Context: an optimization exercise on an open-source flow, tuned for small area and a short achievable clock period. The choices shown serve that exercise and are no tape-out recipe. RTL that was checked went through simulation tests only; none was proved equivalent to the original. Not every run is shown, and edits may drop behaviour that the tests do not exercise. For runs 8 to 12, only the layout was checked, not whether the RTL still works. Power figures rest on the tool's default switching activity, not on a simulated workload.

==> design/flow/design.v <==
module sensor_trace # (parameter DW=512)
(
    input clk, resetn,
    input[31:0] cycles_per_frame,
    input[31:0] frame_header,
    input[7:0]  tracer_value,
    input[7:0]  tracer_enable,
    input[2:0]  tracer_index,
    output[31:0] rd_tracer_cell,
    input[31:0] wr_tracer_cell,
    input       wr_tracer_cell_wstrobe,
    input      [DW-1:0] lvds_in,
    output reg [DW-1:0] lvds_out,
    output sof
);
localparam TRACER_COUNT = 8;
reg[31:0] tracer_cell[0:TRACER_COUNT-1];
assign rd_tracer_cell = tracer_cell[tracer_index];
always @(posedge clk) begin
    if (wr_tracer_cell_wstrobe)
        tracer_cell[tracer_index] <= wr_tracer_cell;
end
wire[31:0] tracer_cycle[0:TRACER_COUNT-1];
wire[10:0] tracer_offset[0:TRACER_COUNT-1];
genvar i;
for (i=0; i<TRACER_COUNT; i=i+1) begin
    assign tracer_cycle[i] = tracer_cell[i] / (DW/8);
    assign tracer_offset[i] = (tracer_cell[i] % (DW/8)) * 8;
end
wire[DW-1:0] fh0={(DW/8){frame_header[07:00]}};
wire[DW-1:0] fh1={(DW/8){frame_header[15:08]}};
wire[DW-1:0] fh2={(DW/8){frame_header[23:16]}};
wire[DW-1:0] fh3={(DW/8){frame_header[31:24]}};
reg [31:0] frame_cycle;
always @(posedge clk) begin
    if (resetn == 0) begin
        frame_cycle <= 0;
    end
    else case (frame_cycle)
        0:  frame_cycle <= (lvds_in == fh0) ? 1 : 0;
        1:  frame_cycle <= (lvds_in == fh1) ? 2 : 0;
        2:  frame_cycle <= (lvds_in == fh2) ? 3 : 0;
        3:  frame_cycle <= (lvds_in == fh3) ? 4 : 0;
        default:
            if (frame_cycle == cycles_per_frame - 1)
                frame_cycle <= 0;
            else
                frame_cycle <= frame_cycle + 1;
    endcase
end
always @* begin
    lvds_out = lvds_in;
    if (tracer_enable[0] && frame_cycle == tracer_cycle[0])
        lvds_out[tracer_offset[0] +: 8] = tracer_value;
    if (tracer_enable[1] && frame_cycle == tracer_cycle[1])
        lvds_out[tracer_offset[1] +: 8] = tracer_value;
    if (tracer_enable[2] && frame_cycle == tracer_cycle[2])
        lvds_out[tracer_offset[2] +: 8] = tracer_value;
    if (tracer_enable[3] && frame_cycle == tracer_cycle[3])
        lvds_out[tracer_offset[3] +: 8] = tracer_value;
    if (tracer_enable[4] && frame_cycle == tracer_cycle[4])
        lvds_out[tracer_offset[4] +: 8] = tracer_value;
    if (tracer_enable[5] && frame_cycle == tracer_cycle[5])
        lvds_out[tracer_offset[5] +: 8] = tracer_value;
    if (tracer_enable[6] && frame_cycle == tracer_cycle[6])
        lvds_out[tracer_offset[6] +: 8] = tracer_value;
    if (tracer_enable[7] && frame_cycle == tracer_cycle[7])
        lvds_out[tracer_offset[7] +: 8] = tracer_value;
end
assign sof = (frame_cycle == 4);
endmodule
==> design/flow/run.sh <==
#!/bin/bash
# synth_recipe.tcl (not shown) runs the flow's synth.tcl, then flattens the netlist and writes it again
# the make line also repeats each setting of config.mk as NAME=value (left out here)
make -C /OpenROAD-flow-scripts/flow DESIGN_CONFIG=/design/flow/config.mk WORK_HOME=/design/flow/orfs CLKGATE_MAP_FILE= SYNTH_SCRIPT=/design/flow/synth_recipe.tcl finish
==> design/flow/config.mk <==
export PLATFORM = sky130hd
export DESIGN_NAME = sensor_trace
export DESIGN_NICKNAME = sensor_trace
export VERILOG_FILES = /design/flow/design.v
export SDC_FILE = /design/flow/constraint.sdc
export NUM_CORES = 4
export LEC_CHECK = 0
export CAP_MARGIN = 20
export CORE_MARGIN = 2
export CORE_UTILIZATION = 20
export PLACE_DENSITY = 0.35
export SLEW_MARGIN = 20
==> design/flow/constraint.sdc <==
create_clock -name core_clock -period 10.0 [get_ports {clk}]
set_input_delay 2.0000 -clock core_clock [delete_from_list [all_inputs] [get_ports {clk}]]
set_output_delay 2.0000 -clock core_clock [all_outputs]
set_load 0.01 [all_outputs]
==> impl_metrics.json, run 1 <==
{
  "nets": 7809,
  "synth_seq_cells": 288,
  "finalHoldViolCount": 0,
  "worst-setup-path-type": "input port to output port",
  "ant_nets": 0,
  "synthArstFlopShare_pct": 0,
  "fmax_mhz": 111,
  "ir_drop_mv": 0.127,
  "yosysSeqAreaShare_pct": 18.1,
  "clk_pin_slew_ns": 0.07,
  "max-slew-margin-rel_pct": 7.53,
  "grt_pass1_vias": 61300,
  "dieArea_sq_mm": 0.234,
  "postCtsSetupRepairBufs": 0,
  "io_pins": 1175,
  "finalSetupViolCount": 0,
  "dp.final_hpwl_mm": 489,
  "synth_warnings": 1,
  "synthCells": 6126,
  "fin_skew_ns": 0.00656,
  "worst_pin_slew_ns": 1.38,
  "period_share_pct": 90.2,
  "cts-root-buf": "clkbuf_16",
  "insertion_delay_ns": 0.64,
  "routed_wl_mm": 596,
  "status": "no timing/DRC/antenna violations",
  "syn-num-nets": 6777,
  "dr.pass1.iters": 8,
  "vias_per_cell": 6.69,
  "cp-start-kind": "input port",
  "die_w_microns": 484,
  "grt_setup_unrepaired": "false",
  "portBuffers": 1174,
  "ys.flop_type": "edfxtp_1",
  "arrival_ns": 7.02,
  "slew_violations": 0,
  "num_rows": 176,
  "maxCapViolations": 0,
  "end_kind": "output port",
  "required_ns": 8.00,
  "numCtsBuffers": 28,
  "tns_ns": 0,
  "grt_pass1_wl_mm": 736,
  "fin_ws_ns": 0.980,
  "worstPathMaxFanout": 8,
  "syn_area_sq_mm": 0.0461,
  "core_sq_mm": 0.230,
  "syn_area_per_cell_sq_um": 7.53,
  "cts_hold_buffers": 0,
  "total_power_mw": 4.99
}
-- run 1: cells in the mapped netlist (28+ instances only) --
| cell type | instances | share of area [%] |
|---|---|---|
| nor2_1 | 508 | 4.1 |
| clkbuf_1 | 494 | 4.0 |
| nand2_1 | 408 | 3.3 |
| nor4_1 | 350 | 4.7 |
| nand4_1 | 344 | 4.7 |
| nand3_1 | 343 | 3.7 |
| mux2_2 | 336 | 8.2 |
| nor3_1 | 291 | 3.2 |
| edfxtp_1 | 256 | 17 |
| a21oi_1 | 240 | 2.6 |
| or4_1 | 234 | 3.8 |
| o21ai_0 | 217 | 2.4 |
| xnor2_1 | 179 | 3.4 |
| xor2_1 | 175 | 3.3 |
| a21o_1 | 141 | 2.3 |
| o22ai_1 | 129 | 1.7 |
| inv_1 | 111 | 0.90 |
| and3_1 | 99 | 1.3 |
| or3_1 | 87 | 1.2 |
| a22oi_1 | 65 | 1.1 |
| mux4_2 | 64 | 3.1 |
| buf_2 | 61 | 0.66 |
| buf_1 | 51 | 0.42 |
| a31oi_1 | 50 | 0.68 |
| and4_1 | 47 | 0.89 |
| o2111ai_1 | 47 | 0.89 |
| a32oi_1 | 45 | 0.85 |
| mux2i_1 | 44 | 0.96 |
| a221oi_1 | 33 | 0.63 |
| and2_1 | 33 | 0.45 |
| dfxtp_1 | 32 | 1.4 |
| nand2b_1 | 31 | 0.42 |
| o31ai_1 | 28 | 0.46 |
| o32ai_1 | 28 | 0.53 |
| or2_2 | 28 | 0.38 |
-- run 1: per-layer routing --
layer	vias up	track usage, %	wire, microns
met3	1681	13.0	56800
met4	48	43.4	65200
met2	5971	72.9	253000
met5	-	0	342
met1	34900	56.1	221000
li1	26200	-	-
-- run 1: cell families after synthesis --
group                      count (synthesis)  share of synthesized area, %
DFF                                      288                          18.1
buffers and inverters                    738                          6.35
AOI/OAI and AO/OA                       1311                          20.3
adders and majority gates                 21                         0.570
and+or+nand+nor                         2958                          35.4
muxes                                    456                          12.6
xor gates and xnor gates                 354                          6.72
-- run 1: area by class of cell --
cell class	count	area, sq um
antenna	74	185
clock inverter	22	333
timing repair buffer	1626	15100
sequential	288	8330
inverter	114	428
clock buffer	30	708
fill	25000	165000
multi-input combinational	5100	35500
tap	3026	3790
-- run 1: critical path: stages --
cell and delay [ns]:
clkdlybuf4s50_1 0.50, o21ai_0 0.23, or4_1 0.83, nor4_1 0.94
a222oi_1 0.36, o2111ai_4 0.35, a221o_1 0.62, buf_4 0.30
mux2_2 0.35, clkdlybuf4s50_1 0.48
-- run 1: final timing paths --
kind	startpoint	end	slack, ns	depth (start not counted)
setup / recovery	tracer_enable[4]	lvds_out[502]	0.98	10
hold / removal	frame_cycle[29]	frame_cycle[29]	0.64	2
setup reg to reg	frame_cycle[0]	frame_cycle[1]	5.85	8
hold reg to reg	frame_cycle[29]	frame_cycle[29]	0.64	2
-- run 1: registers in the layout, summed over array words and instances (netlist names) --
signal,flops
frame_cycle,32
tracer_cell,256
-- run 1: power breakdown --
part	switching [mW]	internal, mW
Combinational	1.60	0.760
Sequential	0.0340	1.35
Clock	0.543	0.702
-- run 1: stage by stage --
stage               cell area, sq um  utilization, %  instances  hold slack [ns]
finish                         64400            28.0      10300            0.641
global route                   64300            28.0      10200            0.701
CTS                            64200            27.9      10200            0.644
detailed placement             63100            27.5      10200            0.624
global placement               63000            27.4      10100            0.618
floorplan                      46100               -       6126            0.566
### Clock network drawn from the DEF, run 1

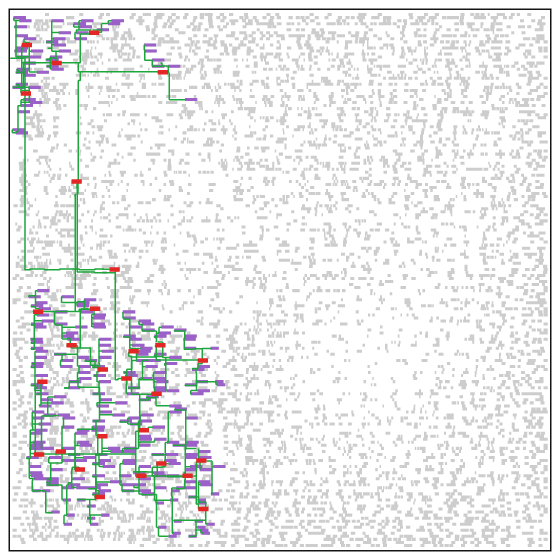
clock wires: marked green, length 4670 microns. flip-flops: marked purple, count 288. clock-net drivers: marked red, count 28.
There are 29 routed clock nets.

### Layout detail, run 1

Region (217, 120) to (267, 170) microns. Cells in grey, sequential cells in the stronger grey; small squares are vias.
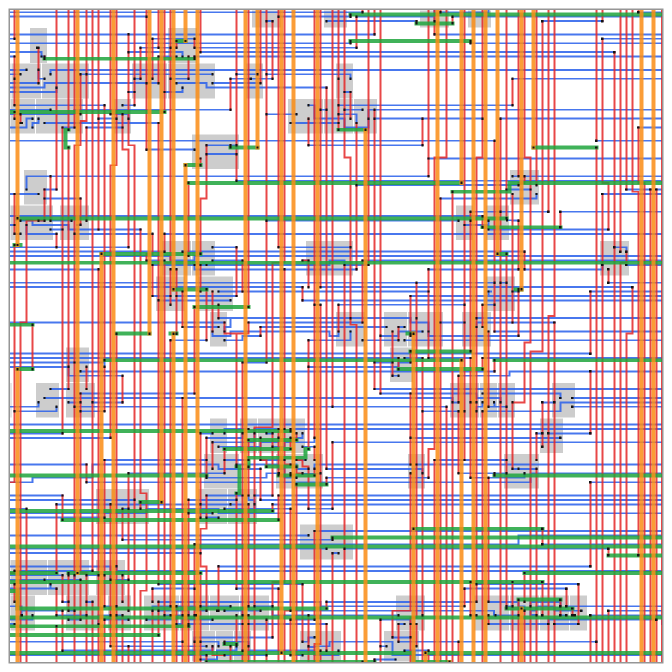
M3: marked green. M1: marked blue. M2: marked red. M4: marked orange.
Sequential cells in the window: 0. 75 logic cells have their middle in the window. Most frequent: nand4_1 (12), or4_1 (10), nand2_1 (8).

### Pin map, run 1

Pins as bars across the die edge, other pins in grey.
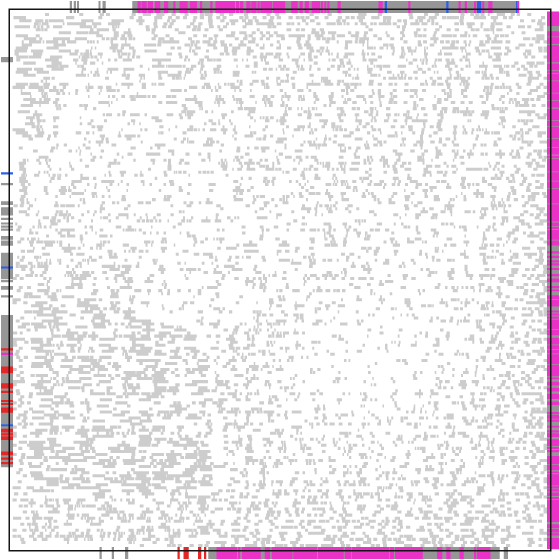
tracer_value: marked blue, pins 8, direction input, edge 5 top, 3 left. cycles_per_frame: marked red, pins 32, direction input, edge 23 left, 9 bottom. lvds_in: marked magenta, pins 512, direction input, edge 247 right, 171 bottom, 93 top, 1 left.

==> run 2: a larger rewrite; changed files in full <==
removed: design/flow/run.sh
==> design/flow/design.v <==
module sensor_trace # (parameter DW=512)
(
    input clk, resetn,
    input[31:0] cycles_per_frame,
    input[31:0] frame_header,
    input[7:0]  tracer_value,
    input[7:0]  tracer_enable,
    input[2:0]  tracer_index,
    output[31:0] rd_tracer_cell,
    input[31:0] wr_tracer_cell,
    input       wr_tracer_cell_wstrobe,
    input      [DW-1:0] lvds_in,
    output reg [DW-1:0] lvds_out,
    output sof
);
localparam NB = DW/8;
reg [31:0] cell0, cell1, cell2, cell3, cell4, cell5, cell6, cell7;
wire [7:0] idx_hot = 8'd1 << tracer_index;
always @(posedge clk) begin
    if (wr_tracer_cell_wstrobe & idx_hot[0]) cell0 <= wr_tracer_cell;
    if (wr_tracer_cell_wstrobe & idx_hot[1]) cell1 <= wr_tracer_cell;
    if (wr_tracer_cell_wstrobe & idx_hot[2]) cell2 <= wr_tracer_cell;
    if (wr_tracer_cell_wstrobe & idx_hot[3]) cell3 <= wr_tracer_cell;
    if (wr_tracer_cell_wstrobe & idx_hot[4]) cell4 <= wr_tracer_cell;
    if (wr_tracer_cell_wstrobe & idx_hot[5]) cell5 <= wr_tracer_cell;
    if (wr_tracer_cell_wstrobe & idx_hot[6]) cell6 <= wr_tracer_cell;
    if (wr_tracer_cell_wstrobe & idx_hot[7]) cell7 <= wr_tracer_cell;
end
assign rd_tracer_cell = ({32{idx_hot[0]}} & cell0) | ({32{idx_hot[1]}} & cell1)
                      | ({32{idx_hot[2]}} & cell2) | ({32{idx_hot[3]}} & cell3)
                      | ({32{idx_hot[4]}} & cell4) | ({32{idx_hot[5]}} & cell5)
                      | ({32{idx_hot[6]}} & cell6) | ({32{idx_hot[7]}} & cell7);
reg [31:0] fc;
wire fc_lo = (fc[31:2] == 30'd0);
reg [7:0] hb;
always @* begin
    case (fc[1:0])
        2'd0: hb = frame_header[7:0];
        2'd1: hb = frame_header[15:8];
        2'd2: hb = frame_header[23:16];
        default: hb = frame_header[31:24];
    endcase
end
wire [7:0] lane_all1, lane_all0;
genvar k, b;
for (k = 0; k < 8; k = k + 1) begin : g_lane
    wire [NB-1:0] lane;
    for (b = 0; b < NB; b = b + 1) begin : g_bit
        assign lane[b] = lvds_in[8*b + k];
    end
    assign lane_all1[k] = &lane;
    assign lane_all0[k] = ~|lane;
end
wire hmatch = &((hb & lane_all1) | (~hb & lane_all0));
wire [31:0] fc_inc = fc + 32'd1;
wire fc_clear = fc_lo ? ~hmatch : (fc_inc == cycles_per_frame);
always @(posedge clk) begin
    if (~resetn | fc_clear)
        fc <= 32'd0;
    else
        fc <= fc_inc;
end
assign sof = (fc == 32'd4);
wire fc_hi0 = (fc[31:26] == 6'd0);
wire [31:0] cells [0:7];
assign cells[0] = cell0; assign cells[1] = cell1;
assign cells[2] = cell2; assign cells[3] = cell3;
assign cells[4] = cell4; assign cells[5] = cell5;
assign cells[6] = cell6; assign cells[7] = cell7;
wire [7:0] act;
wire [7:0] hi_hot [0:7];
wire [7:0] lo_hot [0:7];
genvar i;
for (i = 0; i < 8; i = i + 1) begin : g_tr
    assign act[i] = tracer_enable[i] & fc_hi0 & (fc[25:0] == cells[i][31:6]);
    assign hi_hot[i] = {8{act[i]}} & (8'd1 << cells[i][5:3]);
    assign lo_hot[i] = 8'd1 << cells[i][2:0];
end
wire [NB-1:0] sel;
for (b = 0; b < NB; b = b + 1) begin : g_sel
    assign sel[b] = (hi_hot[0][b/8] & lo_hot[0][b%8]) | (hi_hot[1][b/8] & lo_hot[1][b%8])
                  | (hi_hot[2][b/8] & lo_hot[2][b%8]) | (hi_hot[3][b/8] & lo_hot[3][b%8])
                  | (hi_hot[4][b/8] & lo_hot[4][b%8]) | (hi_hot[5][b/8] & lo_hot[5][b%8])
                  | (hi_hot[6][b/8] & lo_hot[6][b%8]) | (hi_hot[7][b/8] & lo_hot[7][b%8]);
end
integer j;
always @* begin
    for (j = 0; j < NB; j = j + 1)
        lvds_out[8*j +: 8] = sel[j] ? tracer_value : lvds_in[8*j +: 8];
end
endmodule
==> design/flow/flow/run.sh <==
#!/bin/bash
# Standard ORFS layout, with the port buffers made from the smallest buffer cell
# instead of the delay cell buffer_ports picks by default.
set -euo pipefail
export BUFFER_PORTS_ARGS="-buffer_cell sky130_fd_sc_hd__buf_1"
bash standard.sh > standard_flow.log 2>&1
==> design/flow/standard.sh <==
#!/bin/bash
# synth_recipe.tcl (not shown) runs the flow's synth.tcl, then flattens the netlist and writes it again
# the make line also repeats each setting of config.mk as NAME=value (left out here)
make -C /OpenROAD-flow-scripts/flow DESIGN_CONFIG=/design/flow/config.mk WORK_HOME=/design/flow/orfs CLKGATE_MAP_FILE= SYNTH_SCRIPT=/design/flow/synth_recipe.tcl "${@:-finish}"
==> design/flow/config.mk <==
export PLATFORM = sky130hd
export DESIGN_NAME = sensor_trace
export DESIGN_NICKNAME = sensor_trace
export VERILOG_FILES = /design/flow/design.v
export SDC_FILE = /design/flow/constraint.sdc
export NUM_CORES = 4
export LEC_CHECK = 0
export CAP_MARGIN = 20
export CORE_MARGIN = 2
export CORE_UTILIZATION = 40
export PLACE_DENSITY = 0.55
export SLEW_MARGIN = 20
==> run 2 against run 1 <==
Against the previous run: synthesized cell count shrank 57%; the flow now stops in 3_2_place_iop; synthesized area shrank 42%.
==> impl_metrics.json, run 2 <==
{
  "lastStage": "3_2_place_iop",
  "syn-num-nets": 3287,
  "firstError": "[ERROR PPL-0024] Number of IO pins (1175) exceeds maximum number of available positions (944). Increase the die perimeter from 1049.70um to 1598.00um.",
  "die_w_microns": 262,
  "synth-edff-count": 256,
  "syn_area_sq_mm": 0.0267,
  "yosysSeqAreaShare_pct": 31.2,
  "synth_seq_cells": 288,
  "synth_warnings": 1,
  "ys.flop_type": "edfxtp_1",
  "die_h_microns": 262,
  "start_util_pct": 40.5,
  "synthArstFlopShare_pct": 0,
  "ys_top_cells_by_area": "edfxtp_1 29%, mux2_2 21%, nand4_1 6.4%",
  "synth.top_cells.by_count": "501 x mux2_2, 274 x nand4_1, 256 x edfxtp_1",
  "synthCells": 2652,
  "syn_area_per_cell_sq_um": 10.1,
  "synth_top_area_share_pct": 28.8,
  "yosysMostFrequentCell": "mux2_2",
  "synth_top_cell_by_area": "edfxtp_1",
  "num_rows": 94,
  "synthDistinctLibCells": 82,
  "status": "stopped before the end"
}
run 2: cell types whose count changed after synthesis, moves of 226 or more:
cell and change:
nor3_1 -252, nand3_1 -298, nor2_1 -430, clkbuf_1 -366
nand2_1 -312, a21oi_1 -226
run 2: logic make-up after synthesis:
kind of cell,Yosys count,share of synthesized area [%]
buffers and inverters,238,3.74
xor gates and xnor gates,248,8.29
adders and majority gates,5,0.234
muxes,516,21.7
DFF,288,31.2
and+or+nand+nor,953,21.6
AOI/OAI and AO/OA,404,13.2
--- run 3 (diff from run 2) ---
==> design/flow/flow/run.sh (replaced) <==
#!/bin/bash
# Standard ORFS layout, with the port buffers made from the smallest buffer
# cell (buffer_ports otherwise picks a delay cell) and IO pins allowed on
# every routing track, so the die need not grow to fit 1175 pins.
set -euo pipefail
export BUFFER_PORTS_ARGS="-buffer_cell sky130_fd_sc_hd__buf_1"
export PLACE_PINS_ARGS="-min_distance 1 -min_distance_in_tracks"
bash standard.sh > standard_flow.log 2>&1
==> run 3 against run 2 <==
Against the previous run: the run fails in 5_1_grt; synthesized cell count stayed put; synthesized area stayed put.
==> impl_metrics.json, run 3 <==
{
  "ys_top_cells_by_area": "edfxtp_1 29%, mux2_2 21%, nand4_1 6.4%",
  "yosysMostFrequentCell": "mux2_2",
  "ys.flop_type": "edfxtp_1",
  "place_ws_ns": 2.18,
  "status": "stopped before the end",
  "post_cts_resized": 0,
  "dp.final_hpwl_mm": 195,
  "cts.sinks": 288,
  "synthCells": 2652,
  "synth_top_area_share_pct": 28.8,
  "start_util_pct": 40.5,
  "numCtsBuffers": 26,
  "gr-total-overflow": 113,
  "syn-num-nets": 3287,
  "syn_area_sq_mm": 0.0267,
  "gp_congestion": 1.41,
  "synthDistinctLibCells": 82,
  "synthArstFlopShare_pct": 0,
  "cts-root-buf": "clkbuf_16",
  "synth_seq_cells": 288,
  "synth-edff-count": 256,
  "firstError": "[ERROR GRT-0116] Global routing finished with congestion. Check the congestion regions in the DRC Viewer.",
  "io_pins": 1175,
  "synth_top_cell_by_area": "edfxtp_1",
  "placedCellCount": 4562,
  "placed_area_sq_mm": 0.0320,
  "portBuffers": 1174,
  "grt_max_degree": 65,
  "die_w_microns": 262,
  "die_h_microns": 262,
  "track_usage_pct": 73.1,
  "grt_pass1_wl_mm": 343,
  "lastStage": "5_1_grt",
  "postCtsSetupRepairBufs": 0,
  "yosysSeqAreaShare_pct": 31.2,
  "num_rows": 94,
  "cts_buffer_depth": 3,
  "cts_hold_buffers": 0,
  "syn_area_per_cell_sq_um": 10.1,
  "cts_max_level": 1,
  "synth.top_cells.by_count": "501 x mux2_2, 274 x nand4_1, 256 x edfxtp_1",
  "synth_warnings": 1,
  "grt_pass1_vias": 37700
}
-- run 3: cell counts after synthesis --
No cell type changed its count.
-- run 3: how the worst max path moves through the flow --
| stage | start | to | slack [ns] | cells after the start |
|---|---|---|---|---|
| after detailed placement | tracer_enable[4] | lvds_out[375] | 2.18 | 9 |
| after global placement | tracer_enable[5] | lvds_out[238] | 2.22 | 8 |
| after CTS | fc[27] | lvds_out[375] | 2.13 | 9 |
| after floorplan | tracer_enable[5] | lvds_out[249] | 3.56 | 8 |
-- run 3: cell families after synthesis --
logic type / Yosys count / synth area share, %
fa+ha+maj: 5 / 0.234
compound gates: 404 / 13.2
flops: 288 / 31.2
xor+xnor: 248 / 8.29
buf+inv: 238 / 3.74
simple gates: 953 / 21.6
mux: 516 / 21.7
-- run 3: power by group through the flow --
| stage | sequential (mW) | clock [mW] | combinational [mW] |
|---|---|---|---|
| 2_1_floorplan | 1.39 | 0 | 0.318 |
| 4_1_cts | 1.38 | 1.04 | 0.842 |
| 3_5_place_dp | 1.41 | 0 | 0.833 |
| 3_3_place_gp | 1.40 | 0 | 0.836 |
-- run 3: metal layers --
metal | GRT usage (%) | GRT overflow
met1 | 76.6 | 4
met2 | 87.3 | 74
met3 | 56.7 | 3
met4 | 70.9 | 32
met5 | 25.4 | 0
--- run 4 (diff from run 3) ---
--- a/design/flow/config.mk
+++ b/design/flow/config.mk
@@ -10,3 +10,4 @@
 export CORE_UTILIZATION = 40
 export PLACE_DENSITY = 0.55
+export SETUP_SLACK_MARGIN = 4
 export SLEW_MARGIN = 20
==> run 4 against run 3 <==
Against the previous run: synthesized area did not move; synthesized cell count did not move; the flow again stops in 5_1_grt.
==> impl_metrics.json, run 4 <==
{
  "cts.sinks": 288,
  "portBuffers": 1174,
  "grt_pass1_vias": 38800,
  "place_ws_ns": 2.38,
  "io_pins": 1175,
  "num_rows": 94,
  "synthCells": 2652,
  "synth_top_cell_by_area": "edfxtp_1",
  "die_w_microns": 262,
  "yosysSeqAreaShare_pct": 31.2,
  "syn_area_sq_mm": 0.0267,
  "syn_area_per_cell_sq_um": 10.1,
  "syn-num-nets": 3287,
  "synthArstFlopShare_pct": 0,
  "synth_warnings": 1,
  "gp_congestion": 1.54,
  "start_util_pct": 40.5,
  "cts_max_level": 1,
  "synth_top_area_share_pct": 28.8,
  "grt_max_degree": 65,
  "cts_hold_buffers": 0,
  "synth.top_cells.by_count": "501 x mux2_2, 274 x nand4_1, 256 x edfxtp_1",
  "lastStage": "5_1_grt",
  "synth_seq_cells": 288,
  "ys.flop_type": "edfxtp_1",
  "gr-total-overflow": 94,
  "synth-edff-count": 256,
  "status": "stopped before the end",
  "track_usage_pct": 75.4,
  "firstError": "[ERROR GRT-0116] Global routing finished with congestion. Check the congestion regions in the DRC Viewer.",
  "yosysMostFrequentCell": "mux2_2",
  "numCtsBuffers": 27,
  "die_h_microns": 262,
  "cts-root-buf": "clkbuf_16",
  "cts_buffer_depth": 3,
  "dp.final_hpwl_mm": 194,
  "ys_top_cells_by_area": "edfxtp_1 29%, mux2_2 21%, nand4_1 6.4%",
  "synthDistinctLibCells": 82,
  "grt_pass1_wl_mm": 353
}
-- run 4: cell counts after synthesis --
Identical to the previous run, type by type.
-- run 4: cell families after synthesis --
logic type | synth area share (%)
AO/OA/AOI/OAI | 13.2
XOR/XNOR | 8.29
adder cells (fa/ha/maj) | 0.234
buffers and inverters | 3.74
flip-flops | 31.2
multiplexers | 21.7
AND/OR/NAND/NOR | 21.6
-- run 4: power by group through the flow --
stage	Combinational [mW]	Clock (mW)	Sequential [mW]
4_1_cts	1.01	1.17	1.38
3_5_place_dp	0.858	0	1.41
3_3_place_gp	0.858	0	1.40
2_1_floorplan	0.352	0	1.39
-- run 4: what timing repair did --
| action | CTS |
|---|---|
| pin swaps | 85 |
| buffers inserted | 114 |
| setup endpoints to repair | 512 |
| gates resized for setup | 1189 |
-- run 4: worst max path at each step --
stage | startpoint | end | slack (ns)
after CTS | tracer_enable[5] | lvds_out[127] | 3.07
after detailed placement | tracer_enable[5] | lvds_out[198] | 2.38
after global placement | tracer_enable[4] | lvds_out[458] | 2.30
after floorplan | tracer_enable[5] | lvds_out[248] | 3.68
-- run 4: routing by layer --
metal | track usage (%) | overflow
met1 | 76.8 | 4
met2 | 88.8 | 63
met3 | 64.2 | 1
met4 | 71.2 | 26
met5 | 32.2 | 0
-- run 4: stage by stage --
stage	cell area (sq um)	cells	hold WS [ns]	util [%]	total power, mW
CTS	39800	4716	0.587	60.3	3.57
detailed placement	33200	4552	0.570	50.3	2.27
global placement	33100	4551	0.557	50.2	2.26
floorplan	27900	2652	0.562	-	1.74
--- run 5 (diff from run 4) ---
--- a/design/flow/design.v
+++ b/design/flow/design.v
@@ -73,5 +73,7 @@
 genvar i;
 for (i = 0; i < 8; i = i + 1) begin : g_tr
-    assign act[i] = tracer_enable[i] & fc_hi0 & (fc[25:0] == cells[i][31:6]);
+    wire m;
+    sensor_trace_match u_match (.fc(fc[25:0]), .fc_hi0(fc_hi0), .c(cells[i][31:6]), .m(m));
+    assign act[i] = tracer_enable[i] & m;
     assign hi_hot[i] = {8{act[i]}} & (8'd1 << cells[i][5:3]);
     assign lo_hot[i] = 8'd1 << cells[i][2:0];
@@ -90,2 +92,11 @@
 end
 endmodule
+module sensor_trace_match
+(
+    input [25:0] fc,
+    input        fc_hi0,
+    input [25:0] c,
+    output       m
+);
+assign m = fc_hi0 & (fc == c);
+endmodule
--- a/design/flow/config.mk
+++ b/design/flow/config.mk
@@ -8,6 +8,8 @@
 export CAP_MARGIN = 20
 export CORE_MARGIN = 2
-export CORE_UTILIZATION = 40
-export PLACE_DENSITY = 0.55
-export SETUP_SLACK_MARGIN = 4
+export CORE_UTILIZATION = 30
+export PLACE_DENSITY = 0.45
+export SETUP_SLACK_MARGIN = 3
 export SLEW_MARGIN = 20
+export SYNTH_HIERARCHICAL = 1
+export SYNTH_MINIMUM_KEEP_SIZE = 0
==> run 5 against run 4 <==
Against the previous run: the flow again stops in 5_1_grt; synthesized area decreased by 1.3%; synthesized cell count up 1.4%.
==> impl_metrics.json, run 5 <==
{
  "cts_hold_buffers": 0,
  "numCtsBuffers": 30,
  "muxShareOfSynthArea_pct": 22.2,
  "grt_max_degree": 65,
  "place_ws_ns": 2.54,
  "ys.flop_type": "edfxtp_1",
  "lastStage": "5_1_grt",
  "start_util_pct": 30.4,
  "synth_seq_cells": 288,
  "cts_max_level": 1,
  "synth_top_cell_by_area": "edfxtp_1",
  "grt_pass1_wl_mm": 357,
  "gr-total-overflow": 83,
  "grt_pass1_vias": 35700,
  "yosysMostFrequentCell": "mux2_2",
  "num_rows": 108,
  "synth_top_family_by_area": "simple AND/OR/NAND/NOR gates",
  "syn_area_per_cell_sq_um": 9.81,
  "io_pins": 1175,
  "gp_congestion": 1.18,
  "synthDistinctLibCells": 62,
  "synth_fa_ha_area_share_pct": 0.237,
  "synth.top_cells.by_count": "513 x mux2_2, 291 x nand4_1, 258 x a22oi_1",
  "synth-edff-count": 256,
  "track_usage_pct": 59.6,
  "synth_warnings": 7,
  "yosysSeqAreaShare_pct": 31.6,
  "die_h_microns": 301,
  "syn_area_sq_mm": 0.0264,
  "synthArstFlopShare_pct": 0,
  "synth_xor_area_share_pct": 8.92,
  "cts.sinks": 288,
  "synth_top_area_share_pct": 29.1,
  "status": "stopped before the end",
  "portBuffers": 1174,
  "die_w_microns": 301,
  "ys_top_cells_by_area": "edfxtp_1 29%, mux2_2 22%, xnor2_1 8.1%",
  "firstError": "[ERROR GRT-0116] Global routing finished with congestion. Check the congestion regions in the DRC Viewer.",
  "syn-num-nets": 3325,
  "cts-root-buf": "clkbuf_16",
  "synthCells": 2690,
  "synth-simple-area-share_pct": 22.3,
  "synth-compound-area-share_pct": 12.0,
  "dp.final_hpwl_mm": 203,
  "cts_buffer_depth": 3
}
==> run 5: how the worst min path moves through the flow <==
stage	endpoint	slack, ns	depth (start not counted)
after CTS	fc[31]	0.61	3
after detailed placement	fc[31]	0.60	3
after global placement	fc[28]	0.58	3
after floorplan	fc[31]	0.54	3
==> run 5: cells by family after synthesis <==
group	count (synthesis)
AO/OA/AOI/OAI	443
adder cells (fa/ha/maj)	5
multiplexers	522
flip-flops	288
XOR/XNOR	267
AND/OR/NAND/NOR	987
buffers and inverters	178
==> run 5: per-layer routing <==
layer | global-route usage (%) | overflow
met5 | 9.47 | 0
met4 | 48.5 | 26
met3 | 40.9 | 3
met2 | 77.5 | 51
met1 | 65.1 | 3
==> run 5: metrics by stage <==
step                cell area, sq um  power [mW]  std cells
detailed placement             32500        2.23       4944
global placement               32400        2.23       4941
floorplan                      26400        1.71       2690
CTS                            34200        3.29       5058
==> run 5: repair_timing <==
action | 4_1_cts
pin swaps | 24
setup buffers | 61
endpoints found under the hold margin | 0
endpoints found under the setup margin | 509
gates resized for setup | 45
==> run 5: power groups by stage <==
stage | sequential, mW | combinational (mW) | clock (mW)
2_1_floorplan | 1.39 | 0.319 | 0
3_3_place_gp | 1.41 | 0.821 | 0
3_5_place_dp | 1.41 | 0.813 | 0
4_1_cts | 1.39 | 0.819 | 1.08
==> run 5: per-module statistics from Yosys (local to each module, per instance) <==
| module | cells inside | cell area [sq um] |
|---|---|---|
| sensor_trace_match | 35 | 290 |
| sensor_trace | 2410 | 24100 |
--- run 6 (diff from run 5) ---
--- a/design/flow/config.mk
+++ b/design/flow/config.mk
@@ -10,5 +10,4 @@
 export CORE_UTILIZATION = 30
 export PLACE_DENSITY = 0.45
-export SETUP_SLACK_MARGIN = 3
 export SLEW_MARGIN = 20
 export SYNTH_HIERARCHICAL = 1
==> run 6 against run 5 <==
Against the previous run: the flow again stops in 5_1_grt; synthesized area unchanged; synthesized cell count unchanged.
==> impl_metrics.json, run 6 <==
{
  "lastStage": "5_1_grt",
  "synth-edff-count": 256,
  "syn-num-nets": 3325,
  "die_h_microns": 301,
  "gr-total-overflow": 83,
  "postCtsSetupRepairBufs": 0,
  "grt_pass1_wl_mm": 354,
  "post_cts_resized": 0,
  "cts_buffer_depth": 3,
  "syn_area_sq_mm": 0.0264,
  "yosysSeqAreaShare_pct": 31.6,
  "synth_top_area_share_pct": 29.1,
  "cts-root-buf": "clkbuf_16",
  "gp_congestion": 1.18,
  "cts_hold_buffers": 0,
  "grt_pass1_vias": 35300,
  "synth.top_cells.by_count": "513 x mux2_2, 291 x nand4_1, 258 x a22oi_1",
  "cts.sinks": 288,
  "firstError": "[ERROR GRT-0116] Global routing finished with congestion. Check the congestion regions in the DRC Viewer.",
  "synth_warnings": 7,
  "synth_top_cell_by_area": "edfxtp_1",
  "portBuffers": 1174,
  "cts_max_level": 1,
  "dp.final_hpwl_mm": 203,
  "syn_area_per_cell_sq_um": 9.81,
  "num_rows": 108,
  "ys_top_cells_by_area": "edfxtp_1 29%, mux2_2 22%, xnor2_1 8.1%",
  "die_w_microns": 301,
  "synthArstFlopShare_pct": 0,
  "status": "stopped before the end",
  "io_pins": 1175,
  "grt_max_degree": 65,
  "start_util_pct": 30.4,
  "track_usage_pct": 59.1,
  "synthCells": 2690,
  "synthDistinctLibCells": 62,
  "synth_seq_cells": 288,
  "numCtsBuffers": 30,
  "ys.flop_type": "edfxtp_1",
  "yosysMostFrequentCell": "mux2_2"
}
run 6: cells by family after synthesis:
family / count (synthesis) / share of synthesized area (%)
DFF: 288 / 31.6
adders and majority gates: 5 / 0.237
AOI/OAI and AO/OA: 443 / 12.0
and+or+nand+nor: 987 / 22.3
buffers and inverters: 178 / 2.76
xor gates and xnor gates: 267 / 8.92
muxes: 522 / 22.2
run 6: modules after synthesis (local to each module, per instance):
module | flops+latches | copies in the design | cells inside
sensor_trace | 288 | 1 | 2410
sensor_trace_match | 0 | 8 | 35
run 6: power by group through the flow:
| stage | clock (mW) | sequential [mW] | combinational [mW] |
|---|---|---|---|
| floorplan | 0 | 1.39 | 0.319 |
| CTS | 1.08 | 1.39 | 0.817 |
| global placement | 0 | 1.41 | 0.821 |
| detailed placement | 0 | 1.41 | 0.813 |
run 6: worst max path at each step:
stage                          to  slack [ns]  cells past startpoint
CTS                 lvds_out[195]        1.92                     12
detailed placement  lvds_out[195]        2.54                     12
global placement    lvds_out[208]        2.57                     12
floorplan           lvds_out[100]        4.07                      6
run 6: per-stage QoR:
| step | power [mW] | hold WS, ns | worst slack (ns) | cells | instance area (sq um) |
|---|---|---|---|---|---|
| CTS | 3.29 | 0.612 | 1.92 | 4997 | 33500 |
| detailed placement | 2.23 | 0.603 | 2.54 | 4944 | 32500 |
| global placement | 2.23 | 0.585 | 2.57 | 4941 | 32400 |
| floorplan | 1.71 | 0.538 | 4.07 | 2690 | 26400 |
run 6: metal layers:
layer	overflow	global-route usage [%]
met5	2	8.41
met4	27	50.2
met3	6	39.8
met2	40	76.5
met1	8	64.5
--- run 7 (diff from run 6) ---
==> design/flow/flow/run.sh (replaced) <==
#!/bin/bash
# Standard ORFS layout, with the port buffers made from the smallest buffer
# cell instead of the delay cell buffer_ports picks by default.
set -euo pipefail
export BUFFER_PORTS_ARGS="-buffer_cell sky130_fd_sc_hd__buf_1"
bash standard.sh > standard_flow.log 2>&1
--- a/design/flow/config.mk
+++ b/design/flow/config.mk
@@ -8,6 +8,7 @@
 export CAP_MARGIN = 20
 export CORE_MARGIN = 2
-export CORE_UTILIZATION = 30
-export PLACE_DENSITY = 0.45
+export CORE_UTILIZATION = 20
+export PLACE_DENSITY = 0.35
+export SETUP_SLACK_MARGIN = 2.5
 export SLEW_MARGIN = 20
 export SYNTH_HIERARCHICAL = 1
### Clock network drawn from the DEF, run 7

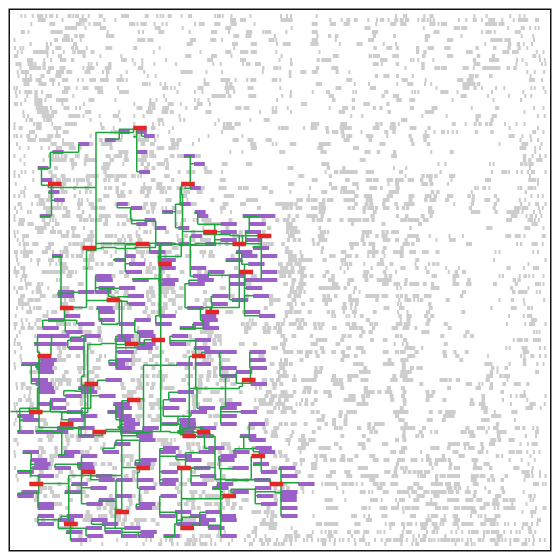
clock wires: marked green, length 4490 microns. flip-flops: marked purple, count 288. clock-net drivers: marked red, count 35.
There are 36 routed clock nets.

### Selected gate families, run 7

The bar under the picture is 100 microns long.
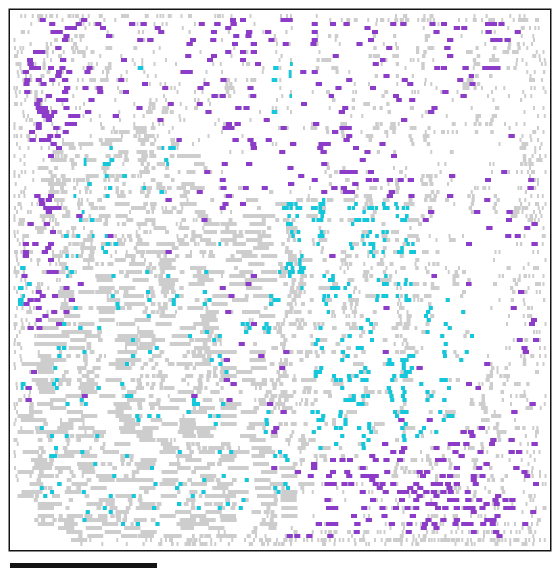
aoi and oai cells: marked cyan, cells 435, most used a22oi_1. mux cells: marked purple, cells 522, most used mux2_2, where spread over the die.

### Pin map, run 7

Pins as bars across the die edge, other pins in grey.
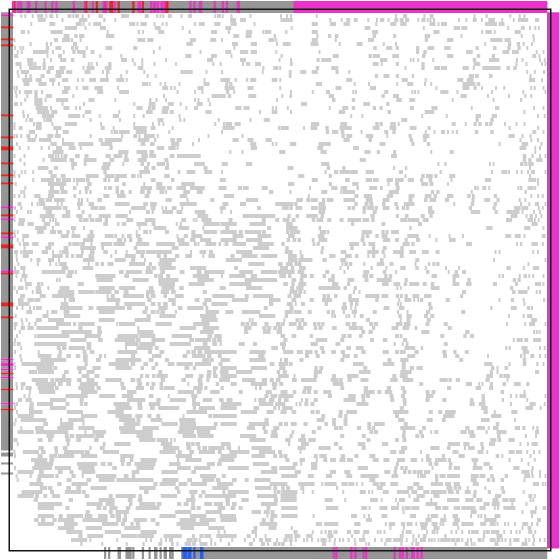
lvds_in: marked magenta, pins 512, direction input, edge 268 right, 219 top, 14 bottom, 11 left. cycles_per_frame: marked red, pins 32, direction input, edge 21 left, 11 top. tracer_value: marked blue, pins 8, direction input, edge bottom.
All pins by edge: 395 top, 289 bottom, 268 right, 223 left.

### Layout detail, run 7

Region (159, 85) to (209, 135) microns. Cells in grey, sequential cells in the stronger grey; small squares are vias.
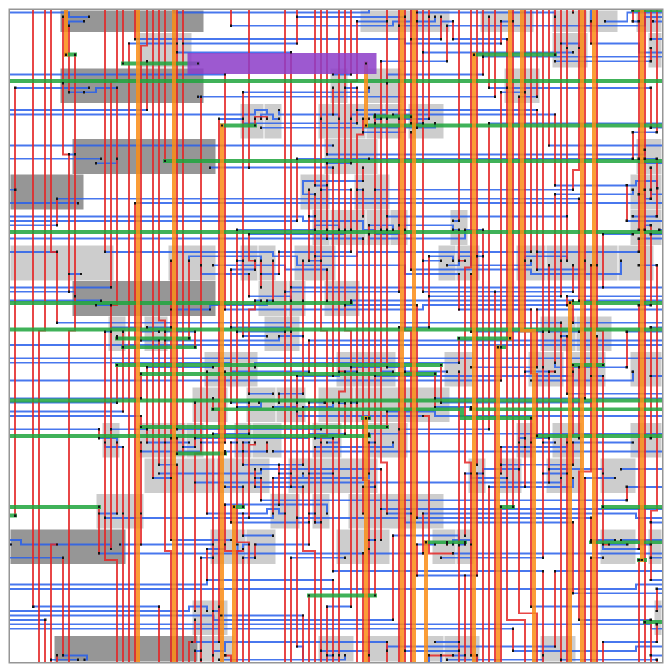
M4: marked orange. M2: marked red. M5: marked purple. M3: marked green. M1: marked blue.
Sequential cells in the window: 7. Netlist names of flops here include cell2 (2). 99 logic cells have their middle in the window. Most frequent: buf_4 (16), nand2_1 (11).

==> run 7 against run 6 <==
Against the previous run: now clean on timing, DRC and antenna; synthesized cell count stayed put; synthesized area stayed put.
==> impl_metrics.json, run 7 <==
{
  "status": "no timing/DRC/antenna violations",
  "routed_wl_mm": 329,
  "p_int_mw": 2.39,
  "cts_buffer_depth": 3,
  "synthDistinctLibCells": 62,
  "synth_xor_area_share_pct": 8.92,
  "ys.flop_type": "edfxtp_1",
  "dr.pass1.iters": 8,
  "end_kind": "output port",
  "finalHoldViolCount": 0,
  "synth_top_cell_by_area": "edfxtp_1",
  "gr-total-overflow": 0,
  "dieArea_sq_mm": 0.135,
  "combPwrFrac_pct": 28.1,
  "io_pins": 1175,
  "dp.final_hpwl_mm": 277,
  "worst_pin_slew_ns": 1.28,
  "portBuffers": 1174,
  "met3_usage_pct": 22.8,
  "maxCapViolations": 0,
  "required_ns": 8.00,
  "fmax_mhz": 134,
  "ant_nets": 0,
  "finalSetupViolCount": 0,
  "placed_area_sq_mm": 0.0337,
  "synth-compound-area-share_pct": 12.0,
  "die_w_microns": 367,
  "hold_slack_ns": 0.621,
  "synth_warnings": 7,
  "slowest_stage": "or3_1",
  "cts-root-buf": "clkbuf_16",
  "syn_area_sq_mm": 0.0264,
  "max_stage_delay_ns": 0.68,
  "fin_ws_ns": 2.51,
  "max-slew-margin-rel_pct": 14.5,
  "arrival_ns": 5.49,
  "start_util_pct": 20.1,
  "cp-start-kind": "register",
  "synth-edff-count": 256,
  "vias_per_cell": 6.24,
  "nets": 4569,
  "synthCells": 2690,
  "synth_seq_cells": 288,
  "cts.sinks": 288,
  "pwr-share-clk_pct": 35.7,
  "switchingPower_mw": 1.45,
  "gp_congestion": 1.19,
  "synth-simple-area-share_pct": 22.3,
  "fin_skew_ns": 0.0191,
  "worstPathMaxFanout": 8,
  "crit_chain": "or4_1, or3_1, inv_2, nand4_1, or4_1, nor4_2, nand2_1, or3_1, o22ai_1, nor4_4, buf_4, mux2_2, buf_1",
  "core_sq_mm": 0.131,
  "syn-num-nets": 3325,
  "cts_max_level": 2,
  "yosysSeqAreaShare_pct": 31.6,
  "slew_violations": 0,
  "cts_hold_buffers": 0,
  "insertion_delay_ns": 0.57,
  "syn_area_per_cell_sq_um": 9.81,
  "yosysMostFrequentCell": "mux2_2",
  "synth_top_area_share_pct": 29.1,
  "muxShareOfSynthArea_pct": 22.2,
  "track_usage_pct": 46.4,
  "netSwitchingFraction_pct": 37.7,
  "grt_busiest_layer": "met2"
}
run 7: cell counts after synthesis:
No cell type changed its count.
run 7: cell families after synthesis:
group / count (synthesis)
xor gates and xnor gates: 267
AOI/OAI and AO/OA: 443
and+or+nand+nor: 987
DFF: 288
muxes: 522
buffers and inverters: 178
adders and majority gates: 5
run 7: power by group through the flow:
stage | Clock (mW) | Sequential [mW] | Combinational [mW]
after floorplan | 0 | 1.39 | 0.319
after global placement | 0 | 1.41 | 1.02
after detailed placement | 0 | 1.41 | 1.01
after CTS | 1.38 | 1.39 | 1.01
after global routing | 1.42 | 1.39 | 1.05
final | 1.37 | 1.39 | 1.08
run 7: repair_timing:
action,4_1_cts,5_1_grt
resized for setup,30,23
setup endpoints to repair,348,258
pin swaps,22,2
setup buffers,52,4
run 7: final cells by class:
| type | count | area, sq um |
|---|---|---|
| Antenna cell | 54 | 135 |
| Tap cell | 1755 | 2200 |
| Multi-Input combinational cell | 2224 | 17800 |
| Timing Repair Buffer | 1370 | 6080 |
| Clock buffer | 42 | 912 |
| Clock inverter | 22 | 283 |
| Fill cell | 14600 | 95300 |
| Inverter | 15 | 56.3 |
| Sequential cell | 288 | 8330 |
run 7: path summary, 6_finish.rpt:
| kind | slack [ns] | endpoint | from | cells after the start |
|---|---|---|---|---|
| max | 2.51 | lvds_out[166] | fc[28] | 13 |
| min reg2reg | 0.62 | fc[28] | fc[28] | 3 |
| min | 0.62 | fc[28] | fc[28] | 3 |
| max reg2reg | 5.01 | fc[0] | fc[0] | 10 |
run 7: through the flow:
stage / power (mW) / util, % / instances
after floorplan: 1.71 / - / 2690
after global placement: 2.43 / 25.7 / 5592
after detailed placement: 2.42 / 25.7 / 5596
after CTS: 3.78 / 27.1 / 5712
after global routing: 3.87 / 27.3 / 5734
final: 3.84 / 27.3 / 5770
run 7: per-layer routing:
| layer | share of wire, % | up-vias |
|---|---|---|
| met1 | 39 | 18400 |
| met4 | 7.6 | 44 |
| met2 | 40 | 3270 |
| li1 | - | 13500 |
| met5 | 0.088 | - |
| met3 | 13 | 775 |
run 7: modules after synthesis (local to each module, per instance):
module / flip-flops and latches / cells inside
sensor_trace: 288 / 2410
sensor_trace_match: 0 / 35
run 7: worst register-to-register path, cell delays in order, from the launching register on:
cell and delay (ns):
dfxtp_1 0.87, ha_1 0.51, nand3_2 0.24, nor3_1 0.72, o22ai_1 0.19, a221o_1 0.29
or4_1 0.40, nor4_1 0.42, and4_1 0.72, buf_4 0.40, nor4bb_1 0.09
--- run 8 (changed files replaced; the others as in run 7) ---
==> design/flow/design.v <==
module sensor_trace # (parameter DW=512)
(
    input clk, resetn,
    input[31:0] cycles_per_frame,
    input[31:0] frame_header,
    input[7:0]  tracer_value,
    input[7:0]  tracer_enable,
    input[2:0]  tracer_index,
    output[31:0] rd_tracer_cell,
    input[31:0] wr_tracer_cell,
    input       wr_tracer_cell_wstrobe,
    input      [DW-1:0] lvds_in,
    output reg [DW-1:0] lvds_out,
    output sof
);
localparam NB = DW/8;
reg [31:0] cell0, cell1, cell2, cell3, cell4, cell5, cell6, cell7;
wire [7:0] idx_hot = 8'd1 << tracer_index;
wire [7:0] we = {8{wr_tracer_cell_wstrobe}} & idx_hot;
always @(posedge clk) begin
    if (we[0]) cell0 <= wr_tracer_cell;
    if (we[1]) cell1 <= wr_tracer_cell;
    if (we[2]) cell2 <= wr_tracer_cell;
    if (we[3]) cell3 <= wr_tracer_cell;
    if (we[4]) cell4 <= wr_tracer_cell;
    if (we[5]) cell5 <= wr_tracer_cell;
    if (we[6]) cell6 <= wr_tracer_cell;
    if (we[7]) cell7 <= wr_tracer_cell;
end
assign rd_tracer_cell = ({32{idx_hot[0]}} & cell0) | ({32{idx_hot[1]}} & cell1)
                      | ({32{idx_hot[2]}} & cell2) | ({32{idx_hot[3]}} & cell3)
                      | ({32{idx_hot[4]}} & cell4) | ({32{idx_hot[5]}} & cell5)
                      | ({32{idx_hot[6]}} & cell6) | ({32{idx_hot[7]}} & cell7);
wire [31:0] cells [0:7];
assign cells[0] = cell0; assign cells[1] = cell1;
assign cells[2] = cell2; assign cells[3] = cell3;
assign cells[4] = cell4; assign cells[5] = cell5;
assign cells[6] = cell6; assign cells[7] = cell7;
reg [31:0] fc;
wire fc_lo = (fc[31:2] == 30'd0);
reg [7:0] hb;
always @* begin
    case (fc[1:0])
        2'd0: hb = frame_header[7:0];
        2'd1: hb = frame_header[15:8];
        2'd2: hb = frame_header[23:16];
        default: hb = frame_header[31:24];
    endcase
end
wire [7:0] lane_all1, lane_all0;
genvar k, b;
for (k = 0; k < 8; k = k + 1) begin : g_lane
    wire [NB-1:0] lane;
    for (b = 0; b < NB; b = b + 1) begin : g_bit
        assign lane[b] = lvds_in[8*b + k];
    end
    assign lane_all1[k] = &lane;
    assign lane_all0[k] = ~|lane;
end
wire hmatch = &((hb & lane_all1) | (~hb & lane_all0));
wire [31:0] fc_inc = fc + 32'd1;
wire fc_clear = ~resetn | (fc_lo ? ~hmatch : (fc_inc == cycles_per_frame));
wire [31:0] fc_next = fc_clear ? 32'd0 : fc_inc;
always @(posedge clk)
    fc <= fc_next;
assign sof = (fc == 32'd4);
wire fcn_hi0 = (fc_next[31:26] == 6'd0);
wire mw;
sensor_trace_match u_match_wr (.fc(fc_next[25:0]), .fc_hi0(fcn_hi0), .c(wr_tracer_cell[31:6]), .m(mw));
reg [7:0] mq;
genvar i;
for (i = 0; i < 8; i = i + 1) begin : g_mq
    wire m;
    sensor_trace_match u_match (.fc(fc_next[25:0]), .fc_hi0(fcn_hi0), .c(cells[i][31:6]), .m(m));
    always @(posedge clk)
        mq[i] <= we[i] ? mw : m;
end
wire [7:0] hi_hot [0:7];
wire [7:0] lo_hot [0:7];
for (i = 0; i < 8; i = i + 1) begin : g_tr
    assign hi_hot[i] = {8{tracer_enable[i] & mq[i]}} & (8'd1 << cells[i][5:3]);
    assign lo_hot[i] = 8'd1 << cells[i][2:0];
end
wire [NB-1:0] sel;
for (b = 0; b < NB; b = b + 1) begin : g_sel
    assign sel[b] = (hi_hot[0][b/8] & lo_hot[0][b%8]) | (hi_hot[1][b/8] & lo_hot[1][b%8])
                  | (hi_hot[2][b/8] & lo_hot[2][b%8]) | (hi_hot[3][b/8] & lo_hot[3][b%8])
                  | (hi_hot[4][b/8] & lo_hot[4][b%8]) | (hi_hot[5][b/8] & lo_hot[5][b%8])
                  | (hi_hot[6][b/8] & lo_hot[6][b%8]) | (hi_hot[7][b/8] & lo_hot[7][b%8]);
end
integer j;
always @* begin
    for (j = 0; j < NB; j = j + 1)
        lvds_out[8*j +: 8] = sel[j] ? tracer_value : lvds_in[8*j +: 8];
end
endmodule
module sensor_trace_match
(
    input [25:0] fc,
    input        fc_hi0,
    input [25:0] c,
    output       m
);
assign m = fc_hi0 & (fc == c);
endmodule
==> design/flow/flow/run.sh <==
#!/bin/bash
# Standard ORFS layout, with the port buffers made from the smallest buffer
# cell (buffer_ports otherwise picks a delay cell), IO pins allowed on every
# routing track, and the data bus pins ordered byte by byte (flow/pins.tcl).
set -euo pipefail
export BUFFER_PORTS_ARGS="-buffer_cell sky130_fd_sc_hd__buf_1"
export PLACE_PINS_ARGS="-min_distance 1 -min_distance_in_tracks"
export PRE_IO_PLACEMENT_TCL="$PWD/flow/pins.tcl"
bash standard.sh > standard_flow.log 2>&1
==> design/flow/flow/pins.tcl <==
# Byte-sliced IO pin order: 16 bytes of the data bus per die edge, each bit's
# input pin next to its output pin, so every byte's stamping mux can sit
# right behind its own pins.
set sides {bottom right top left}
for {set s 0} {$s < 4} {incr s} {
  set names {}
  for {set b [expr {16 * $s}]} {$b < 16 * ($s + 1)} {incr b} {
    for {set k 0} {$k < 8} {incr k} {
      set j [expr {8 * $b + $k}]
      lappend names "lvds_in\[$j\]" "lvds_out\[$j\]"
    }
  }
  set_io_pin_constraint -region [lindex $sides $s]:* -pin_names $names -group -order
}
==> design/flow/config.mk <==
export PLATFORM = sky130hd
export DESIGN_NAME = sensor_trace
export DESIGN_NICKNAME = sensor_trace
export VERILOG_FILES = /design/flow/design.v
export SDC_FILE = /design/flow/constraint.sdc
export NUM_CORES = 4
export LEC_CHECK = 0
export CAP_MARGIN = 20
export CORE_MARGIN = 2
export CORE_UTILIZATION = 30
export PLACE_DENSITY = 0.45
export SETUP_SLACK_MARGIN = 5
export SLEW_MARGIN = 20
export SYNTH_HIERARCHICAL = 1
export SYNTH_MINIMUM_KEEP_SIZE = 0
==> run 8 against run 7 <==
Against the previous run: the flow now stops in 5_1_grt; synthesized area increased by 1.4%; synthesized cell count is 1.2% higher.
==> impl_metrics.json, run 8 <==
{
  "status": "stopped before the end",
  "lastStage": "5_1_grt",
  "firstError": "[ERROR GRT-0232] Routing congestion too high. Check the congestion heatmap in the GUI.",
  "cts.sinks": 296,
  "synth_seq_cells": 296,
  "die_w_microns": 303,
  "synth.top_cells.by_count": "521 x mux2_2, 304 x nand4_1, 274 x xnor2_1",
  "synth_top_area_share_pct": 28.7,
  "yosysMostFrequentCell": "mux2_2",
  "synth_warnings": 7,
  "synthDistinctLibCells": 60,
  "syn-num-nets": 3357,
  "syn_area_sq_mm": 0.0267,
  "cts_max_level": 2,
  "cts_buffer_depth": 3,
  "ys.flop_type": "edfxtp_1",
  "ys_top_cells_by_area": "edfxtp_1 29%, mux2_2 22%, xnor2_1 9.0%",
  "cts_hold_buffers": 0,
  "synth-edff-count": 256,
  "gr-total-overflow": 1,
  "dp.final_hpwl_mm": 173,
  "io_pins": 1175,
  "synth_top_cell_by_area": "edfxtp_1",
  "die_h_microns": 303,
  "numCtsBuffers": 35,
  "synthCells": 2723,
  "yosysSeqAreaShare_pct": 31.7,
  "grt_max_degree": 65,
  "cts-root-buf": "clkbuf_16",
  "place_ws_ns": 3.05,
  "placedCellCount": 4959,
  "num_rows": 109,
  "portBuffers": 1174,
  "syn_area_per_cell_sq_um": 9.82,
  "synthArstFlopShare_pct": 0,
  "start_util_pct": 30.3,
  "gp_congestion": 1.10,
  "track_usage_pct": 47.3
}
[run 8: cell families after synthesis]
group / count (synthesis) / share of synthesized area (%)
and+or+nand+nor: 978 / 21.6
muxes: 522 / 22.0
AOI/OAI and AO/OA: 448 / 12.1
xor gates and xnor gates: 299 / 9.79
DFF: 296 / 31.7
buffers and inverters: 176 / 2.61
adders and majority gates: 4 / 0.187
[run 8: worst max path at each step]
stage                                to  slack [ns]  cells after the start
after global placement            mq[2]        2.98                     13
after CTS                 lvds_out[316]        4.20                      7
after detailed placement          mq[2]        3.05                     13
after floorplan           lvds_out[100]        4.59                      6
[run 8: stage by stage]
| step | total power, mW | cell area [sq um] |
|---|---|---|
| after CTS | 3.79 | 43300 |
| after global placement | 2.27 | 33600 |
| after floorplan | 1.76 | 28000 |
| after detailed placement | 2.27 | 33600 |
[run 8: repair_timing]
item                       4_1_cts
resized for setup             1486
buffers inserted               189
pin swaps                      217
setup endpoints to repair      553
gates cloned                     8
[run 8: power groups by stage]
stage	Clock [mW]	Combinational, mW	Sequential [mW]
global placement	0	0.829	1.45
CTS	1.33	1.04	1.42
floorplan	0	0.339	1.42
detailed placement	0	0.822	1.45
[run 8: modules after synthesis (local to each module, per instance)]
module | cells | flip-flops and latches
sensor_trace_match | 35 | 0
sensor_trace | 2408 | 296
[run 8: layer usage]
metal | GRT usage (%) | GRT overflow
met1 | 56.7 | 0
met2 | 65.8 | 1
met3 | 24.0 | 0
met4 | 31.1 | 0
met5 | 0.362 | 0
--- run 9 (changed files replaced; the others as in run 8) ---
==> design/flow/design.v <==
module sensor_trace # (parameter DW=512)
(
    input clk, resetn,
    input[31:0] cycles_per_frame,
    input[31:0] frame_header,
    input[7:0]  tracer_value,
    input[7:0]  tracer_enable,
    input[2:0]  tracer_index,
    output[31:0] rd_tracer_cell,
    input[31:0] wr_tracer_cell,
    input       wr_tracer_cell_wstrobe,
    input      [DW-1:0] lvds_in,
    output     [DW-1:0] lvds_out,
    output sof
);
localparam NB = DW/8;
reg [31:0] cell0, cell1, cell2, cell3, cell4, cell5, cell6, cell7;
wire [7:0] idx_hot = 8'd1 << tracer_index;
wire [7:0] we = {8{wr_tracer_cell_wstrobe}} & idx_hot;
always @(posedge clk) begin
    if (we[0]) cell0 <= wr_tracer_cell;
    if (we[1]) cell1 <= wr_tracer_cell;
    if (we[2]) cell2 <= wr_tracer_cell;
    if (we[3]) cell3 <= wr_tracer_cell;
    if (we[4]) cell4 <= wr_tracer_cell;
    if (we[5]) cell5 <= wr_tracer_cell;
    if (we[6]) cell6 <= wr_tracer_cell;
    if (we[7]) cell7 <= wr_tracer_cell;
end
assign rd_tracer_cell = ({32{idx_hot[0]}} & cell0) | ({32{idx_hot[1]}} & cell1)
                      | ({32{idx_hot[2]}} & cell2) | ({32{idx_hot[3]}} & cell3)
                      | ({32{idx_hot[4]}} & cell4) | ({32{idx_hot[5]}} & cell5)
                      | ({32{idx_hot[6]}} & cell6) | ({32{idx_hot[7]}} & cell7);
wire [31:0] cells [0:7];
assign cells[0] = cell0; assign cells[1] = cell1;
assign cells[2] = cell2; assign cells[3] = cell3;
assign cells[4] = cell4; assign cells[5] = cell5;
assign cells[6] = cell6; assign cells[7] = cell7;
reg [31:0] fc;
wire fc_lo = (fc[31:2] == 30'd0);
reg [7:0] hb;
always @* begin
    case (fc[1:0])
        2'd0: hb = frame_header[7:0];
        2'd1: hb = frame_header[15:8];
        2'd2: hb = frame_header[23:16];
        default: hb = frame_header[31:24];
    endcase
end
wire [7:0] lane_all1, lane_all0;
genvar k, b;
for (k = 0; k < 8; k = k + 1) begin : g_lane
    wire [NB-1:0] lane;
    for (b = 0; b < NB; b = b + 1) begin : g_bit
        assign lane[b] = lvds_in[8*b + k];
    end
    assign lane_all1[k] = &lane;
    assign lane_all0[k] = ~|lane;
end
wire hmatch = &((hb & lane_all1) | (~hb & lane_all0));
wire [31:0] fc_inc = fc + 32'd1;
wire fc_clear = ~resetn | (fc_lo ? ~hmatch : (fc_inc == cycles_per_frame));
wire [31:0] fc_next = fc_clear ? 32'd0 : fc_inc;
always @(posedge clk)
    fc <= fc_next;
assign sof = (fc == 32'd4);
wire fci_hi0 = (fc_inc[31:26] == 6'd0);
wire mw_inc, mw_zero;
sensor_trace_match u_match_wr (.fc(fc_inc[25:0]), .fc_hi0(fci_hi0), .c(wr_tracer_cell[31:6]), .m(mw_inc));
assign mw_zero = (wr_tracer_cell[31:6] == 26'd0);
reg [7:0] mq;
genvar i;
for (i = 0; i < 8; i = i + 1) begin : g_mq
    wire m_inc, m_zero;
    sensor_trace_match u_match (.fc(fc_inc[25:0]), .fc_hi0(fci_hi0), .c(cells[i][31:6]), .m(m_inc));
    assign m_zero = (cells[i][31:6] == 26'd0);
    always @(posedge clk)
        mq[i] <= we[i] ? (fc_clear ? mw_zero : mw_inc) : (fc_clear ? m_zero : m_inc);
end
wire [7:0] hi_hot [0:7];
wire [7:0] lo_hot [0:7];
for (i = 0; i < 8; i = i + 1) begin : g_tr
    assign hi_hot[i] = {8{tracer_enable[i] & mq[i]}} & (8'd1 << cells[i][5:3]);
    assign lo_hot[i] = 8'd1 << cells[i][2:0];
end
for (b = 0; b < NB; b = b + 1) begin : g_byte
    sensor_trace_byte u_byte (
        .hi({hi_hot[7][b/8], hi_hot[6][b/8], hi_hot[5][b/8], hi_hot[4][b/8],
             hi_hot[3][b/8], hi_hot[2][b/8], hi_hot[1][b/8], hi_hot[0][b/8]}),
        .lo({lo_hot[7][b%8], lo_hot[6][b%8], lo_hot[5][b%8], lo_hot[4][b%8],
             lo_hot[3][b%8], lo_hot[2][b%8], lo_hot[1][b%8], lo_hot[0][b%8]}),
        .tv(tracer_value), .din(lvds_in[8*b +: 8]), .dout(lvds_out[8*b +: 8])
    );
end
endmodule
module sensor_trace_match
(
    input [25:0] fc,
    input        fc_hi0,
    input [25:0] c,
    output       m
);
assign m = fc_hi0 & (fc == c);
endmodule
module sensor_trace_byte
(
    input [7:0] hi,
    input [7:0] lo,
    input [7:0] tv,
    input [7:0] din,
    output [7:0] dout
);
wire s = |(hi & lo);
assign dout = s ? tv : din;
endmodule
==> design/flow/flow/run.sh <==
#!/bin/bash
# ORFS layout through standard.sh, with these changes:
# - synthesis: the standard script, with ABC's mapping script swapped
#   for an area-oriented one on some modules (flow/abc_override.tcl);
# - port buffers made from the smallest buffer cell (buffer_ports otherwise
#   picks a delay cell);
# - IO pins allowed on every routing track, and the data bus pins ordered
#   byte by byte (flow/pins.tcl).
set -euo pipefail
here=$PWD
export MY_ABC_AREA="$here/flow/abc_area.script"
export BUFFER_PORTS_ARGS="-buffer_cell sky130_fd_sc_hd__buf_1"
export PLACE_PINS_ARGS="-min_distance 1 -min_distance_in_tracks"
export PRE_IO_PLACEMENT_TCL="$here/flow/pins.tcl"
cat flow/abc_override.tcl synth_recipe.tcl > my_synth.tcl
sed "s#SYNTH_SCRIPT=[^ ]*#SYNTH_SCRIPT=$here/my_synth.tcl#" standard.sh > my_standard.sh
grep -q "SYNTH_SCRIPT=$here/my_synth.tcl" my_standard.sh
bash my_standard.sh > standard_flow.log 2>&1
==> design/flow/flow/abc_area.script <==
strash
dch
amap
topo
stime -c
==> design/flow/flow/abc_override.tcl <==
# Prepended to the standard synthesis script: the technology mapping of
# the combinational logic uses an area-oriented ABC script for the top module
# and the per-byte stamping module, and ORFS's own speed script for the
# frame-cycle comparators. Flip-flop mapping and everything else is unchanged.
proc abc {args} {
  set i [lsearch $args -script]
  if {$i < 0} { yosys abc {*}$args; return }
  foreach {sel script} [list \
      sensor_trace_match {} \
      sensor_trace_byte $::env(MY_ABC_AREA) \
      sensor_trace $::env(MY_ABC_AREA)] {
    set a $args
    if {$script ne {}} { lset a [expr {$i + 1}] $script }
    yosys abc {*}$a $sel
  }
}
==> design/flow/config.mk <==
export PLATFORM = sky130hd
export DESIGN_NAME = sensor_trace
export DESIGN_NICKNAME = sensor_trace
export VERILOG_FILES = /design/flow/design.v
export SDC_FILE = /design/flow/constraint.sdc
export NUM_CORES = 4
export LEC_CHECK = 0
export CAP_MARGIN = 20
export CORE_MARGIN = 2
export CORE_UTILIZATION = 30
export PLACE_DENSITY = 0.45
export SETUP_SLACK_MARGIN = 3.5
export SLEW_MARGIN = 20
export SYNTH_HIERARCHICAL = 1
export SYNTH_MINIMUM_KEEP_SIZE = 0
### Clock network drawn from the DEF, run 9

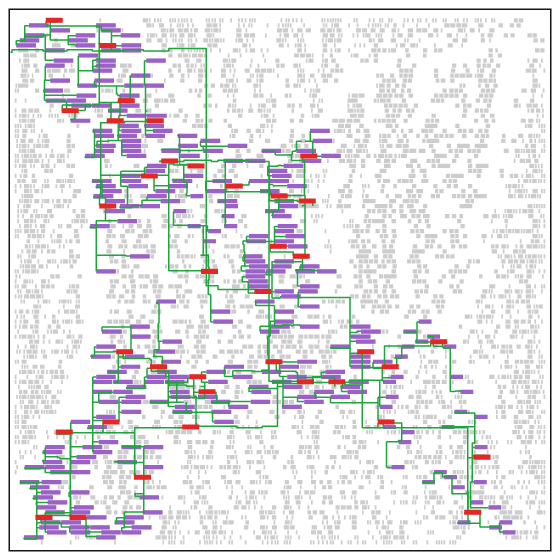
flip-flops: marked purple, count 296. clock wires: marked green, length 4440 microns. clock-net drivers: marked red, count 37.
There are 38 routed clock nets.

### Selected gate families, run 9

The bar under the picture is 100 microns long.
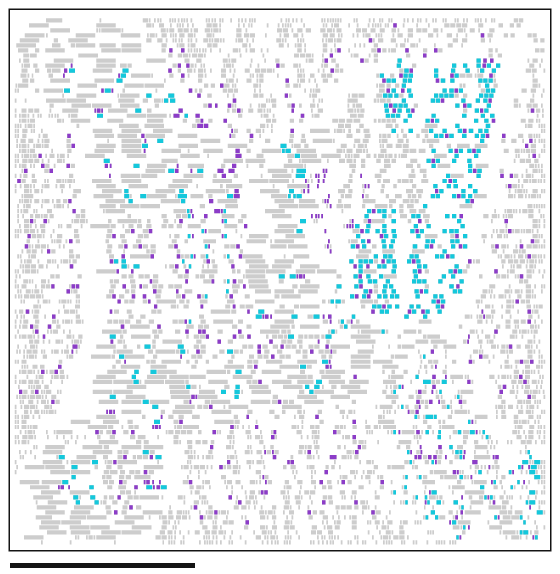
aoi and oai cells: marked cyan, cells 446, most used a22oi_1. nand cells: marked purple, cells 461, most used nand4_1, where spread over the die.

### Pin map, run 9

Pins as bars across the die edge, other pins in grey.
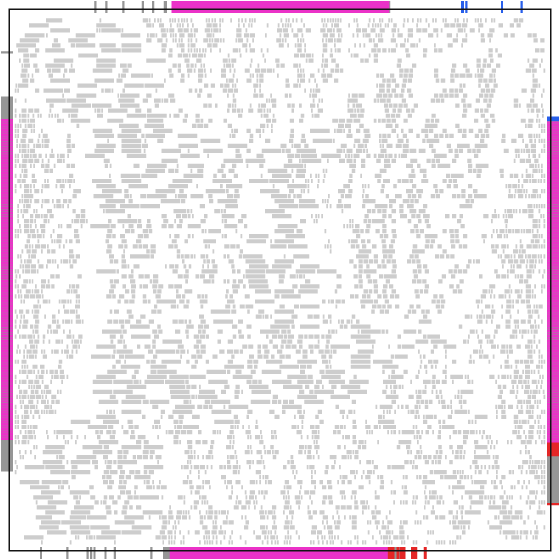
lvds_in: marked magenta, pins 512, direction input, edge 128 bottom, 128 right, 128 top, 128 left. tracer_value: marked blue, pins 8, direction input, edge 5 top, 3 right. cycles_per_frame: marked red, pins 32, direction input, edge 20 bottom, 12 right.
All pins by edge: 309 right, 299 left, 299 bottom, 268 top.

### Layout detail, run 9

Region (121, 63) to (171, 113) microns. Cells in grey, sequential cells in the stronger grey; small squares are vias.
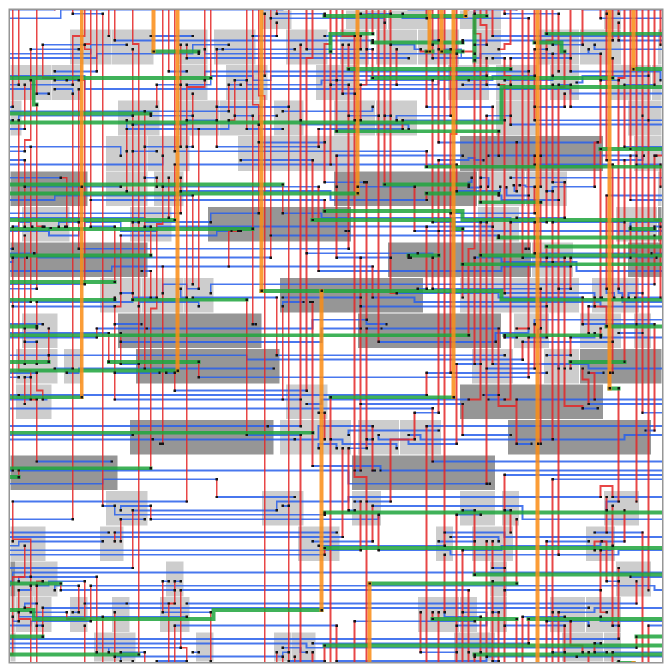
M3: marked green. M1: marked blue. M2: marked red. M4: marked orange.
Most frequent: xnor2_1 (42), edfxtp_1 (16), nand4_1 (11). Sequential cells in the window: 16. Netlist names of flops here include cell0 (3), cell2 (3), cell1 (2). 114 logic cells have their middle in the window.

==> run 9 against run 8 <==
Against the previous run: synthesized area decreased by 6.6%; synthesized cell count decreased by 0.51%; the run now finishes clean.
==> impl_metrics.json, run 9 <==
{
  "drive_above_1_share_pct": 9.80,
  "io_pins": 1175,
  "hold_slack_ns": 0.547,
  "synthDistinctLibCells": 41,
  "yosysMostFrequentCell": "a22o_1",
  "route.detailed.drc": 0,
  "crit_chain": "buf_1, nand3_1, nor2_4, a22oi_1, nand4_1, clkinv_1, a22o_1, buf_1",
  "clk_pin_slew_ns": 0.06,
  "synth_warnings": 7,
  "vias": 36100,
  "tns_ns": 0,
  "max_stage_delay_ns": 0.46,
  "grt_pass1_vias": 32500,
  "min_period_ns": 6.52,
  "cts_buffer_depth": 3,
  "start_util_pct": 30.4,
  "cp-start-kind": "input port",
  "vias_per_cell": 6.90,
  "final_cell_mix": "1166 x buf_1, 514 x a22o_1, 289 x nand4_1",
  "grt_max_degree": 65,
  "ant_nets": 0,
  "ir_drop_mv": 0.117,
  "synth_top_cell_by_area": "edfxtp_1",
  "ys.flop_type": "edfxtp_1",
  "synthArstFlopShare_pct": 0,
  "arrival_ns": 4.52,
  "cp_common_cell": "buf_1",
  "worst_pin_slew_ns": 1.29,
  "cts.sinks": 296,
  "fin_skew_ns": 0.0336,
  "ys_top_cells_by_area": "edfxtp_1 31%, a22o_1 18%, a22oi_1 8.2%",
  "grt_busiest_layer": "met2",
  "gr-total-overflow": 0,
  "synth_top_area_share_pct": 30.8,
  "gp_congestion": 1.09,
  "first_iter_violations": 5972,
  "fmax_mhz": 153,
  "portBuffers": 1174,
  "finalHoldViolCount": 0,
  "dr.pass1.iters": 14,
  "end_kind": "output port",
  "cts_tree": "yes",
  "syn_area_per_cell_sq_um": 9.22,
  "syn-num-nets": 3344,
  "cts_hold_buffers": 0,
  "track_usage_pct": 44.8,
  "grt_setup_unrepaired": "true",
  "slew_violations": 0,
  "leakage_nw": 9.61,
  "area_growth_pct": 37.9,
  "num_rows": 105,
  "met3_usage_pct": 16.2,
  "numCtsBuffers": 37,
  "die_w_microns": 293,
  "required_ns": 8.00,
  "final_area_sq_mm": 0.0344,
  "period_share_pct": 65.2,
  "grt_pass1_wl_mm": 269,
  "max-slew-margin-rel_pct": 13.5,
  "synthCells": 2709,
  "core_sq_mm": 0.0822,
  "routed_wl_mm": 204,
  "die_h_microns": 293,
  "cts_max_level": 2,
  "hold_path.class": "register to register",
  "powerDensity_mw_per_mm2": 103,
  "drt-wirelength-per-cell_microns": 38.9,
  "placed_area_sq_mm": 0.0317,
  "use_met1_pct": 54.8,
  "maxCapViolations": 0,
  "grtUsageMet2_pct": 66.4,
  "worst-setup-path-type": "input port to output port",
  "insertion_delay_ns": 0.58,
  "syn_area_sq_mm": 0.0250,
  "dp.final_hpwl_mm": 160,
  "yosysSeqAreaShare_pct": 34.0,
  "final_common_cell": "buf_1",
  "cpLargestDelayFamily": "simple AND/OR/NAND/NOR gates",
  "slowest_stage": "nand3_1",
  "dieArea_sq_mm": 0.0856,
  "status": "no timing/DRC/antenna violations",
  "antenna_found_initial": 29,
  "nets": 4751,
  "crit_buf_inv": 3,
  "synth.top_cells.by_count": "514 x a22o_1, 289 x nand4_1, 273 x a22oi_1",
  "cts-root-buf": "clkbuf_16",
  "finalSetupViolCount": 0,
  "synth_seq_cells": 296,
  "synth-edff-count": 256,
  "worstPathMaxFanout": 9
}
-- run 9: modules after synthesis (local to each module, per instance) --
| module | cell area (sq um) | copies in the design |
|---|---|---|
| sensor_trace | 15300 | 1 |
| sensor_trace_byte | 110 | 64 |
| sensor_trace_match | 290 | 9 |
-- run 9: power breakdown --
part	switching [mW]	leakage (nW)	internal [mW]
logic	0.547	6.42	0.255
registers	0.0566	2.65	1.38
clock network	0.575	0.541	0.729
-- run 9: cells by family after synthesis --
group / after synthesis / share of synthesized area [%]
and+or+nand+nor: 1039 / 23.4
AOI/OAI and AO/OA: 966 / 31.6
DFF: 296 / 34.0
xor gates and xnor gates: 236 / 8.27
buffers and inverters: 167 / 2.51
adders and majority gates: 5 / 0.250
-- run 9: path summary, 6_finish.rpt --
check	slack, ns	start	cells past startpoint	endpoint
min reg2reg	0.55	fc[0]	1	fc[0]
min	0.55	fc[0]	1	fc[0]
max	3.48	tracer_enable[0]	8	lvds_out[373]
max reg2reg	4.31	fc[0]	20	mq[6]
-- run 9: repair_timing --
item                                   in CTS  in global routing
setup buffers                              46                 75
gates resized for setup                    56                 56
endpoints found under the hold margin       0                  0
pin swaps                                  24                 30
setup endpoints to repair                 552                364
-- run 9: stage by stage --
stage	cells	total power, mW	util (%)	setup WS [ns]
floorplan	2709	1.72	-	3.54
CTS	5138	3.50	40.8	3.19
detailed placement	5026	2.22	38.5	2.73
global route	5220	3.61	41.8	3.48
global placement	5025	2.23	38.5	2.63
finish	5234	3.54	41.9	3.48
-- run 9: area by class of cell --
cell class | instances | area (sq um)
fillers | 8620 | 47800
inverters | 167 | 634
clock inverters | 21 | 174
multi-input cells | 2246 | 16600
repair buffers | 1368 | 6160
clock buffers | 45 | 977
diodes | 21 | 52.6
flip-flops and latches | 296 | 8490
well taps | 1070 | 1340
-- run 9: per-layer routing --
metal  vias up  share of wire [%]  wire length [microns]
met2      3493                 41                  84200
li1      14500                  -                      -
met5         -              0.078                    159
met3       868                 14                  28200
met1     17200                 37                  74600
met4        20                8.1                  16500
--- run 10 (diff from run 9) ---
--- a/design/flow/design.v
+++ b/design/flow/design.v
@@ -28,8 +28,10 @@
     if (we[7]) cell7 <= wr_tracer_cell;
 end
-assign rd_tracer_cell = ({32{idx_hot[0]}} & cell0) | ({32{idx_hot[1]}} & cell1)
-                      | ({32{idx_hot[2]}} & cell2) | ({32{idx_hot[3]}} & cell3)
-                      | ({32{idx_hot[4]}} & cell4) | ({32{idx_hot[5]}} & cell5)
-                      | ({32{idx_hot[6]}} & cell6) | ({32{idx_hot[7]}} & cell7);
+sensor_trace_rdmux u_rdmux (
+    .hot(idx_hot),
+    .c0(cell0), .c1(cell1), .c2(cell2), .c3(cell3),
+    .c4(cell4), .c5(cell5), .c6(cell6), .c7(cell7),
+    .rd(rd_tracer_cell)
+);
 wire [31:0] cells [0:7];
 assign cells[0] = cell0; assign cells[1] = cell1;
@@ -48,14 +50,7 @@
     endcase
 end
+genvar b;
 wire [7:0] lane_all1, lane_all0;
-genvar k, b;
-for (k = 0; k < 8; k = k + 1) begin : g_lane
-    wire [NB-1:0] lane;
-    for (b = 0; b < NB; b = b + 1) begin : g_bit
-        assign lane[b] = lvds_in[8*b + k];
-    end
-    assign lane_all1[k] = &lane;
-    assign lane_all0[k] = ~|lane;
-end
+sensor_trace_lanes u_lanes (.w(lvds_in), .all1(lane_all1), .all0(lane_all0));
 wire hmatch = &((hb & lane_all1) | (~hb & lane_all0));
 wire [31:0] fc_inc = fc + 32'd1;
@@ -114,2 +109,29 @@
 assign dout = s ? tv : din;
 endmodule
+module sensor_trace_lanes
+(
+    input  [511:0] w,
+    output [7:0]   all1,
+    output [7:0]   all0
+);
+genvar k, b;
+for (k = 0; k < 8; k = k + 1) begin : g_lane
+    wire [63:0] lane;
+    for (b = 0; b < 64; b = b + 1) begin : g_bit
+        assign lane[b] = w[8*b + k];
+    end
+    assign all1[k] = &lane;
+    assign all0[k] = ~|lane;
+end
+endmodule
+module sensor_trace_rdmux
+(
+    input  [7:0]  hot,
+    input  [31:0] c0, c1, c2, c3, c4, c5, c6, c7,
+    output [31:0] rd
+);
+assign rd = ({32{hot[0]}} & c0) | ({32{hot[1]}} & c1)
+          | ({32{hot[2]}} & c2) | ({32{hot[3]}} & c3)
+          | ({32{hot[4]}} & c4) | ({32{hot[5]}} & c5)
+          | ({32{hot[6]}} & c6) | ({32{hot[7]}} & c7);
+endmodule
--- a/design/flow/flow/run.sh
+++ b/design/flow/flow/run.sh
@@ -2,5 +2,5 @@
 # ORFS layout through standard.sh, with these changes:
 # - synthesis: the standard script, with ABC's mapping script swapped
-#   for an area-oriented one on some modules (flow/abc_override.tcl);
+#   per module (flow/abc_override.tcl);
 # - port buffers made from the smallest buffer cell (buffer_ports otherwise
 #   picks a delay cell);
@@ -10,4 +10,5 @@
 here=$PWD
 export MY_ABC_AREA="$here/flow/abc_area.script"
+export MY_ABC_MAP="$here/flow/abc_map.script"
 export BUFFER_PORTS_ARGS="-buffer_cell sky130_fd_sc_hd__buf_1"
 export PLACE_PINS_ARGS="-min_distance 1 -min_distance_in_tracks"
==> design/flow/flow/abc_map.script (new file) <==
&get -n
&st
&dch
&nf
&put
topo
stime -c
==> design/flow/flow/abc_override.tcl (replaced) <==
# Prepended to the standard synthesis script: the technology mapping of
# the combinational logic uses an area-oriented ABC script (MY_ABC_AREA) for
# the top module, the read mux and the per-byte stamping module, a plain
# delay-oriented mapping without gate sizing (MY_ABC_MAP) for the header
# lane trees, and ORFS's own speed script for the comparators. Flip-flop
# mapping and everything else is unchanged.
proc abc {args} {
  set i [lsearch $args -script]
  if {$i < 0} { yosys abc {*}$args; return }
  foreach {sel script} [list \
      sensor_trace_match {} \
      sensor_trace_lanes $::env(MY_ABC_MAP) \
      sensor_trace_rdmux $::env(MY_ABC_AREA) \
      sensor_trace_byte $::env(MY_ABC_AREA) \
      sensor_trace $::env(MY_ABC_AREA)] {
    set a $args
    if {$script ne {}} { lset a [expr {$i + 1}] $script }
    yosys abc {*}$a $sel
  }
}
--- a/design/flow/config.mk
+++ b/design/flow/config.mk
@@ -10,5 +10,5 @@
 export CORE_UTILIZATION = 30
 export PLACE_DENSITY = 0.45
-export SETUP_SLACK_MARGIN = 3.5
+export SETUP_SLACK_MARGIN = 4
 export SLEW_MARGIN = 20
 export SYNTH_HIERARCHICAL = 1
### Layout detail, run 10

Region (121, 63) to (171, 113) microns. Cells in grey, sequential cells in the stronger grey; small squares are vias.
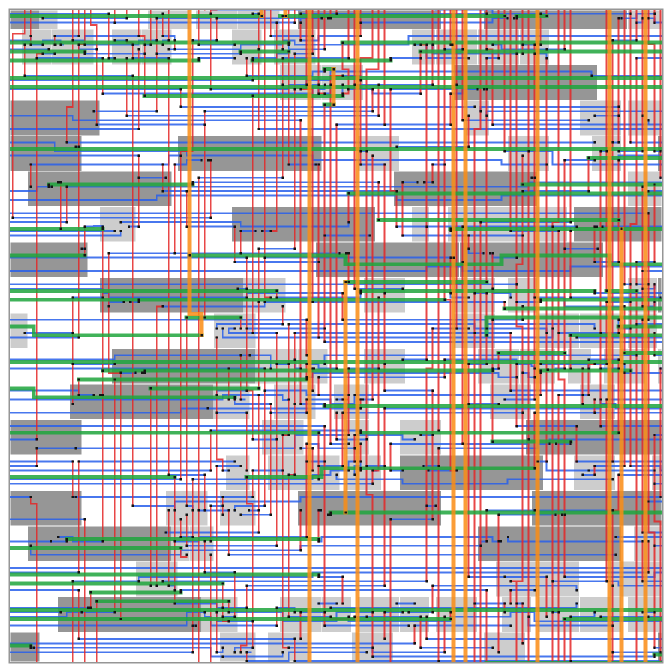
M2: marked red. M4: marked orange. M3: marked green. M1: marked blue.
Netlist names of flops here include cell3 (7), cell2 (5), cell1 (3). Most frequent: xnor2_1 (38), edfxtp_1 (22), a22oi_1 (10). Sequential cells in the window: 22. 102 logic cells have their middle in the window.

### Pin map, run 10

Pins as bars across the die edge, other pins in grey.
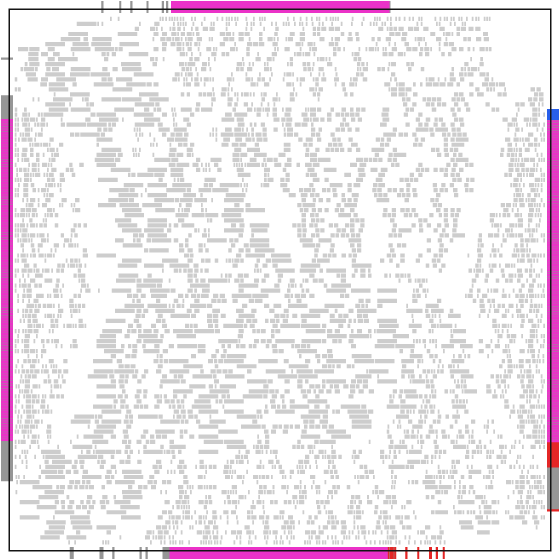
cycles_per_frame: marked red, pins 32, direction input, edge 21 right, 11 bottom. lvds_in: marked magenta, pins 512, direction input, edge 128 bottom, 128 right, 128 top, 128 left. tracer_value: marked blue, pins 8, direction input, edge right.
All pins by edge: 319 right, 307 left, 287 bottom, 262 top.

### Clock network drawn from the DEF, run 10

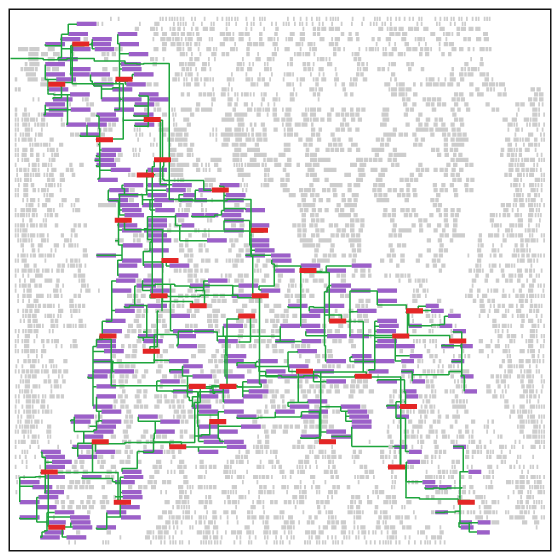
clock-net drivers: marked red, count 36. flip-flops: marked purple, count 296. clock wires: marked green, length 4620 microns.
There are 37 routed clock nets.

### Selected gate families, run 10

The bar under the picture is 100 microns long.
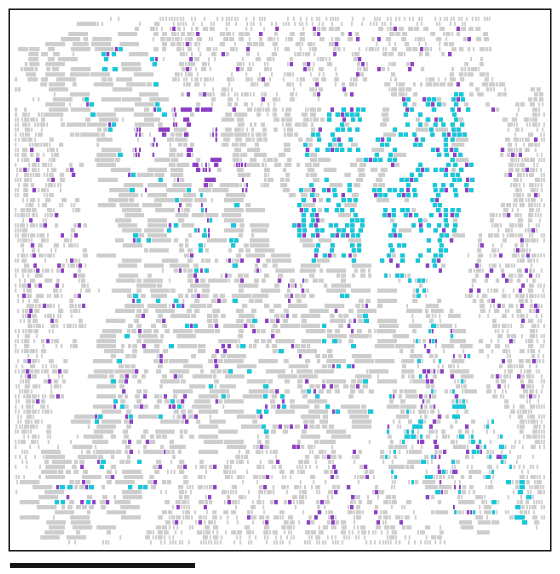
aoi and oai cells: marked cyan, cells 440, most used a22oi_1. nand cells: marked purple, cells 443, most used nand4_1, where spread over the die.

==> run 10 against run 9 <==
Against the previous run: setup slack better by 0.50 ns; global-route usage decreased by 2.3 points; synthesized cell count fell by 1.4%; total power is 0.23% higher; cell area rose by 1.5%; wire length down 5.9%; utilization is 0.76 points higher; fmax up 8.3%; highest routed layer unchanged.
==> impl_metrics.json, run 10 <==
{
  "status": "no timing/DRC/antenna violations",
  "hold-path-endpoint": "fc[0]",
  "synth_top_area_share_pct": 30.9,
  "grt_pass1_vias": 32300,
  "first_iter_violations": 5389,
  "die_w_microns": 292,
  "hold_path.class": "register to register",
  "synth-edff-count": 256,
  "synth_seq_cells": 296,
  "placedCellCount": 5002,
  "synthCells": 2670,
  "route.detailed.drc": 0,
  "hold_slack_ns": 0.549,
  "worst_pin_slew_ns": 1.45,
  "arrival_ns": 6.45,
  "syn-num-nets": 3305,
  "cp-start-kind": "input port",
  "cts-root-buf": "clkbuf_16",
  "reg2reg_depth": 19,
  "ir_drop_mv": 0.110,
  "utilization_pct": 42.6,
  "start_util_pct": 30.3,
  "finalSetupViolCount": 0,
  "drt-wirelength-per-cell_microns": 36.8,
  "vias_per_cell": 6.83,
  "slew_violations": 0,
  "r2r-start": "fc[0]",
  "dp.final_hpwl_mm": 151,
  "clk_pin_slew_ns": 0.06,
  "ant_nets": 0,
  "syn_area_sq_mm": 0.0248,
  "finalHoldViolCount": 0,
  "synthArstFlopShare_pct": 0,
  "vias": 35600,
  "period_share_pct": 60.2,
  "synth.top_cells.by_count": "552 x a22o_1, 326 x a22oi_1, 305 x nand4_1",
  "required_ns": 10.44,
  "fin_ws_ns": 3.98,
  "gp_congestion": 1.18,
  "num_rows": 105,
  "min_period_ns": 6.02,
  "leakage_nw": 9.89,
  "fmax_mhz": 166,
  "worstPathMaxFanout": 22,
  "final_common_cell": "buf_1",
  "cts.sinks": 296,
  "cts_buffer_depth": 3
}
==> run 10: cell types whose count changed in the layout (fill, tap and decap cells not counted), moves of 19 or more <==
| cell | before | now |
|---|---|---|
| a221oi_1 | 6 | 32 |
| or4_1 | 155 | 20 |
| clkinv_1 | 169 | 141 |
| a22oi_1 | 273 | 326 |
| nor2_2 | 28 | 3 |
| a222oi_1 | 57 | 0 |
| nand2_1 | 126 | 71 |
| nor4_1 | 89 | 228 |
| a22o_1 | 514 | 552 |
| nor2_1 | 119 | 84 |
| nor2_4 | 40 | 60 |
| nand3_1 | 28 | 47 |
==> run 10: worst max-delay path, stage by stage <==
cell and delay [ns]:
buf_1 0.69, nand4_1 0.20, nor4_1 1.19, and4_1 0.34
o22ai_1 0.11, nor4_1 0.37, a21boi_0 0.29, nand3b_1 0.33
buf_4 0.28, clkinv_1 0.21, nor4_1 0.08, o32a_1 0.33
==> run 10: per-layer routing <==
metal / part of all wire [%] / vias up / wire length, microns / GRT usage [%]
met5: 0.092 / - / 176 / 0.624
met4: 6.6 / 18 / 12700 / 23.2
met3: 16 / 703 / 30500 / 18.7
met2: 39 / 3333 / 75600 / 58.8
met1: 38 / 17100 / 72700 / 54.7
li1: - / 14400 / - / -
==> run 10: cells by family (layout without fill, tap and decap cells) <==
logic type / after synthesis / in the layout / share of synthesized area, %
AOI/OAI and AO/OA: 997 / 997 / 32.6
and+or+nand+nor: 984 / 985 / 22.4
xor gates and xnor gates: 235 / 235 / 8.29
adders and majority gates: 5 / 5 / 0.252
other: 0 / 7 / 0
buffers and inverters: 153 / 1617 / 2.31
DFF: 296 / 296 / 34.2
==> run 10: worst max path at each step <==
| stage | endpoint | slack (ns) | cells after the start | start |
|---|---|---|---|---|
| after global placement | mq[2] | 2.70 | 21 | fc[0] |
| after floorplan | mq[1] | 4.04 | 18 | fc[0] |
| after global routing | lvds_out[105] | 3.93 | 10 | tracer_enable[4] |
| after CTS | lvds_out[194] | 3.75 | 8 | tracer_enable[5] |
| final | mq[0] | 3.98 | 12 | lvds_in[384] |
| after detailed placement | mq[5] | 2.58 | 20 | fc[0] |
==> run 10: what timing repair did <==
action / CTS / global route
pin swaps: 56 / 25
endpoints found under the setup margin: 565 / 512
gates resized for setup: 124 / 51
gates cloned: 1 / 0
buffers inserted: 103 / 32
==> run 10: layout make-up <==
| cell class | instances | area (sq um) |
|---|---|---|
| multi-input cells | 2222 | 16700 |
| fillers | 8454 | 47000 |
| flip-flops and latches | 296 | 8490 |
| inverters | 153 | 602 |
| repair buffers | 1398 | 6620 |
| well taps | 1070 | 1340 |
| clock inverters | 21 | 175 |
| diodes | 7 | 17.5 |
| clock buffers | 45 | 986 |
==> run 10: per-module statistics from Yosys (local to each module, per instance) <==
module	cell area, sq um	copies in the design	cells inside	flip-flops and latches
sensor_trace	11900	1	962	296
sensor_trace_lanes	2130	1	337	0
sensor_trace_byte	110	64	14	0
sensor_trace_match	290	9	35	0
sensor_trace_rdmux	1200	1	160	0
==> run 10: where the power goes <==
part	switching [mW]	total [mW]	internal, mW
registers	0.0535	1.43	1.38
clock network	0.582	1.32	0.735
logic	0.538	0.801	0.263
--- run 11 (diff from run 10) ---
--- a/design/flow/config.mk
+++ b/design/flow/config.mk
@@ -9,4 +9,5 @@
 export CORE_MARGIN = 2
 export CORE_UTILIZATION = 30
+export CTS_BUF_LIST = sky130_fd_sc_hd__clkbuf_8
 export PLACE_DENSITY = 0.45
 export SETUP_SLACK_MARGIN = 4
### Layout detail, run 11

Region (121, 63) to (171, 113) microns. Cells in grey, sequential cells in the stronger grey; small squares are vias.
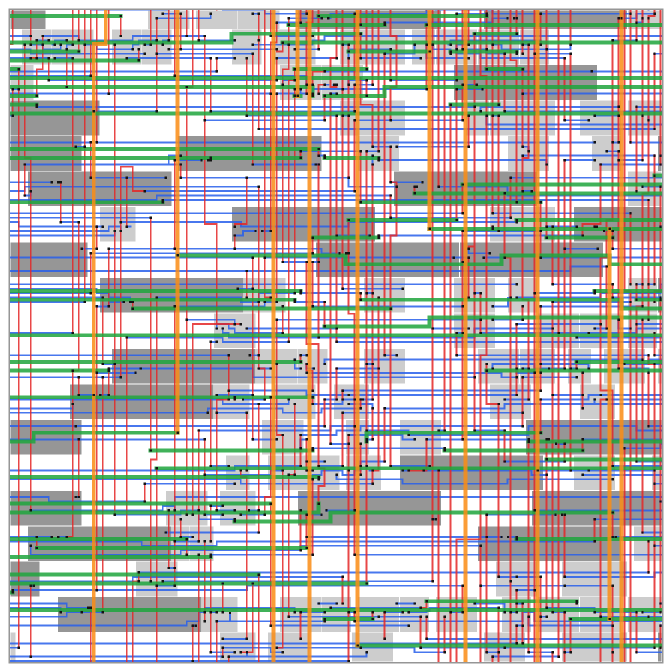
M1: marked blue. M2: marked red. M3: marked green. M4: marked orange.
Most frequent: xnor2_1 (37), edfxtp_1 (22), a22oi_1 (10). 103 logic cells have their middle in the window. Netlist names of flops here include cell3 (7), cell2 (5), cell1 (3). Sequential cells in the window: 22.

### Pin map, run 11

Pins as bars across the die edge, other pins in grey.
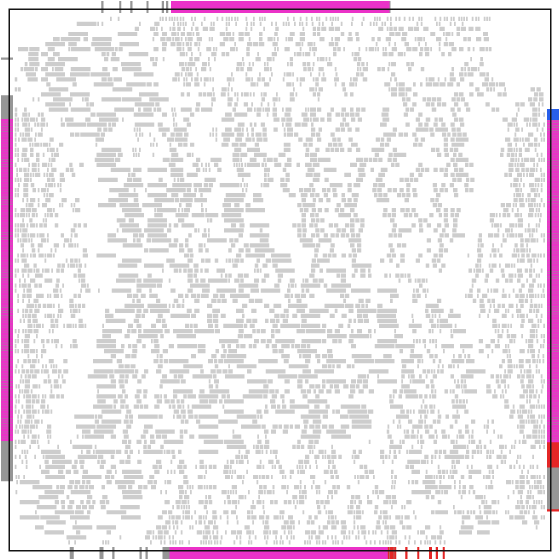
tracer_value: marked blue, pins 8, direction input, edge right. lvds_in: marked magenta, pins 512, direction input, edge 128 bottom, 128 right, 128 top, 128 left. cycles_per_frame: marked red, pins 32, direction input, edge 21 right, 11 bottom.
All pins by edge: 319 right, 307 left, 287 bottom, 262 top.

### Clock network drawn from the DEF, run 11

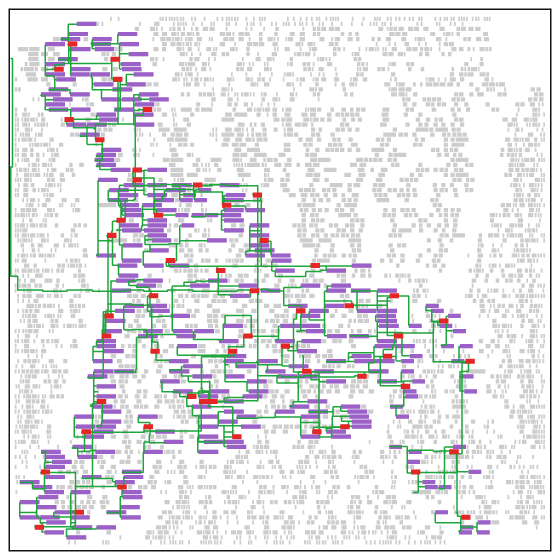
clock wires: marked green, length 4840 microns. flip-flops: marked purple, count 296. clock-net drivers: marked red, count 53.
There are 54 routed clock nets.

### Selected gate families, run 11

The bar under the picture is 100 microns long.
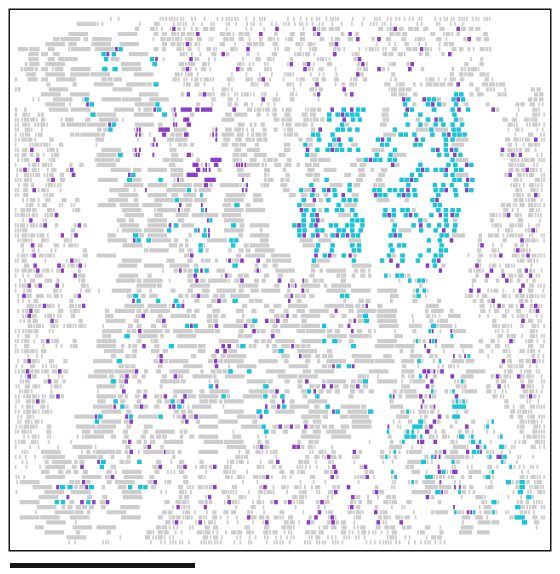
nand cells: marked purple, cells 443, most used nand4_1, where spread over the die. aoi and oai cells: marked cyan, cells 440, most used a22oi_1.

==> run 11 against run 10 <==
Against the previous run: final cell count increased by 0.59%; still clean on timing, DRC and antenna; synthesized area unchanged; register-to-register slack about the same; sequential share of layout area about the same; synthesized cell count unchanged.
==> impl_metrics.json, run 11 <==
{
  "powerDensity_mw_per_mm2": 99.9,
  "routed_wl_mm": 192,
  "power_frac_seq_pct": 41.1,
  "r2r-start": "fc[0]",
  "synth_top_area_share_pct": 30.9,
  "cts.sinks": 296,
  "end_kind": "output port",
  "finalSetupViolCount": 0,
  "synth-edff-count": 256,
  "drt-wirelength-per-cell_microns": 36.6,
  "portBuffers": 1174,
  "slowest_stage": "nor2_4",
  "r2r-end": "mq[1]",
  "placed_area_sq_mm": 0.0317,
  "final_cell_mix": "1157 x buf_1, 552 x a22o_1, 326 x a22oi_1",
  "nets": 4757,
  "cp_common_cell": "buf_1",
  "cts-root-buf": "clkbuf_8",
  "status": "no timing/DRC/antenna violations",
  "vias": 35600,
  "reg2reg_depth": 19,
  "r2r_slack_ns": 4.69,
  "arrival_ns": 4.00,
  "fin_skew_ns": 0.0701,
  "endpoint": "lvds_out[371]",
  "worstPathMaxFanout": 8,
  "cp-start-kind": "input port",
  "clk_pin_slew_ns": 0.06,
  "max_stage_delay_ns": 0.37,
  "maxCapViolations": 0,
  "num_rows": 105,
  "slew_violations": 0,
  "period_share_pct": 60.0,
  "core_sq_mm": 0.0820,
  "ys.flop_type": "edfxtp_1",
  "crit_buf_inv": 3,
  "synthArstFlopShare_pct": 0,
  "numCtsBuffers": 53,
  "io_pins": 1175,
  "area_growth_pct": 40.6,
  "grt_setup_unrepaired": "true",
  "yosysMostFrequentCell": "a22o_1",
  "hold_path.class": "register to register",
  "drive_above_1_share_pct": 11.8,
  "worst_pin_slew_ns": 1.33
}
-- run 11: power groups by stage --
stage	combinational [mW]	sequential [mW]	clock, mW
after global routing	0.824	1.44	1.31
after CTS	0.764	1.43	1.27
after detailed placement	0.754	1.46	0
after floorplan	0.302	1.43	0
final	0.800	1.43	1.25
after global placement	0.765	1.46	0
-- run 11: how the worst min path moves through the flow --
stage / from / end / slack, ns / cells after the start
CTS: fc[0] / fc[0] / 0.53 / 1
finish: fc[0] / fc[0] / 0.55 / 1
global route: fc[0] / fc[0] / 0.59 / 1
detailed placement: fc[0] / fc[0] / 0.51 / 1
floorplan: fc[0] / fc[0] / 0.47 / 1
global placement: fc[0] / fc[0] / 0.51 / 1
-- run 11: metrics by stage --
step	instances	utilization [%]
global placement	5001	38.6
CTS	5204	41.8
global route	5236	42.6
floorplan	2670	-
finish	5243	42.6
detailed placement	5002	38.6
-- run 11: what timing repair did --
| action | CTS | global route |
|---|---|---|
| cloned | 1 | 0 |
| setup endpoints to repair | 565 | 512 |
| gates resized for setup | 123 | 58 |
| pin swaps | 56 | 27 |
| buffers inserted | 104 | 29 |
-- run 11: kinds of logic (layout without fill, tap and decap cells) --
logic type	Yosys count	after routing	synth area share (%)
compound gates	997	997	32.6
xor+xnor	235	235	8.29
fa+ha+maj	5	5	0.252
buf+inv	153	1646	2.31
flops	296	296	34.2
other cells	0	9	0
simple gates	984	985	22.4
-- run 11: worst reg2reg max path, stage by stage, from the launching register on --
cell	delay, ns
dfxtp_1	0.48
inv_4	0.20
nor3_1	0.34
clkinv_1	0.15
nor2_1	0.15
clkinv_1	0.16
nor3_2	0.25
clkinv_1	0.14
or2_0	0.30
nor4_1	0.28
nor2_1	0.07
a21oi_1	0.34
nand4_1	0.15
nor3b_1	0.26
buf_4	0.27
nand4_1	0.23
or4_1	0.61
nor4_2	0.45
a22oi_1	0.19
o21ai_0	0.17
-- run 11: routing by layer --
| metal | track usage, % | wire, microns | vias to the layer above |
|---|---|---|---|
| met3 | 18.6 | 29800 | 710 |
| met5 | 0.624 | 237 | - |
| met4 | 22.5 | 12400 | 26 |
| li1 | - | - | 14500 |
| met2 | 59.5 | 76200 | 3323 |
| met1 | 54.5 | 73000 | 17100 |
-- run 11: final cells by class --
cell class | instances | share of cell area [%]
sequential | 296 | 24.3
antenna | 9 | 0.0645
inverter | 153 | 1.74
timing repair buffer | 1396 | 18.9
clock buffer | 59 | 2.32
tap | 1070 | 3.83
clock inverter | 38 | 0.899
multi-input combinational | 2222 | 47.9
-- run 11: per-module statistics from Yosys, one instance, submodules excluded --
module / copies in the design / cell area, sq um / flops+latches
sensor_trace: 1 / 11900 / 296
sensor_trace_byte: 64 / 110 / 0
sensor_trace_lanes: 1 / 2130 / 0
sensor_trace_match: 9 / 290 / 0
sensor_trace_rdmux: 1 / 1200 / 0
--- run 12 (diff from run 11) ---
--- a/design/flow/config.mk
+++ b/design/flow/config.mk
@@ -8,7 +8,7 @@
 export CAP_MARGIN = 20
 export CORE_MARGIN = 2
-export CORE_UTILIZATION = 30
+export CORE_UTILIZATION = 40
 export CTS_BUF_LIST = sky130_fd_sc_hd__clkbuf_8
-export PLACE_DENSITY = 0.45
+export PLACE_DENSITY = 0.55
 export SETUP_SLACK_MARGIN = 4
 export SLEW_MARGIN = 20
==> run 12 against run 11 <==
Against the previous run: the flow now stops in 5_1_grt; synthesized area is the same; synthesized cell count is the same.
==> impl_metrics.json, run 12 <==
{
  "portBuffers": 1174,
  "cts_max_level": 2,
  "firstError": "[ERROR GRT-0116] Global routing finished with congestion. Check the congestion regions in the DRC Viewer.",
  "dp.final_hpwl_mm": 140,
  "status": "stopped before the end",
  "grt_max_degree": 65,
  "syn_area_sq_mm": 0.0248,
  "cts-root-buf": "clkbuf_8",
  "grt_pass1_vias": 36100,
  "track_usage_pct": 55.2,
  "cts_buffer_depth": 3,
  "num_rows": 91,
  "yosysSeqAreaShare_pct": 34.2,
  "lastStage": "5_1_grt",
  "die_w_microns": 253,
  "die_h_microns": 253,
  "synth_top_cell_by_area": "edfxtp_1",
  "yosysMostFrequentCell": "a22o_1",
  "synth_top_area_share_pct": 30.9,
  "syn_area_per_cell_sq_um": 9.30,
  "synthDistinctLibCells": 37,
  "grt_pass1_wl_mm": 252,
  "synth_warnings": 7,
  "cts.sinks": 296,
  "numCtsBuffers": 49,
  "synth-edff-count": 256,
  "gp_congestion": 1.18,
  "synthArstFlopShare_pct": 0,
  "io_pins": 1175,
  "synthCells": 2670,
  "ys.flop_type": "edfxtp_1",
  "cts_hold_buffers": 0,
  "synth.top_cells.by_count": "552 x a22o_1, 326 x a22oi_1, 305 x nand4_1",
  "gr-total-overflow": 10,
  "start_util_pct": 40.3,
  "ys_top_cells_by_area": "edfxtp_1 31%, a22o_1 19%, a22oi_1 9.9%",
  "syn-num-nets": 3305,
  "synth_seq_cells": 296
}
## run 12: cell counts after synthesis
No cell type changed its count.
## run 12: logic make-up after synthesis
kind of cell / count (synthesis) / share of synthesized area [%]
adder cells (fa/ha/maj): 5 / 0.252
AND/OR/NAND/NOR: 984 / 22.4
AO/OA/AOI/OAI: 997 / 32.6
flip-flops: 296 / 34.2
XOR/XNOR: 235 / 8.29
buffers and inverters: 153 / 2.31
## run 12: what timing repair did
| item | in CTS |
|---|---|
| pin swaps | 32 |
| cloned | 0 |
| resized for setup | 95 |
| buffers inserted | 80 |
| setup endpoints to repair | 552 |
| endpoints found under the hold margin | 0 |
## run 12: power groups by stage
stage | registers, mW | logic (mW) | clock network, mW
after global placement | 1.45 | 0.745 | 0
after CTS | 1.43 | 0.753 | 1.12
after detailed placement | 1.45 | 0.745 | 0
after floorplan | 1.43 | 0.302 | 0
## run 12: per-module statistics from Yosys, one instance, submodules excluded
module / cell area [sq um] / copies in the design / flops+latches
sensor_trace_rdmux: 1200 / 1 / 0
sensor_trace: 11900 / 1 / 296
sensor_trace_byte: 110 / 64 / 0
sensor_trace_lanes: 2130 / 1 / 0
sensor_trace_match: 290 / 9 / 0
## run 12: worst max path at each step
stage	end	depth (start not counted)
3_3_place_gp	lvds_out[334]	8
4_1_cts	lvds_out[93]	8
2_1_floorplan	mq[1]	18
3_5_place_dp	lvds_out[134]	8
## run 12: per-stage QoR
stage | cell area [sq um] | util (%) | worst slack, ns | instances | total power [mW]
after CTS | 33100 | 53.8 | 3.62 | 4937 | 3.31
after detailed placement | 31200 | 50.7 | 3.35 | 4765 | 2.20
after global placement | 31200 | 50.7 | 3.34 | 4765 | 2.20
after floorplan | 24900 | - | 4.04 | 2670 | 1.73
## run 12: per-layer routing
metal  overflow  track usage, %
met5          0            4.94
met2          7            72.7
met1          1            62.5
met3          0            33.3
met4          2            45.3
--- run 13 (diff from run 12) ---
--- a/design/flow/design.v
+++ b/design/flow/design.v
@@ -65,5 +65,5 @@
 assign mw_zero = (wr_tracer_cell[31:6] == 26'd0);
 reg [7:0] mq;
-genvar i;
+genvar i, h;
 for (i = 0; i < 8; i = i + 1) begin : g_mq
     wire m_inc, m_zero;
@@ -73,17 +73,17 @@
         mq[i] <= we[i] ? (fc_clear ? mw_zero : mw_inc) : (fc_clear ? m_zero : m_inc);
 end
-wire [7:0] hi_hot [0:7];
-wire [7:0] lo_hot [0:7];
+wire [63:0] nhi, nlo;
 for (i = 0; i < 8; i = i + 1) begin : g_tr
-    assign hi_hot[i] = {8{tracer_enable[i] & mq[i]}} & (8'd1 << cells[i][5:3]);
-    assign lo_hot[i] = 8'd1 << cells[i][2:0];
+    for (h = 0; h < 8; h = h + 1) begin : g_hl
+        wire grp = mq[i] & (cells[i][5:3] == h);
+        assign nhi[8*h + i] = ~(tracer_enable[i] & grp);
+        assign nlo[8*h + i] = ~(cells[i][2:0] == h);
+    end
 end
+wire [7:0] ntv = ~tracer_value;
 for (b = 0; b < NB; b = b + 1) begin : g_byte
     sensor_trace_byte u_byte (
-        .hi({hi_hot[7][b/8], hi_hot[6][b/8], hi_hot[5][b/8], hi_hot[4][b/8],
-             hi_hot[3][b/8], hi_hot[2][b/8], hi_hot[1][b/8], hi_hot[0][b/8]}),
-        .lo({lo_hot[7][b%8], lo_hot[6][b%8], lo_hot[5][b%8], lo_hot[4][b%8],
-             lo_hot[3][b%8], lo_hot[2][b%8], lo_hot[1][b%8], lo_hot[0][b%8]}),
-        .tv(tracer_value), .din(lvds_in[8*b +: 8]), .dout(lvds_out[8*b +: 8])
+        .nhi(nhi[8*(b/8) +: 8]), .nlo(nlo[8*(b%8) +: 8]),
+        .ntv(ntv), .din(lvds_in[8*b +: 8]), .dout(lvds_out[8*b +: 8])
     );
 end
@@ -100,12 +100,12 @@
 module sensor_trace_byte
 (
-    input [7:0] hi,
-    input [7:0] lo,
-    input [7:0] tv,
+    input [7:0] nhi,
+    input [7:0] nlo,
+    input [7:0] ntv,
     input [7:0] din,
     output [7:0] dout
 );
-wire s = |(hi & lo);
-assign dout = s ? tv : din;
+wire s = |(~nhi & ~nlo);
+assign dout = s ? ~ntv : din;
 endmodule
 module sensor_trace_lanes
--- a/design/flow/config.mk
+++ b/design/flow/config.mk
@@ -8,7 +8,7 @@
 export CAP_MARGIN = 20
 export CORE_MARGIN = 2
-export CORE_UTILIZATION = 40
+export CORE_UTILIZATION = 30
 export CTS_BUF_LIST = sky130_fd_sc_hd__clkbuf_8
-export PLACE_DENSITY = 0.55
+export PLACE_DENSITY = 0.45
 export SETUP_SLACK_MARGIN = 4
 export SLEW_MARGIN = 20
### Pin map, run 13

Pins as bars across the die edge, other pins in grey.
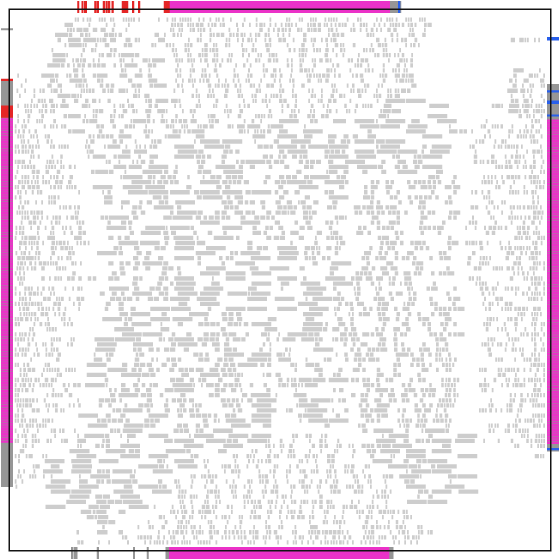
tracer_value: marked blue, pins 8, direction input, edge 7 right, 1 top. cycles_per_frame: marked red, pins 32, direction input, edge 22 top, 10 left. lvds_in: marked magenta, pins 512, direction input, edge 128 bottom, 128 right, 128 top, 128 left.
All pins by edge: 322 left, 292 top, 291 right, 270 bottom.

### Selected gate families, run 13

The bar under the picture is 100 microns long.
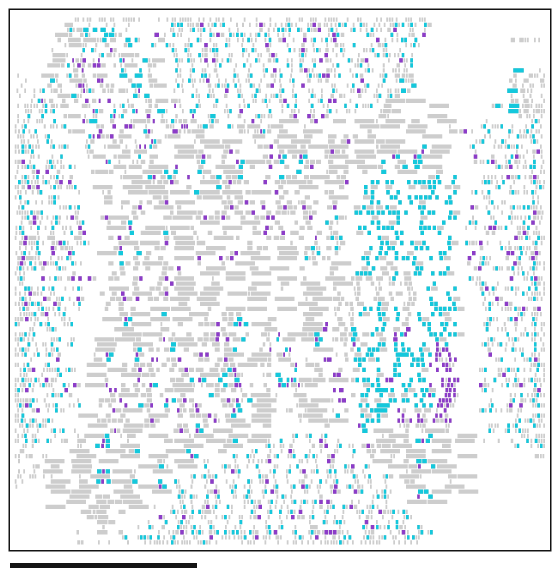
nand cells: marked purple, cells 397, most used nand4_1, where spread over the die. aoi and oai cells: marked cyan, cells 950, most used a21oi_1, where spread over the die.

### Clock network drawn from the DEF, run 13

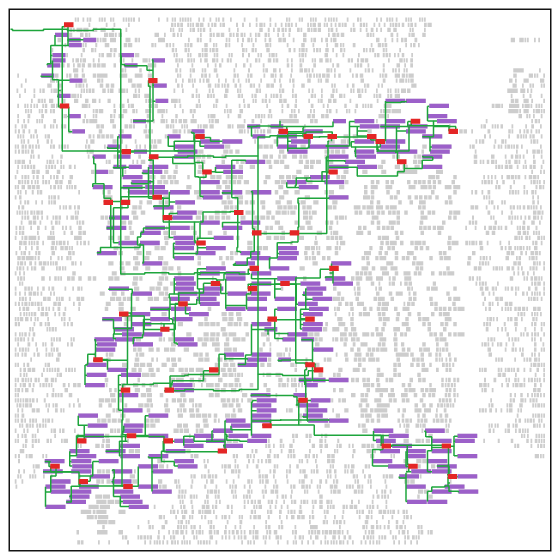
clock wires: marked green, length 4640 microns. clock-net drivers: marked red, count 53. flip-flops: marked purple, count 296.
There are 54 routed clock nets.

### Layout detail, run 13

Region (120, 62) to (170, 112) microns. Cells in grey, sequential cells in the stronger grey; small squares are vias.
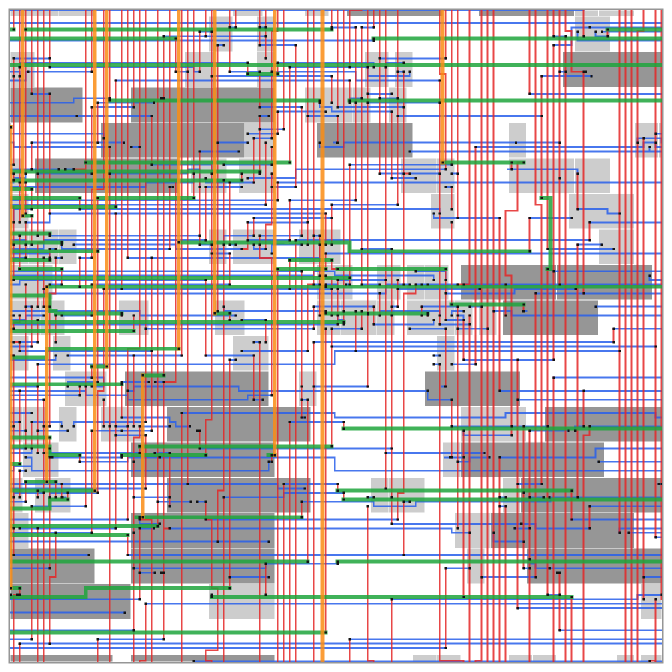
M2: marked red. M4: marked orange. M3: marked green. M1: marked blue.
Sequential cells in the window: 23. 88 logic cells have their middle in the window. Netlist names of flops here include mq (5), cell0 (4), cell1 (3). Most frequent: edfxtp_1 (18), nand2_1 (8), a22oi_1 (6).

==> run 13 against run 12 <==
Against the previous run: the run now finishes clean; synthesized area decreased by 1.6%; synthesized cell count increased by 16%.
==> impl_metrics.json, run 13 <==
{
  "status": "no timing/DRC/antenna violations",
  "placed_area_sq_mm": 0.0308,
  "total_power_mw": 3.34,
  "gr-total-overflow": 0,
  "drive_above_1_share_pct": 6.32,
  "route.detailed.drc": 0,
  "ys.flop_type": "edfxtp_1",
  "crit_buf_inv": 2,
  "r2r-start": "fc[0]",
  "synth-simple-area-share_pct": 31.1,
  "insertion_delay_ns": 0.67,
  "finalHoldViolCount": 0,
  "dr.pass1.iters": 9,
  "slowest_stage": "or3_1",
  "dieArea_sq_mm": 0.0838,
  "hold-path-endpoint": "fc[31]",
  "yosysMostFrequentCell": "nor2_1",
  "use_met1_pct": 49.9,
  "max-slew-margin-rel_pct": 13.5,
  "ir_drop_mv": 0.0812,
  "cpLargestDelayFamily": "simple AND/OR/NAND/NOR gates",
  "cts-root-buf": "clkbuf_8",
  "start_util_pct": 30.3,
  "leakage_nw": 8.93,
  "cp_common_cell": "buf_1",
  "r2r-end": "mq[5]",
  "finalSetupViolCount": 0,
  "grtUsageMet2_pct": 58.4,
  "hp-start": "fc[31]",
  "first_iter_violations": 5192,
  "reg2reg_depth": 18,
  "yosysSeqAreaShare_pct": 34.7,
  "clk_pin_slew_ns": 0.05,
  "worst_pin_slew_ns": 1.29,
  "num_rows": 104,
  "synth_top_area_share_pct": 31.4,
  "grt_setup_unrepaired": "true",
  "fill_cells": 8690,
  "drt-wirelength-per-cell_microns": 32.7,
  "vias_per_cell": 6.42,
  "grt_busiest_layer": "met2",
  "maxCapViolations": 0,
  "grt_max_degree": 65,
  "hold_path.class": "register to register",
  "portBuffers": 1174,
  "synth.top_cells.by_count": "584 x nor2_1, 538 x a21oi_1, 268 x o22ai_1",
  "tns_ns": 0,
  "synth_xor_area_share_pct": 8.46,
  "fin_skew_ns": 0.0360,
  "syn-num-nets": 3719,
  "muxShareOfSynthArea_pct": 0,
  "powerDensity_mw_per_mm2": 103,
  "hold_slack_ns": 0.606,
  "vias": 35200,
  "final_area_sq_mm": 0.0323,
  "final_common_cell": "buf_1",
  "period_share_pct": 60.2,
  "ys_top_cells_by_area": "edfxtp_1 31%, a21oi_1 11%, nor2_1 9.0%",
  "io_pins": 1175,
  "grt_pass1_wl_mm": 237,
  "postCtsSetupRepairBufs": 0,
  "numCtsBuffers": 53,
  "cts_buffer_depth": 3,
  "met3_usage_pct": 14.4,
  "synthDistinctLibCells": 39,
  "arrival_ns": 4.02,
  "synth_seq_cells": 296,
  "die_w_microns": 289,
  "synthArstFlopShare_pct": 0,
  "area_growth_pct": 32.3,
  "cts.sinks": 296,
  "antenna_found_initial": 17,
  "slew_violations": 0,
  "synth-edff-count": 256,
  "track_usage_pct": 39.9,
  "synth_fa_ha_area_share_pct": 0.256,
  "cp-start-kind": "input port",
  "cts_max_level": 2,
  "max_stage_delay_ns": 0.55,
  "synth_top_family_by_area": "simple AND/OR/NAND/NOR gates",
  "required_ns": 8.00,
  "synth_warnings": 7,
  "synthCells": 3084,
  "worst-setup-path-type": "input port to output port",
  "cts_tree": "yes",
  "nets": 5006,
  "r2r_slack_ns": 4.51,
  "synth_top_cell_by_area": "edfxtp_1",
  "die_h_microns": 289,
  "cts_hold_buffers": 0,
  "fmax_mhz": 166,
  "crit_chain": "buf_1, nand3b_1, or3_1, o22ai_1, or4_4, nor2_1, a21oi_1, buf_1",
  "worstPathMaxFanout": 16,
  "synth-compound-area-share_pct": 24.0,
  "ant_nets": 0,
  "syn_area_sq_mm": 0.0244,
  "final_cell_mix": "1168 x buf_1, 584 x nor2_1, 533 x a21oi_1",
  "syn_area_per_cell_sq_um": 7.93
}
[run 13: changes by cell type after synthesis, moves of 65 or more]
cell | previous run | this run
a21oi_1 | 31 | 538
a22o_1 | 552 | 40
a22oi_1 | 326 | 73
nand4_1 | 305 | 238
nor2_1 | 147 | 584
nor3_1 | 81 | 16
o22ai_1 | 12 | 268
or3_1 | 5 | 80
or4_1 | 20 | 85
[run 13: logic make-up (layout without fill, tap and decap cells)]
group,count (synthesis),after routing
other cells,0,15
xor+xnor,236,236
buf+inv,95,1422
simple gates,1456,1457
compound gates,996,996
fa+ha+maj,5,5
flops,296,296
[run 13: what timing repair did]
action	4_1_cts	5_1_grt
endpoints found under the setup margin	486	135
gates resized for setup	79	39
cloned	0	1
pin swaps	0	4
[run 13: report_power, final]
group          switching (mW)  internal, mW
clock network           0.557         0.588
registers              0.0531          1.38
logic                   0.533         0.229
total                    1.14          2.20
[run 13: layout make-up]
type                       instances  area (sq um)  share of cell area [%]
timing repair buffer            1231          4870                    15.1
antenna                           15          37.5                   0.116
inverter                          95           363                    1.12
clock inverter                    41           267                   0.824
tap                             1060          1330                    4.10
clock buffer                      55           757                    2.34
multi-input combinational       2694         16200                    50.2
sequential                       296          8490                    26.2
[run 13: how the worst max path moves through the flow]
stage	from	to	slack, ns	cells after the start
2_1_floorplan	fc[0]	mq[2]	4.10	17
3_3_place_gp	fc[0]	mq[4]	3.45	21
3_5_place_dp	fc[0]	mq[2]	3.23	22
4_1_cts	tracer_enable[5]	lvds_out[184]	4.00	8
5_1_grt	tracer_enable[5]	lvds_out[357]	3.96	8
6_report	tracer_enable[5]	lvds_out[69]	3.98	8
[run 13: routing by layer]
metal	wire length (microns)	part of all wire, %	up-vias
met5	100	0.056	-
met4	13500	7.5	12
met3	26200	15	771
met2	73700	41	3250
met1	66000	37	16100
li1	-	-	15000
[run 13: per-stage QoR]
stage,util [%],cells,setup slack [ns]
2_1_floorplan,-,3084,4.10
3_3_place_gp,38.2,5374,3.45
3_5_place_dp,38.2,5375,3.23
4_1_cts,39.8,5471,4.00
5_1_grt,40.1,5475,3.96
6_report,40.2,5487,3.98
[run 13: worst min-delay path, stage by stage (launching register included)]
cell and delay (ns):
dfxtp_1 0.34, a21oi_1 0.10, clkinv_1 0.07, nor2_1 0.04
[run 13: Yosys stat by module, one instance, submodules excluded]
module              cell area (sq um)  cells  times used
sensor_trace                    11900    928           1
sensor_trace_byte                 103     21          64
sensor_trace_lanes               2130    337           1
sensor_trace_match                290     35           9
sensor_trace_rdmux               1200    160           1
--- run 14 (diff from run 13) ---
--- a/design/flow/design.v
+++ b/design/flow/design.v
@@ -55,5 +55,7 @@
 wire hmatch = &((hb & lane_all1) | (~hb & lane_all0));
 wire [31:0] fc_inc = fc + 32'd1;
-wire fc_clear = ~resetn | (fc_lo ? ~hmatch : (fc_inc == cycles_per_frame));
+wire fc_end;
+sensor_trace_eq32 u_end (.a(fc_inc), .b(cycles_per_frame), .eq(fc_end));
+wire fc_clear = ~resetn | (fc_lo ? ~hmatch : fc_end);
 wire [31:0] fc_next = fc_clear ? 32'd0 : fc_inc;
 always @(posedge clk)
@@ -77,5 +79,5 @@
     for (h = 0; h < 8; h = h + 1) begin : g_hl
         wire grp = mq[i] & (cells[i][5:3] == h);
-        assign nhi[8*h + i] = ~(tracer_enable[i] & grp);
+        sensor_trace_gate u_gate (.en(tracer_enable[i]), .grp(grp), .nhi(nhi[8*h + i]));
         assign nlo[8*h + i] = ~(cells[i][2:0] == h);
     end
@@ -106,6 +108,24 @@
     output [7:0] dout
 );
-wire s = |(~nhi & ~nlo);
-assign dout = s ? ~ntv : din;
+wire ns;
+sensor_trace_bsel u_sel (.nhi(nhi), .nlo(nlo), .ns(ns));
+sensor_trace_bmux u_mux (.ns(ns), .ntv(ntv), .din(din), .dout(dout));
+endmodule
+module sensor_trace_bsel
+(
+    input [7:0] nhi,
+    input [7:0] nlo,
+    output ns
+);
+assign ns = ~|(~nhi & ~nlo);
+endmodule
+module sensor_trace_bmux
+(
+    input ns,
+    input [7:0] ntv,
+    input [7:0] din,
+    output [7:0] dout
+);
+assign dout = ns ? din : ~ntv;
 endmodule
 module sensor_trace_lanes
@@ -136,2 +156,18 @@
           | ({32{hot[6]}} & c6) | ({32{hot[7]}} & c7);
 endmodule
+module sensor_trace_gate
+(
+    input  en,
+    input  grp,
+    output nhi
+);
+assign nhi = ~(en & grp);
+endmodule
+module sensor_trace_eq32
+(
+    input  [31:0] a,
+    input  [31:0] b,
+    output        eq
+);
+assign eq = (a == b);
+endmodule
==> design/flow/flow/abc_override.tcl (replaced) <==
# Prepended to the standard synthesis script: the technology mapping of
# the combinational logic uses an area-oriented ABC script (MY_ABC_AREA) for
# the top module and the per-byte stamping modules, a plain delay-oriented
# mapping without gate sizing (MY_ABC_MAP) for the header lane trees, the
# read mux and the enable gates, and ORFS's own speed script for the
# equality comparators. Flip-flop mapping and everything else is unchanged.
proc abc {args} {
  set i [lsearch $args -script]
  if {$i < 0} { yosys abc {*}$args; return }
  foreach {sel script} [list \
      sensor_trace_match {} \
      sensor_trace_eq32 {} \
      sensor_trace_lanes $::env(MY_ABC_MAP) \
      sensor_trace_rdmux $::env(MY_ABC_MAP) \
      sensor_trace_gate $::env(MY_ABC_MAP) \
      sensor_trace_bsel $::env(MY_ABC_AREA) \
      sensor_trace_bmux $::env(MY_ABC_AREA) \
      sensor_trace_byte $::env(MY_ABC_AREA) \
      sensor_trace $::env(MY_ABC_AREA)] {
    set a $args
    if {$script ne {}} { lset a [expr {$i + 1}] $script }
    yosys abc {*}$a $sel
  }
}
--- a/design/flow/config.mk
+++ b/design/flow/config.mk
@@ -6,5 +6,5 @@
 export NUM_CORES = 4
 export LEC_CHECK = 0
-export CAP_MARGIN = 20
+export CAP_MARGIN = 30
 export CORE_MARGIN = 2
 export CORE_UTILIZATION = 30
### Clock network drawn from the DEF, run 14

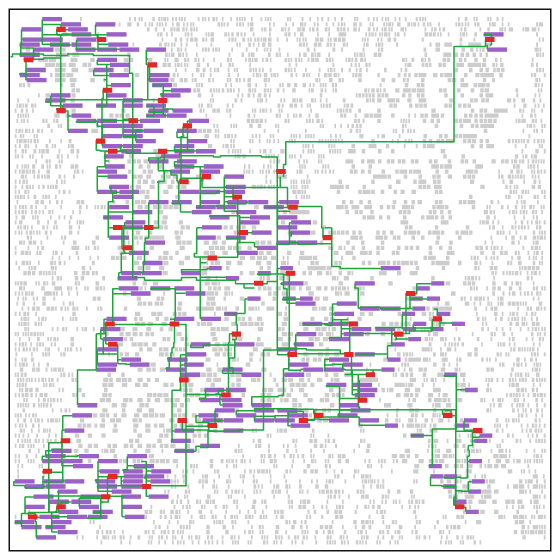
clock wires: marked green, length 4970 microns. clock-net drivers: marked red, count 54. flip-flops: marked purple, count 296.
There are 55 routed clock nets. Position of the flops: spread over the die.

### Pin map, run 14

Pins as bars across the die edge, other pins in grey.
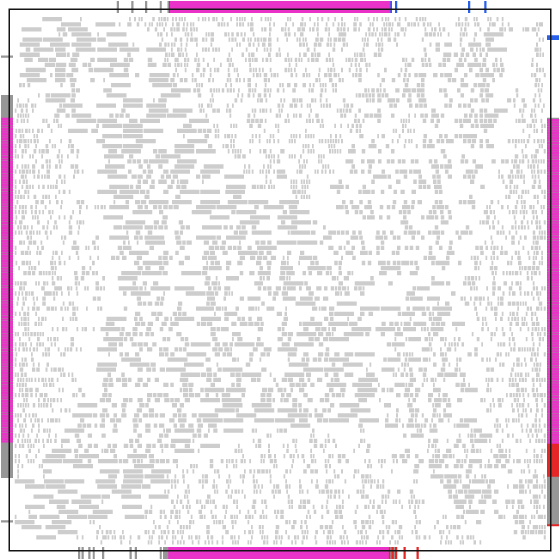
cycles_per_frame: marked red, pins 32, direction input, edge 27 right, 5 bottom. lvds_in: marked magenta, pins 512, direction input, edge 128 bottom, 128 right, 128 top, 128 left. tracer_value: marked blue, pins 8, direction input, edge 5 top, 3 right.
All pins by edge: 324 right, 303 left, 281 bottom, 267 top.

==> run 14 against run 13 <==
Against the previous run: synthesized area decreased by 0.19%; clock power increased by 5%; highest routed layer unchanged; still clean on timing, DRC and antenna; critical path type unchanged; die area decreased by 0.19%.
==> impl_metrics.json, run 14 <==
{
  "hold_path.class": "register to register",
  "min_period_ns": 6.17,
  "slew_violations": 0,
  "synthDistinctLibCells": 29,
  "leakage_nw": 10.2,
  "reg2reg_depth": 27,
  "cts_max_level": 2,
  "vias": 36000,
  "syn-num-nets": 3779,
  "start_util_pct": 30.3,
  "gr-total-overflow": 0,
  "core_sq_mm": 0.0805,
  "worst-setup-path-type": "input port to output port",
  "max-slew-margin-rel_pct": 21.8,
  "dieArea_sq_mm": 0.0836,
  "final_common_cell": "buf_1",
  "cts_tree": "yes",
  "slowest_stage": "nor4_2",
  "end_kind": "output port",
  "fin_skew_ns": 0.0393,
  "grt_pass1_wl_mm": 256,
  "area_growth_pct": 35.4,
  "ys_top_cells_by_area": "edfxtp_1 32%, o21ai_0 11%, nand2_1 10%",
  "cts-root-buf": "clkbuf_8",
  "dp.final_hpwl_mm": 155,
  "fmax_mhz": 162,
  "final_area_sq_mm": 0.0330,
  "utilization_pct": 41.0,
  "vias_per_cell": 6.40,
  "powerDensity_mw_per_mm2": 104,
  "switchingPower_mw": 1.19,
  "die_h_microns": 289,
  "syn_area_sq_mm": 0.0244,
  "grt_pass1_vias": 32200,
  "combPwrFrac_pct": 22.4,
  "finalHoldViolCount": 0,
  "synth.top_cells.by_count": "648 x nand2_1, 524 x o21ai_0, 303 x nor4_1",
  "placed_area_sq_mm": 0.0316,
  "yosysSeqAreaShare_pct": 34.8,
  "worstPathMaxFanout": 16,
  "cts_buffer_depth": 3,
  "synth_warnings": 7,
  "synthCells": 3145,
  "status": "no timing/DRC/antenna violations",
  "tns_ns": 0,
  "die_w_microns": 289,
  "clk_pin_slew_ns": 0.06,
  "synth-edff-count": 256,
  "synth_top_area_share_pct": 31.5,
  "maxCapViolations": 0,
  "synth_top_cell_by_area": "edfxtp_1",
  "dr.pass1.iters": 8,
  "synth_seq_cells": 296,
  "drive_above_1_share_pct": 7.46,
  "nets": 5136,
  "cts.sinks": 296,
  "routed_wl_mm": 195,
  "p_int_mw": 2.23,
  "io_pins": 1175,
  "ant_nets": 0,
  "power_frac_seq_pct": 42.2,
  "hold_depth": 1,
  "ys.flop_type": "edfxtp_1",
  "period_share_pct": 61.7,
  "crit_chain": "buf_1, nand2_1, o22ai_1, nor4_2, buf_4, nand2_1, o21ai_0, buf_1",
  "arrival_ns": 4.17,
  "drt-wirelength-per-cell_microns": 34.8,
  "final_cell_mix": "1171 x buf_1, 645 x nand2_1, 519 x o21ai_0",
  "grt_max_degree": 65,
  "numCtsBuffers": 54,
  "worst_pin_slew_ns": 1.16,
  "ir_drop_mv": 0.108,
  "required_ns": 8.00,
  "synthArstFlopShare_pct": 0,
  "num_rows": 104,
  "first_iter_violations": 5657,
  "track_usage_pct": 44.0,
  "route.detailed.drc": 0
}
### Selected gate families, run 14

The bar under the picture is 100 microns long.
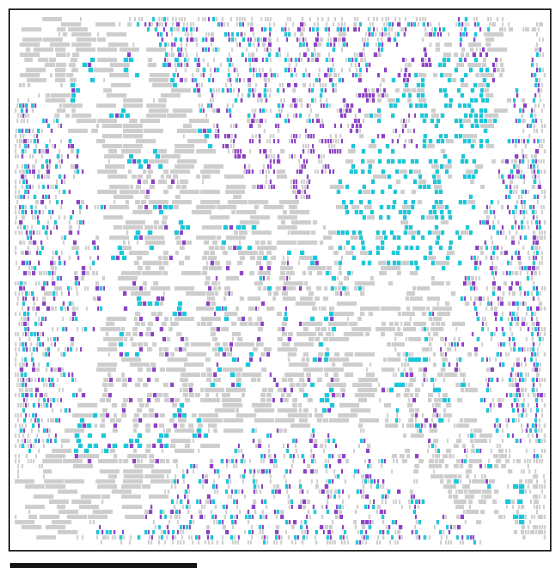
aoi and oai cells: marked cyan, cells 949, most used o21ai_0, where spread over the die. nand cells: marked purple, cells 989, most used nand2_1, where spread over the die.

### Layout detail, run 14

Region (120, 62) to (170, 112) microns. Cells in grey, sequential cells in the stronger grey; small squares are vias.
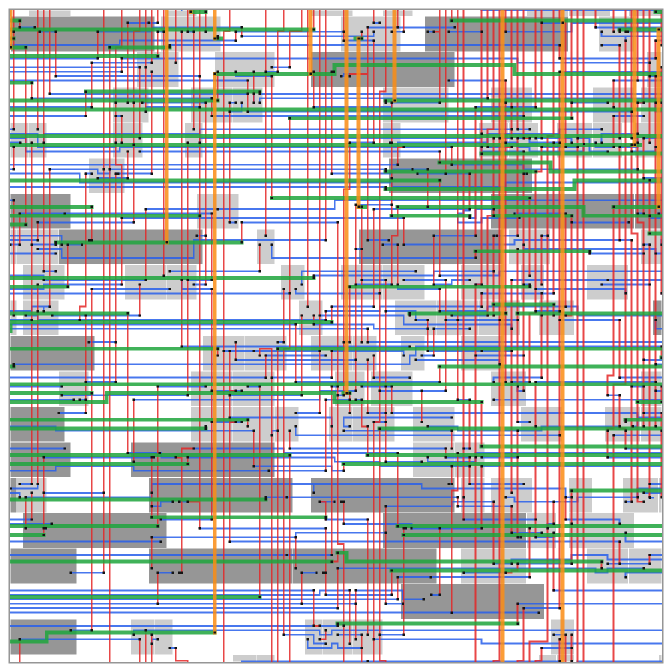
M1: marked blue. M3: marked green. M4: marked orange. M2: marked red.
Sequential cells in the window: 16. Netlist names of flops here include cell1 (3), cell2 (3), cell3 (3). Most frequent: xnor2_1 (32), edfxtp_1 (16), a22oi_1 (14). 100 logic cells have their middle in the window.

==> run 14: critical path: cells and delay by family <==
kind	cells	cell delay (ns)
buf+inv	3	0.78
simple gates	3	1.08
compound gates	2	0.28
==> run 14: cell families (layout without fill, tap and decap cells) <==
| group | Yosys count | in the layout | share of synthesized area, % |
|---|---|---|---|
| AOI/OAI and AO/OA | 962 | 962 | 22.8 |
| other | 0 | 15 | 0 |
| and+or+nand+nor | 1512 | 1512 | 30.9 |
| adders and majority gates | 4 | 4 | 0.205 |
| buffers and inverters | 103 | 1503 | 1.58 |
| xor gates and xnor gates | 268 | 268 | 9.62 |
| DFF | 296 | 296 | 34.8 |
==> run 14: final timing paths <==
kind | start | to
max | tracer_enable[1] | lvds_out[112]
min | fc[0] | fc[0]
max reg2reg | fc[0] | mq[0]
min reg2reg | fc[0] | fc[0]
==> run 14: power groups by stage <==
stage          registers (mW)  clock network (mW)  logic (mW)
5_1_grt                  1.44                1.27       0.800
2_1_floorplan            1.43                   0       0.287
3_3_place_gp             1.47                   0       0.730
4_1_cts                  1.44                1.22       0.732
3_5_place_dp             1.46                   0       0.727
6_report                 1.44                1.21       0.765
==> run 14: repair_timing <==
item                                    in CTS  in global routing
pin swaps                                    0                  3
gates resized for setup                     23                 24
endpoints found under the setup margin      89                136
gates cloned                                 0                  0
setup buffers                                0                  5
==> run 14: final cells by class <==
class | count | area [sq um]
multi-input cells | 2746 | 16300
diodes | 15 | 37.5
well taps | 1060 | 1330
clock inverters | 42 | 298
fillers | 8807 | 47500
inverters | 103 | 403
clock buffers | 57 | 785
repair buffers | 1301 | 5440
flip-flops and latches | 296 | 8490
==> run 14: through the flow <==
stage	setup slack, ns	total power [mW]	std cells	hold WS (ns)
after detailed placement	3.30	2.19	5498	0.464
final	3.83	3.42	5620	0.514
after CTS	3.97	3.39	5597	0.512
after global routing	3.88	3.51	5610	0.553
after global placement	3.17	2.20	5482	0.468
after floorplan	4.23	1.72	3145	0.437
==> run 14: layer usage <==
metal,vias to the layer above,share of wire (%),track usage [%],routed length [microns]
met5,-,0.20,2.44,391
met4,20,6.6,23.4,12900
met3,777,15,19.1,29600
met2,3259,40,62.9,78700
met1,16800,38,55.4,73900
li1,15200,-,-,-
==> run 14: per-module statistics from Yosys (local to each module, per instance), a selection <==
module              cell area [sq um]  copies in the design  flip-flops and latches  cells inside
sensor_trace_bmux                70.1                    64                       0            16
sensor_trace_gate                3.75                    64                       0             1
sensor_trace_bsel                31.3                    64                       0             5
sensor_trace_rdmux               1160                     1                       0           160
sensor_trace_eq32                 347                     1                       0            43
sensor_trace_match                290                     9                       0            35
sensor_trace_lanes               2130                     1                       0           337
sensor_trace                    11400                     1                     296           882

re-timing with driven ports:
Ports are ideal in the flow. The routed layouts listed here were re-timed in OpenROAD.
Step 1 sets driving cells, clkbuf_16 on the clock port and buf_2 on the other inputs (assumed; they add their load-dependent delay and slew).
Step 2 adds t to the input delays and takes it off the output delays; t is the mean of the earliest and latest rising clock arrival at the registers after step 1. Input paths then give back, and output paths get back, about the clock's delay inside the block.
a / b / c = no drivers / after step 1 / after step 2; a / b = the first two.
run | shift t [ns] | setup WS [ns] | worst setup path at the end
run 1 | 0.702 | 0.980 / 0.956 / 0.956 | input to output
run 7 | 0.615 | 2.511 / 2.460 / 2.837 | input to output
run 9 | 0.632 | 3.485 / 3.434 / 3.133 | input to register
run 10 | 0.636 | 3.984 / 3.870 / 3.385 | input to register
run 11 | 0.723 | 3.998 / 3.860 / 3.770 | input to register
run 13 | 0.723 | 3.979 / 3.857 / 3.857 | input to output
run 14 | 0.746 | 3.831 / 3.735 / 3.735 | input to output
After both steps every run listed still meets setup and hold. The setup slack of run 10, which loses most, moves by -0.114 ns with the drivers and by -0.599 ns with both steps.
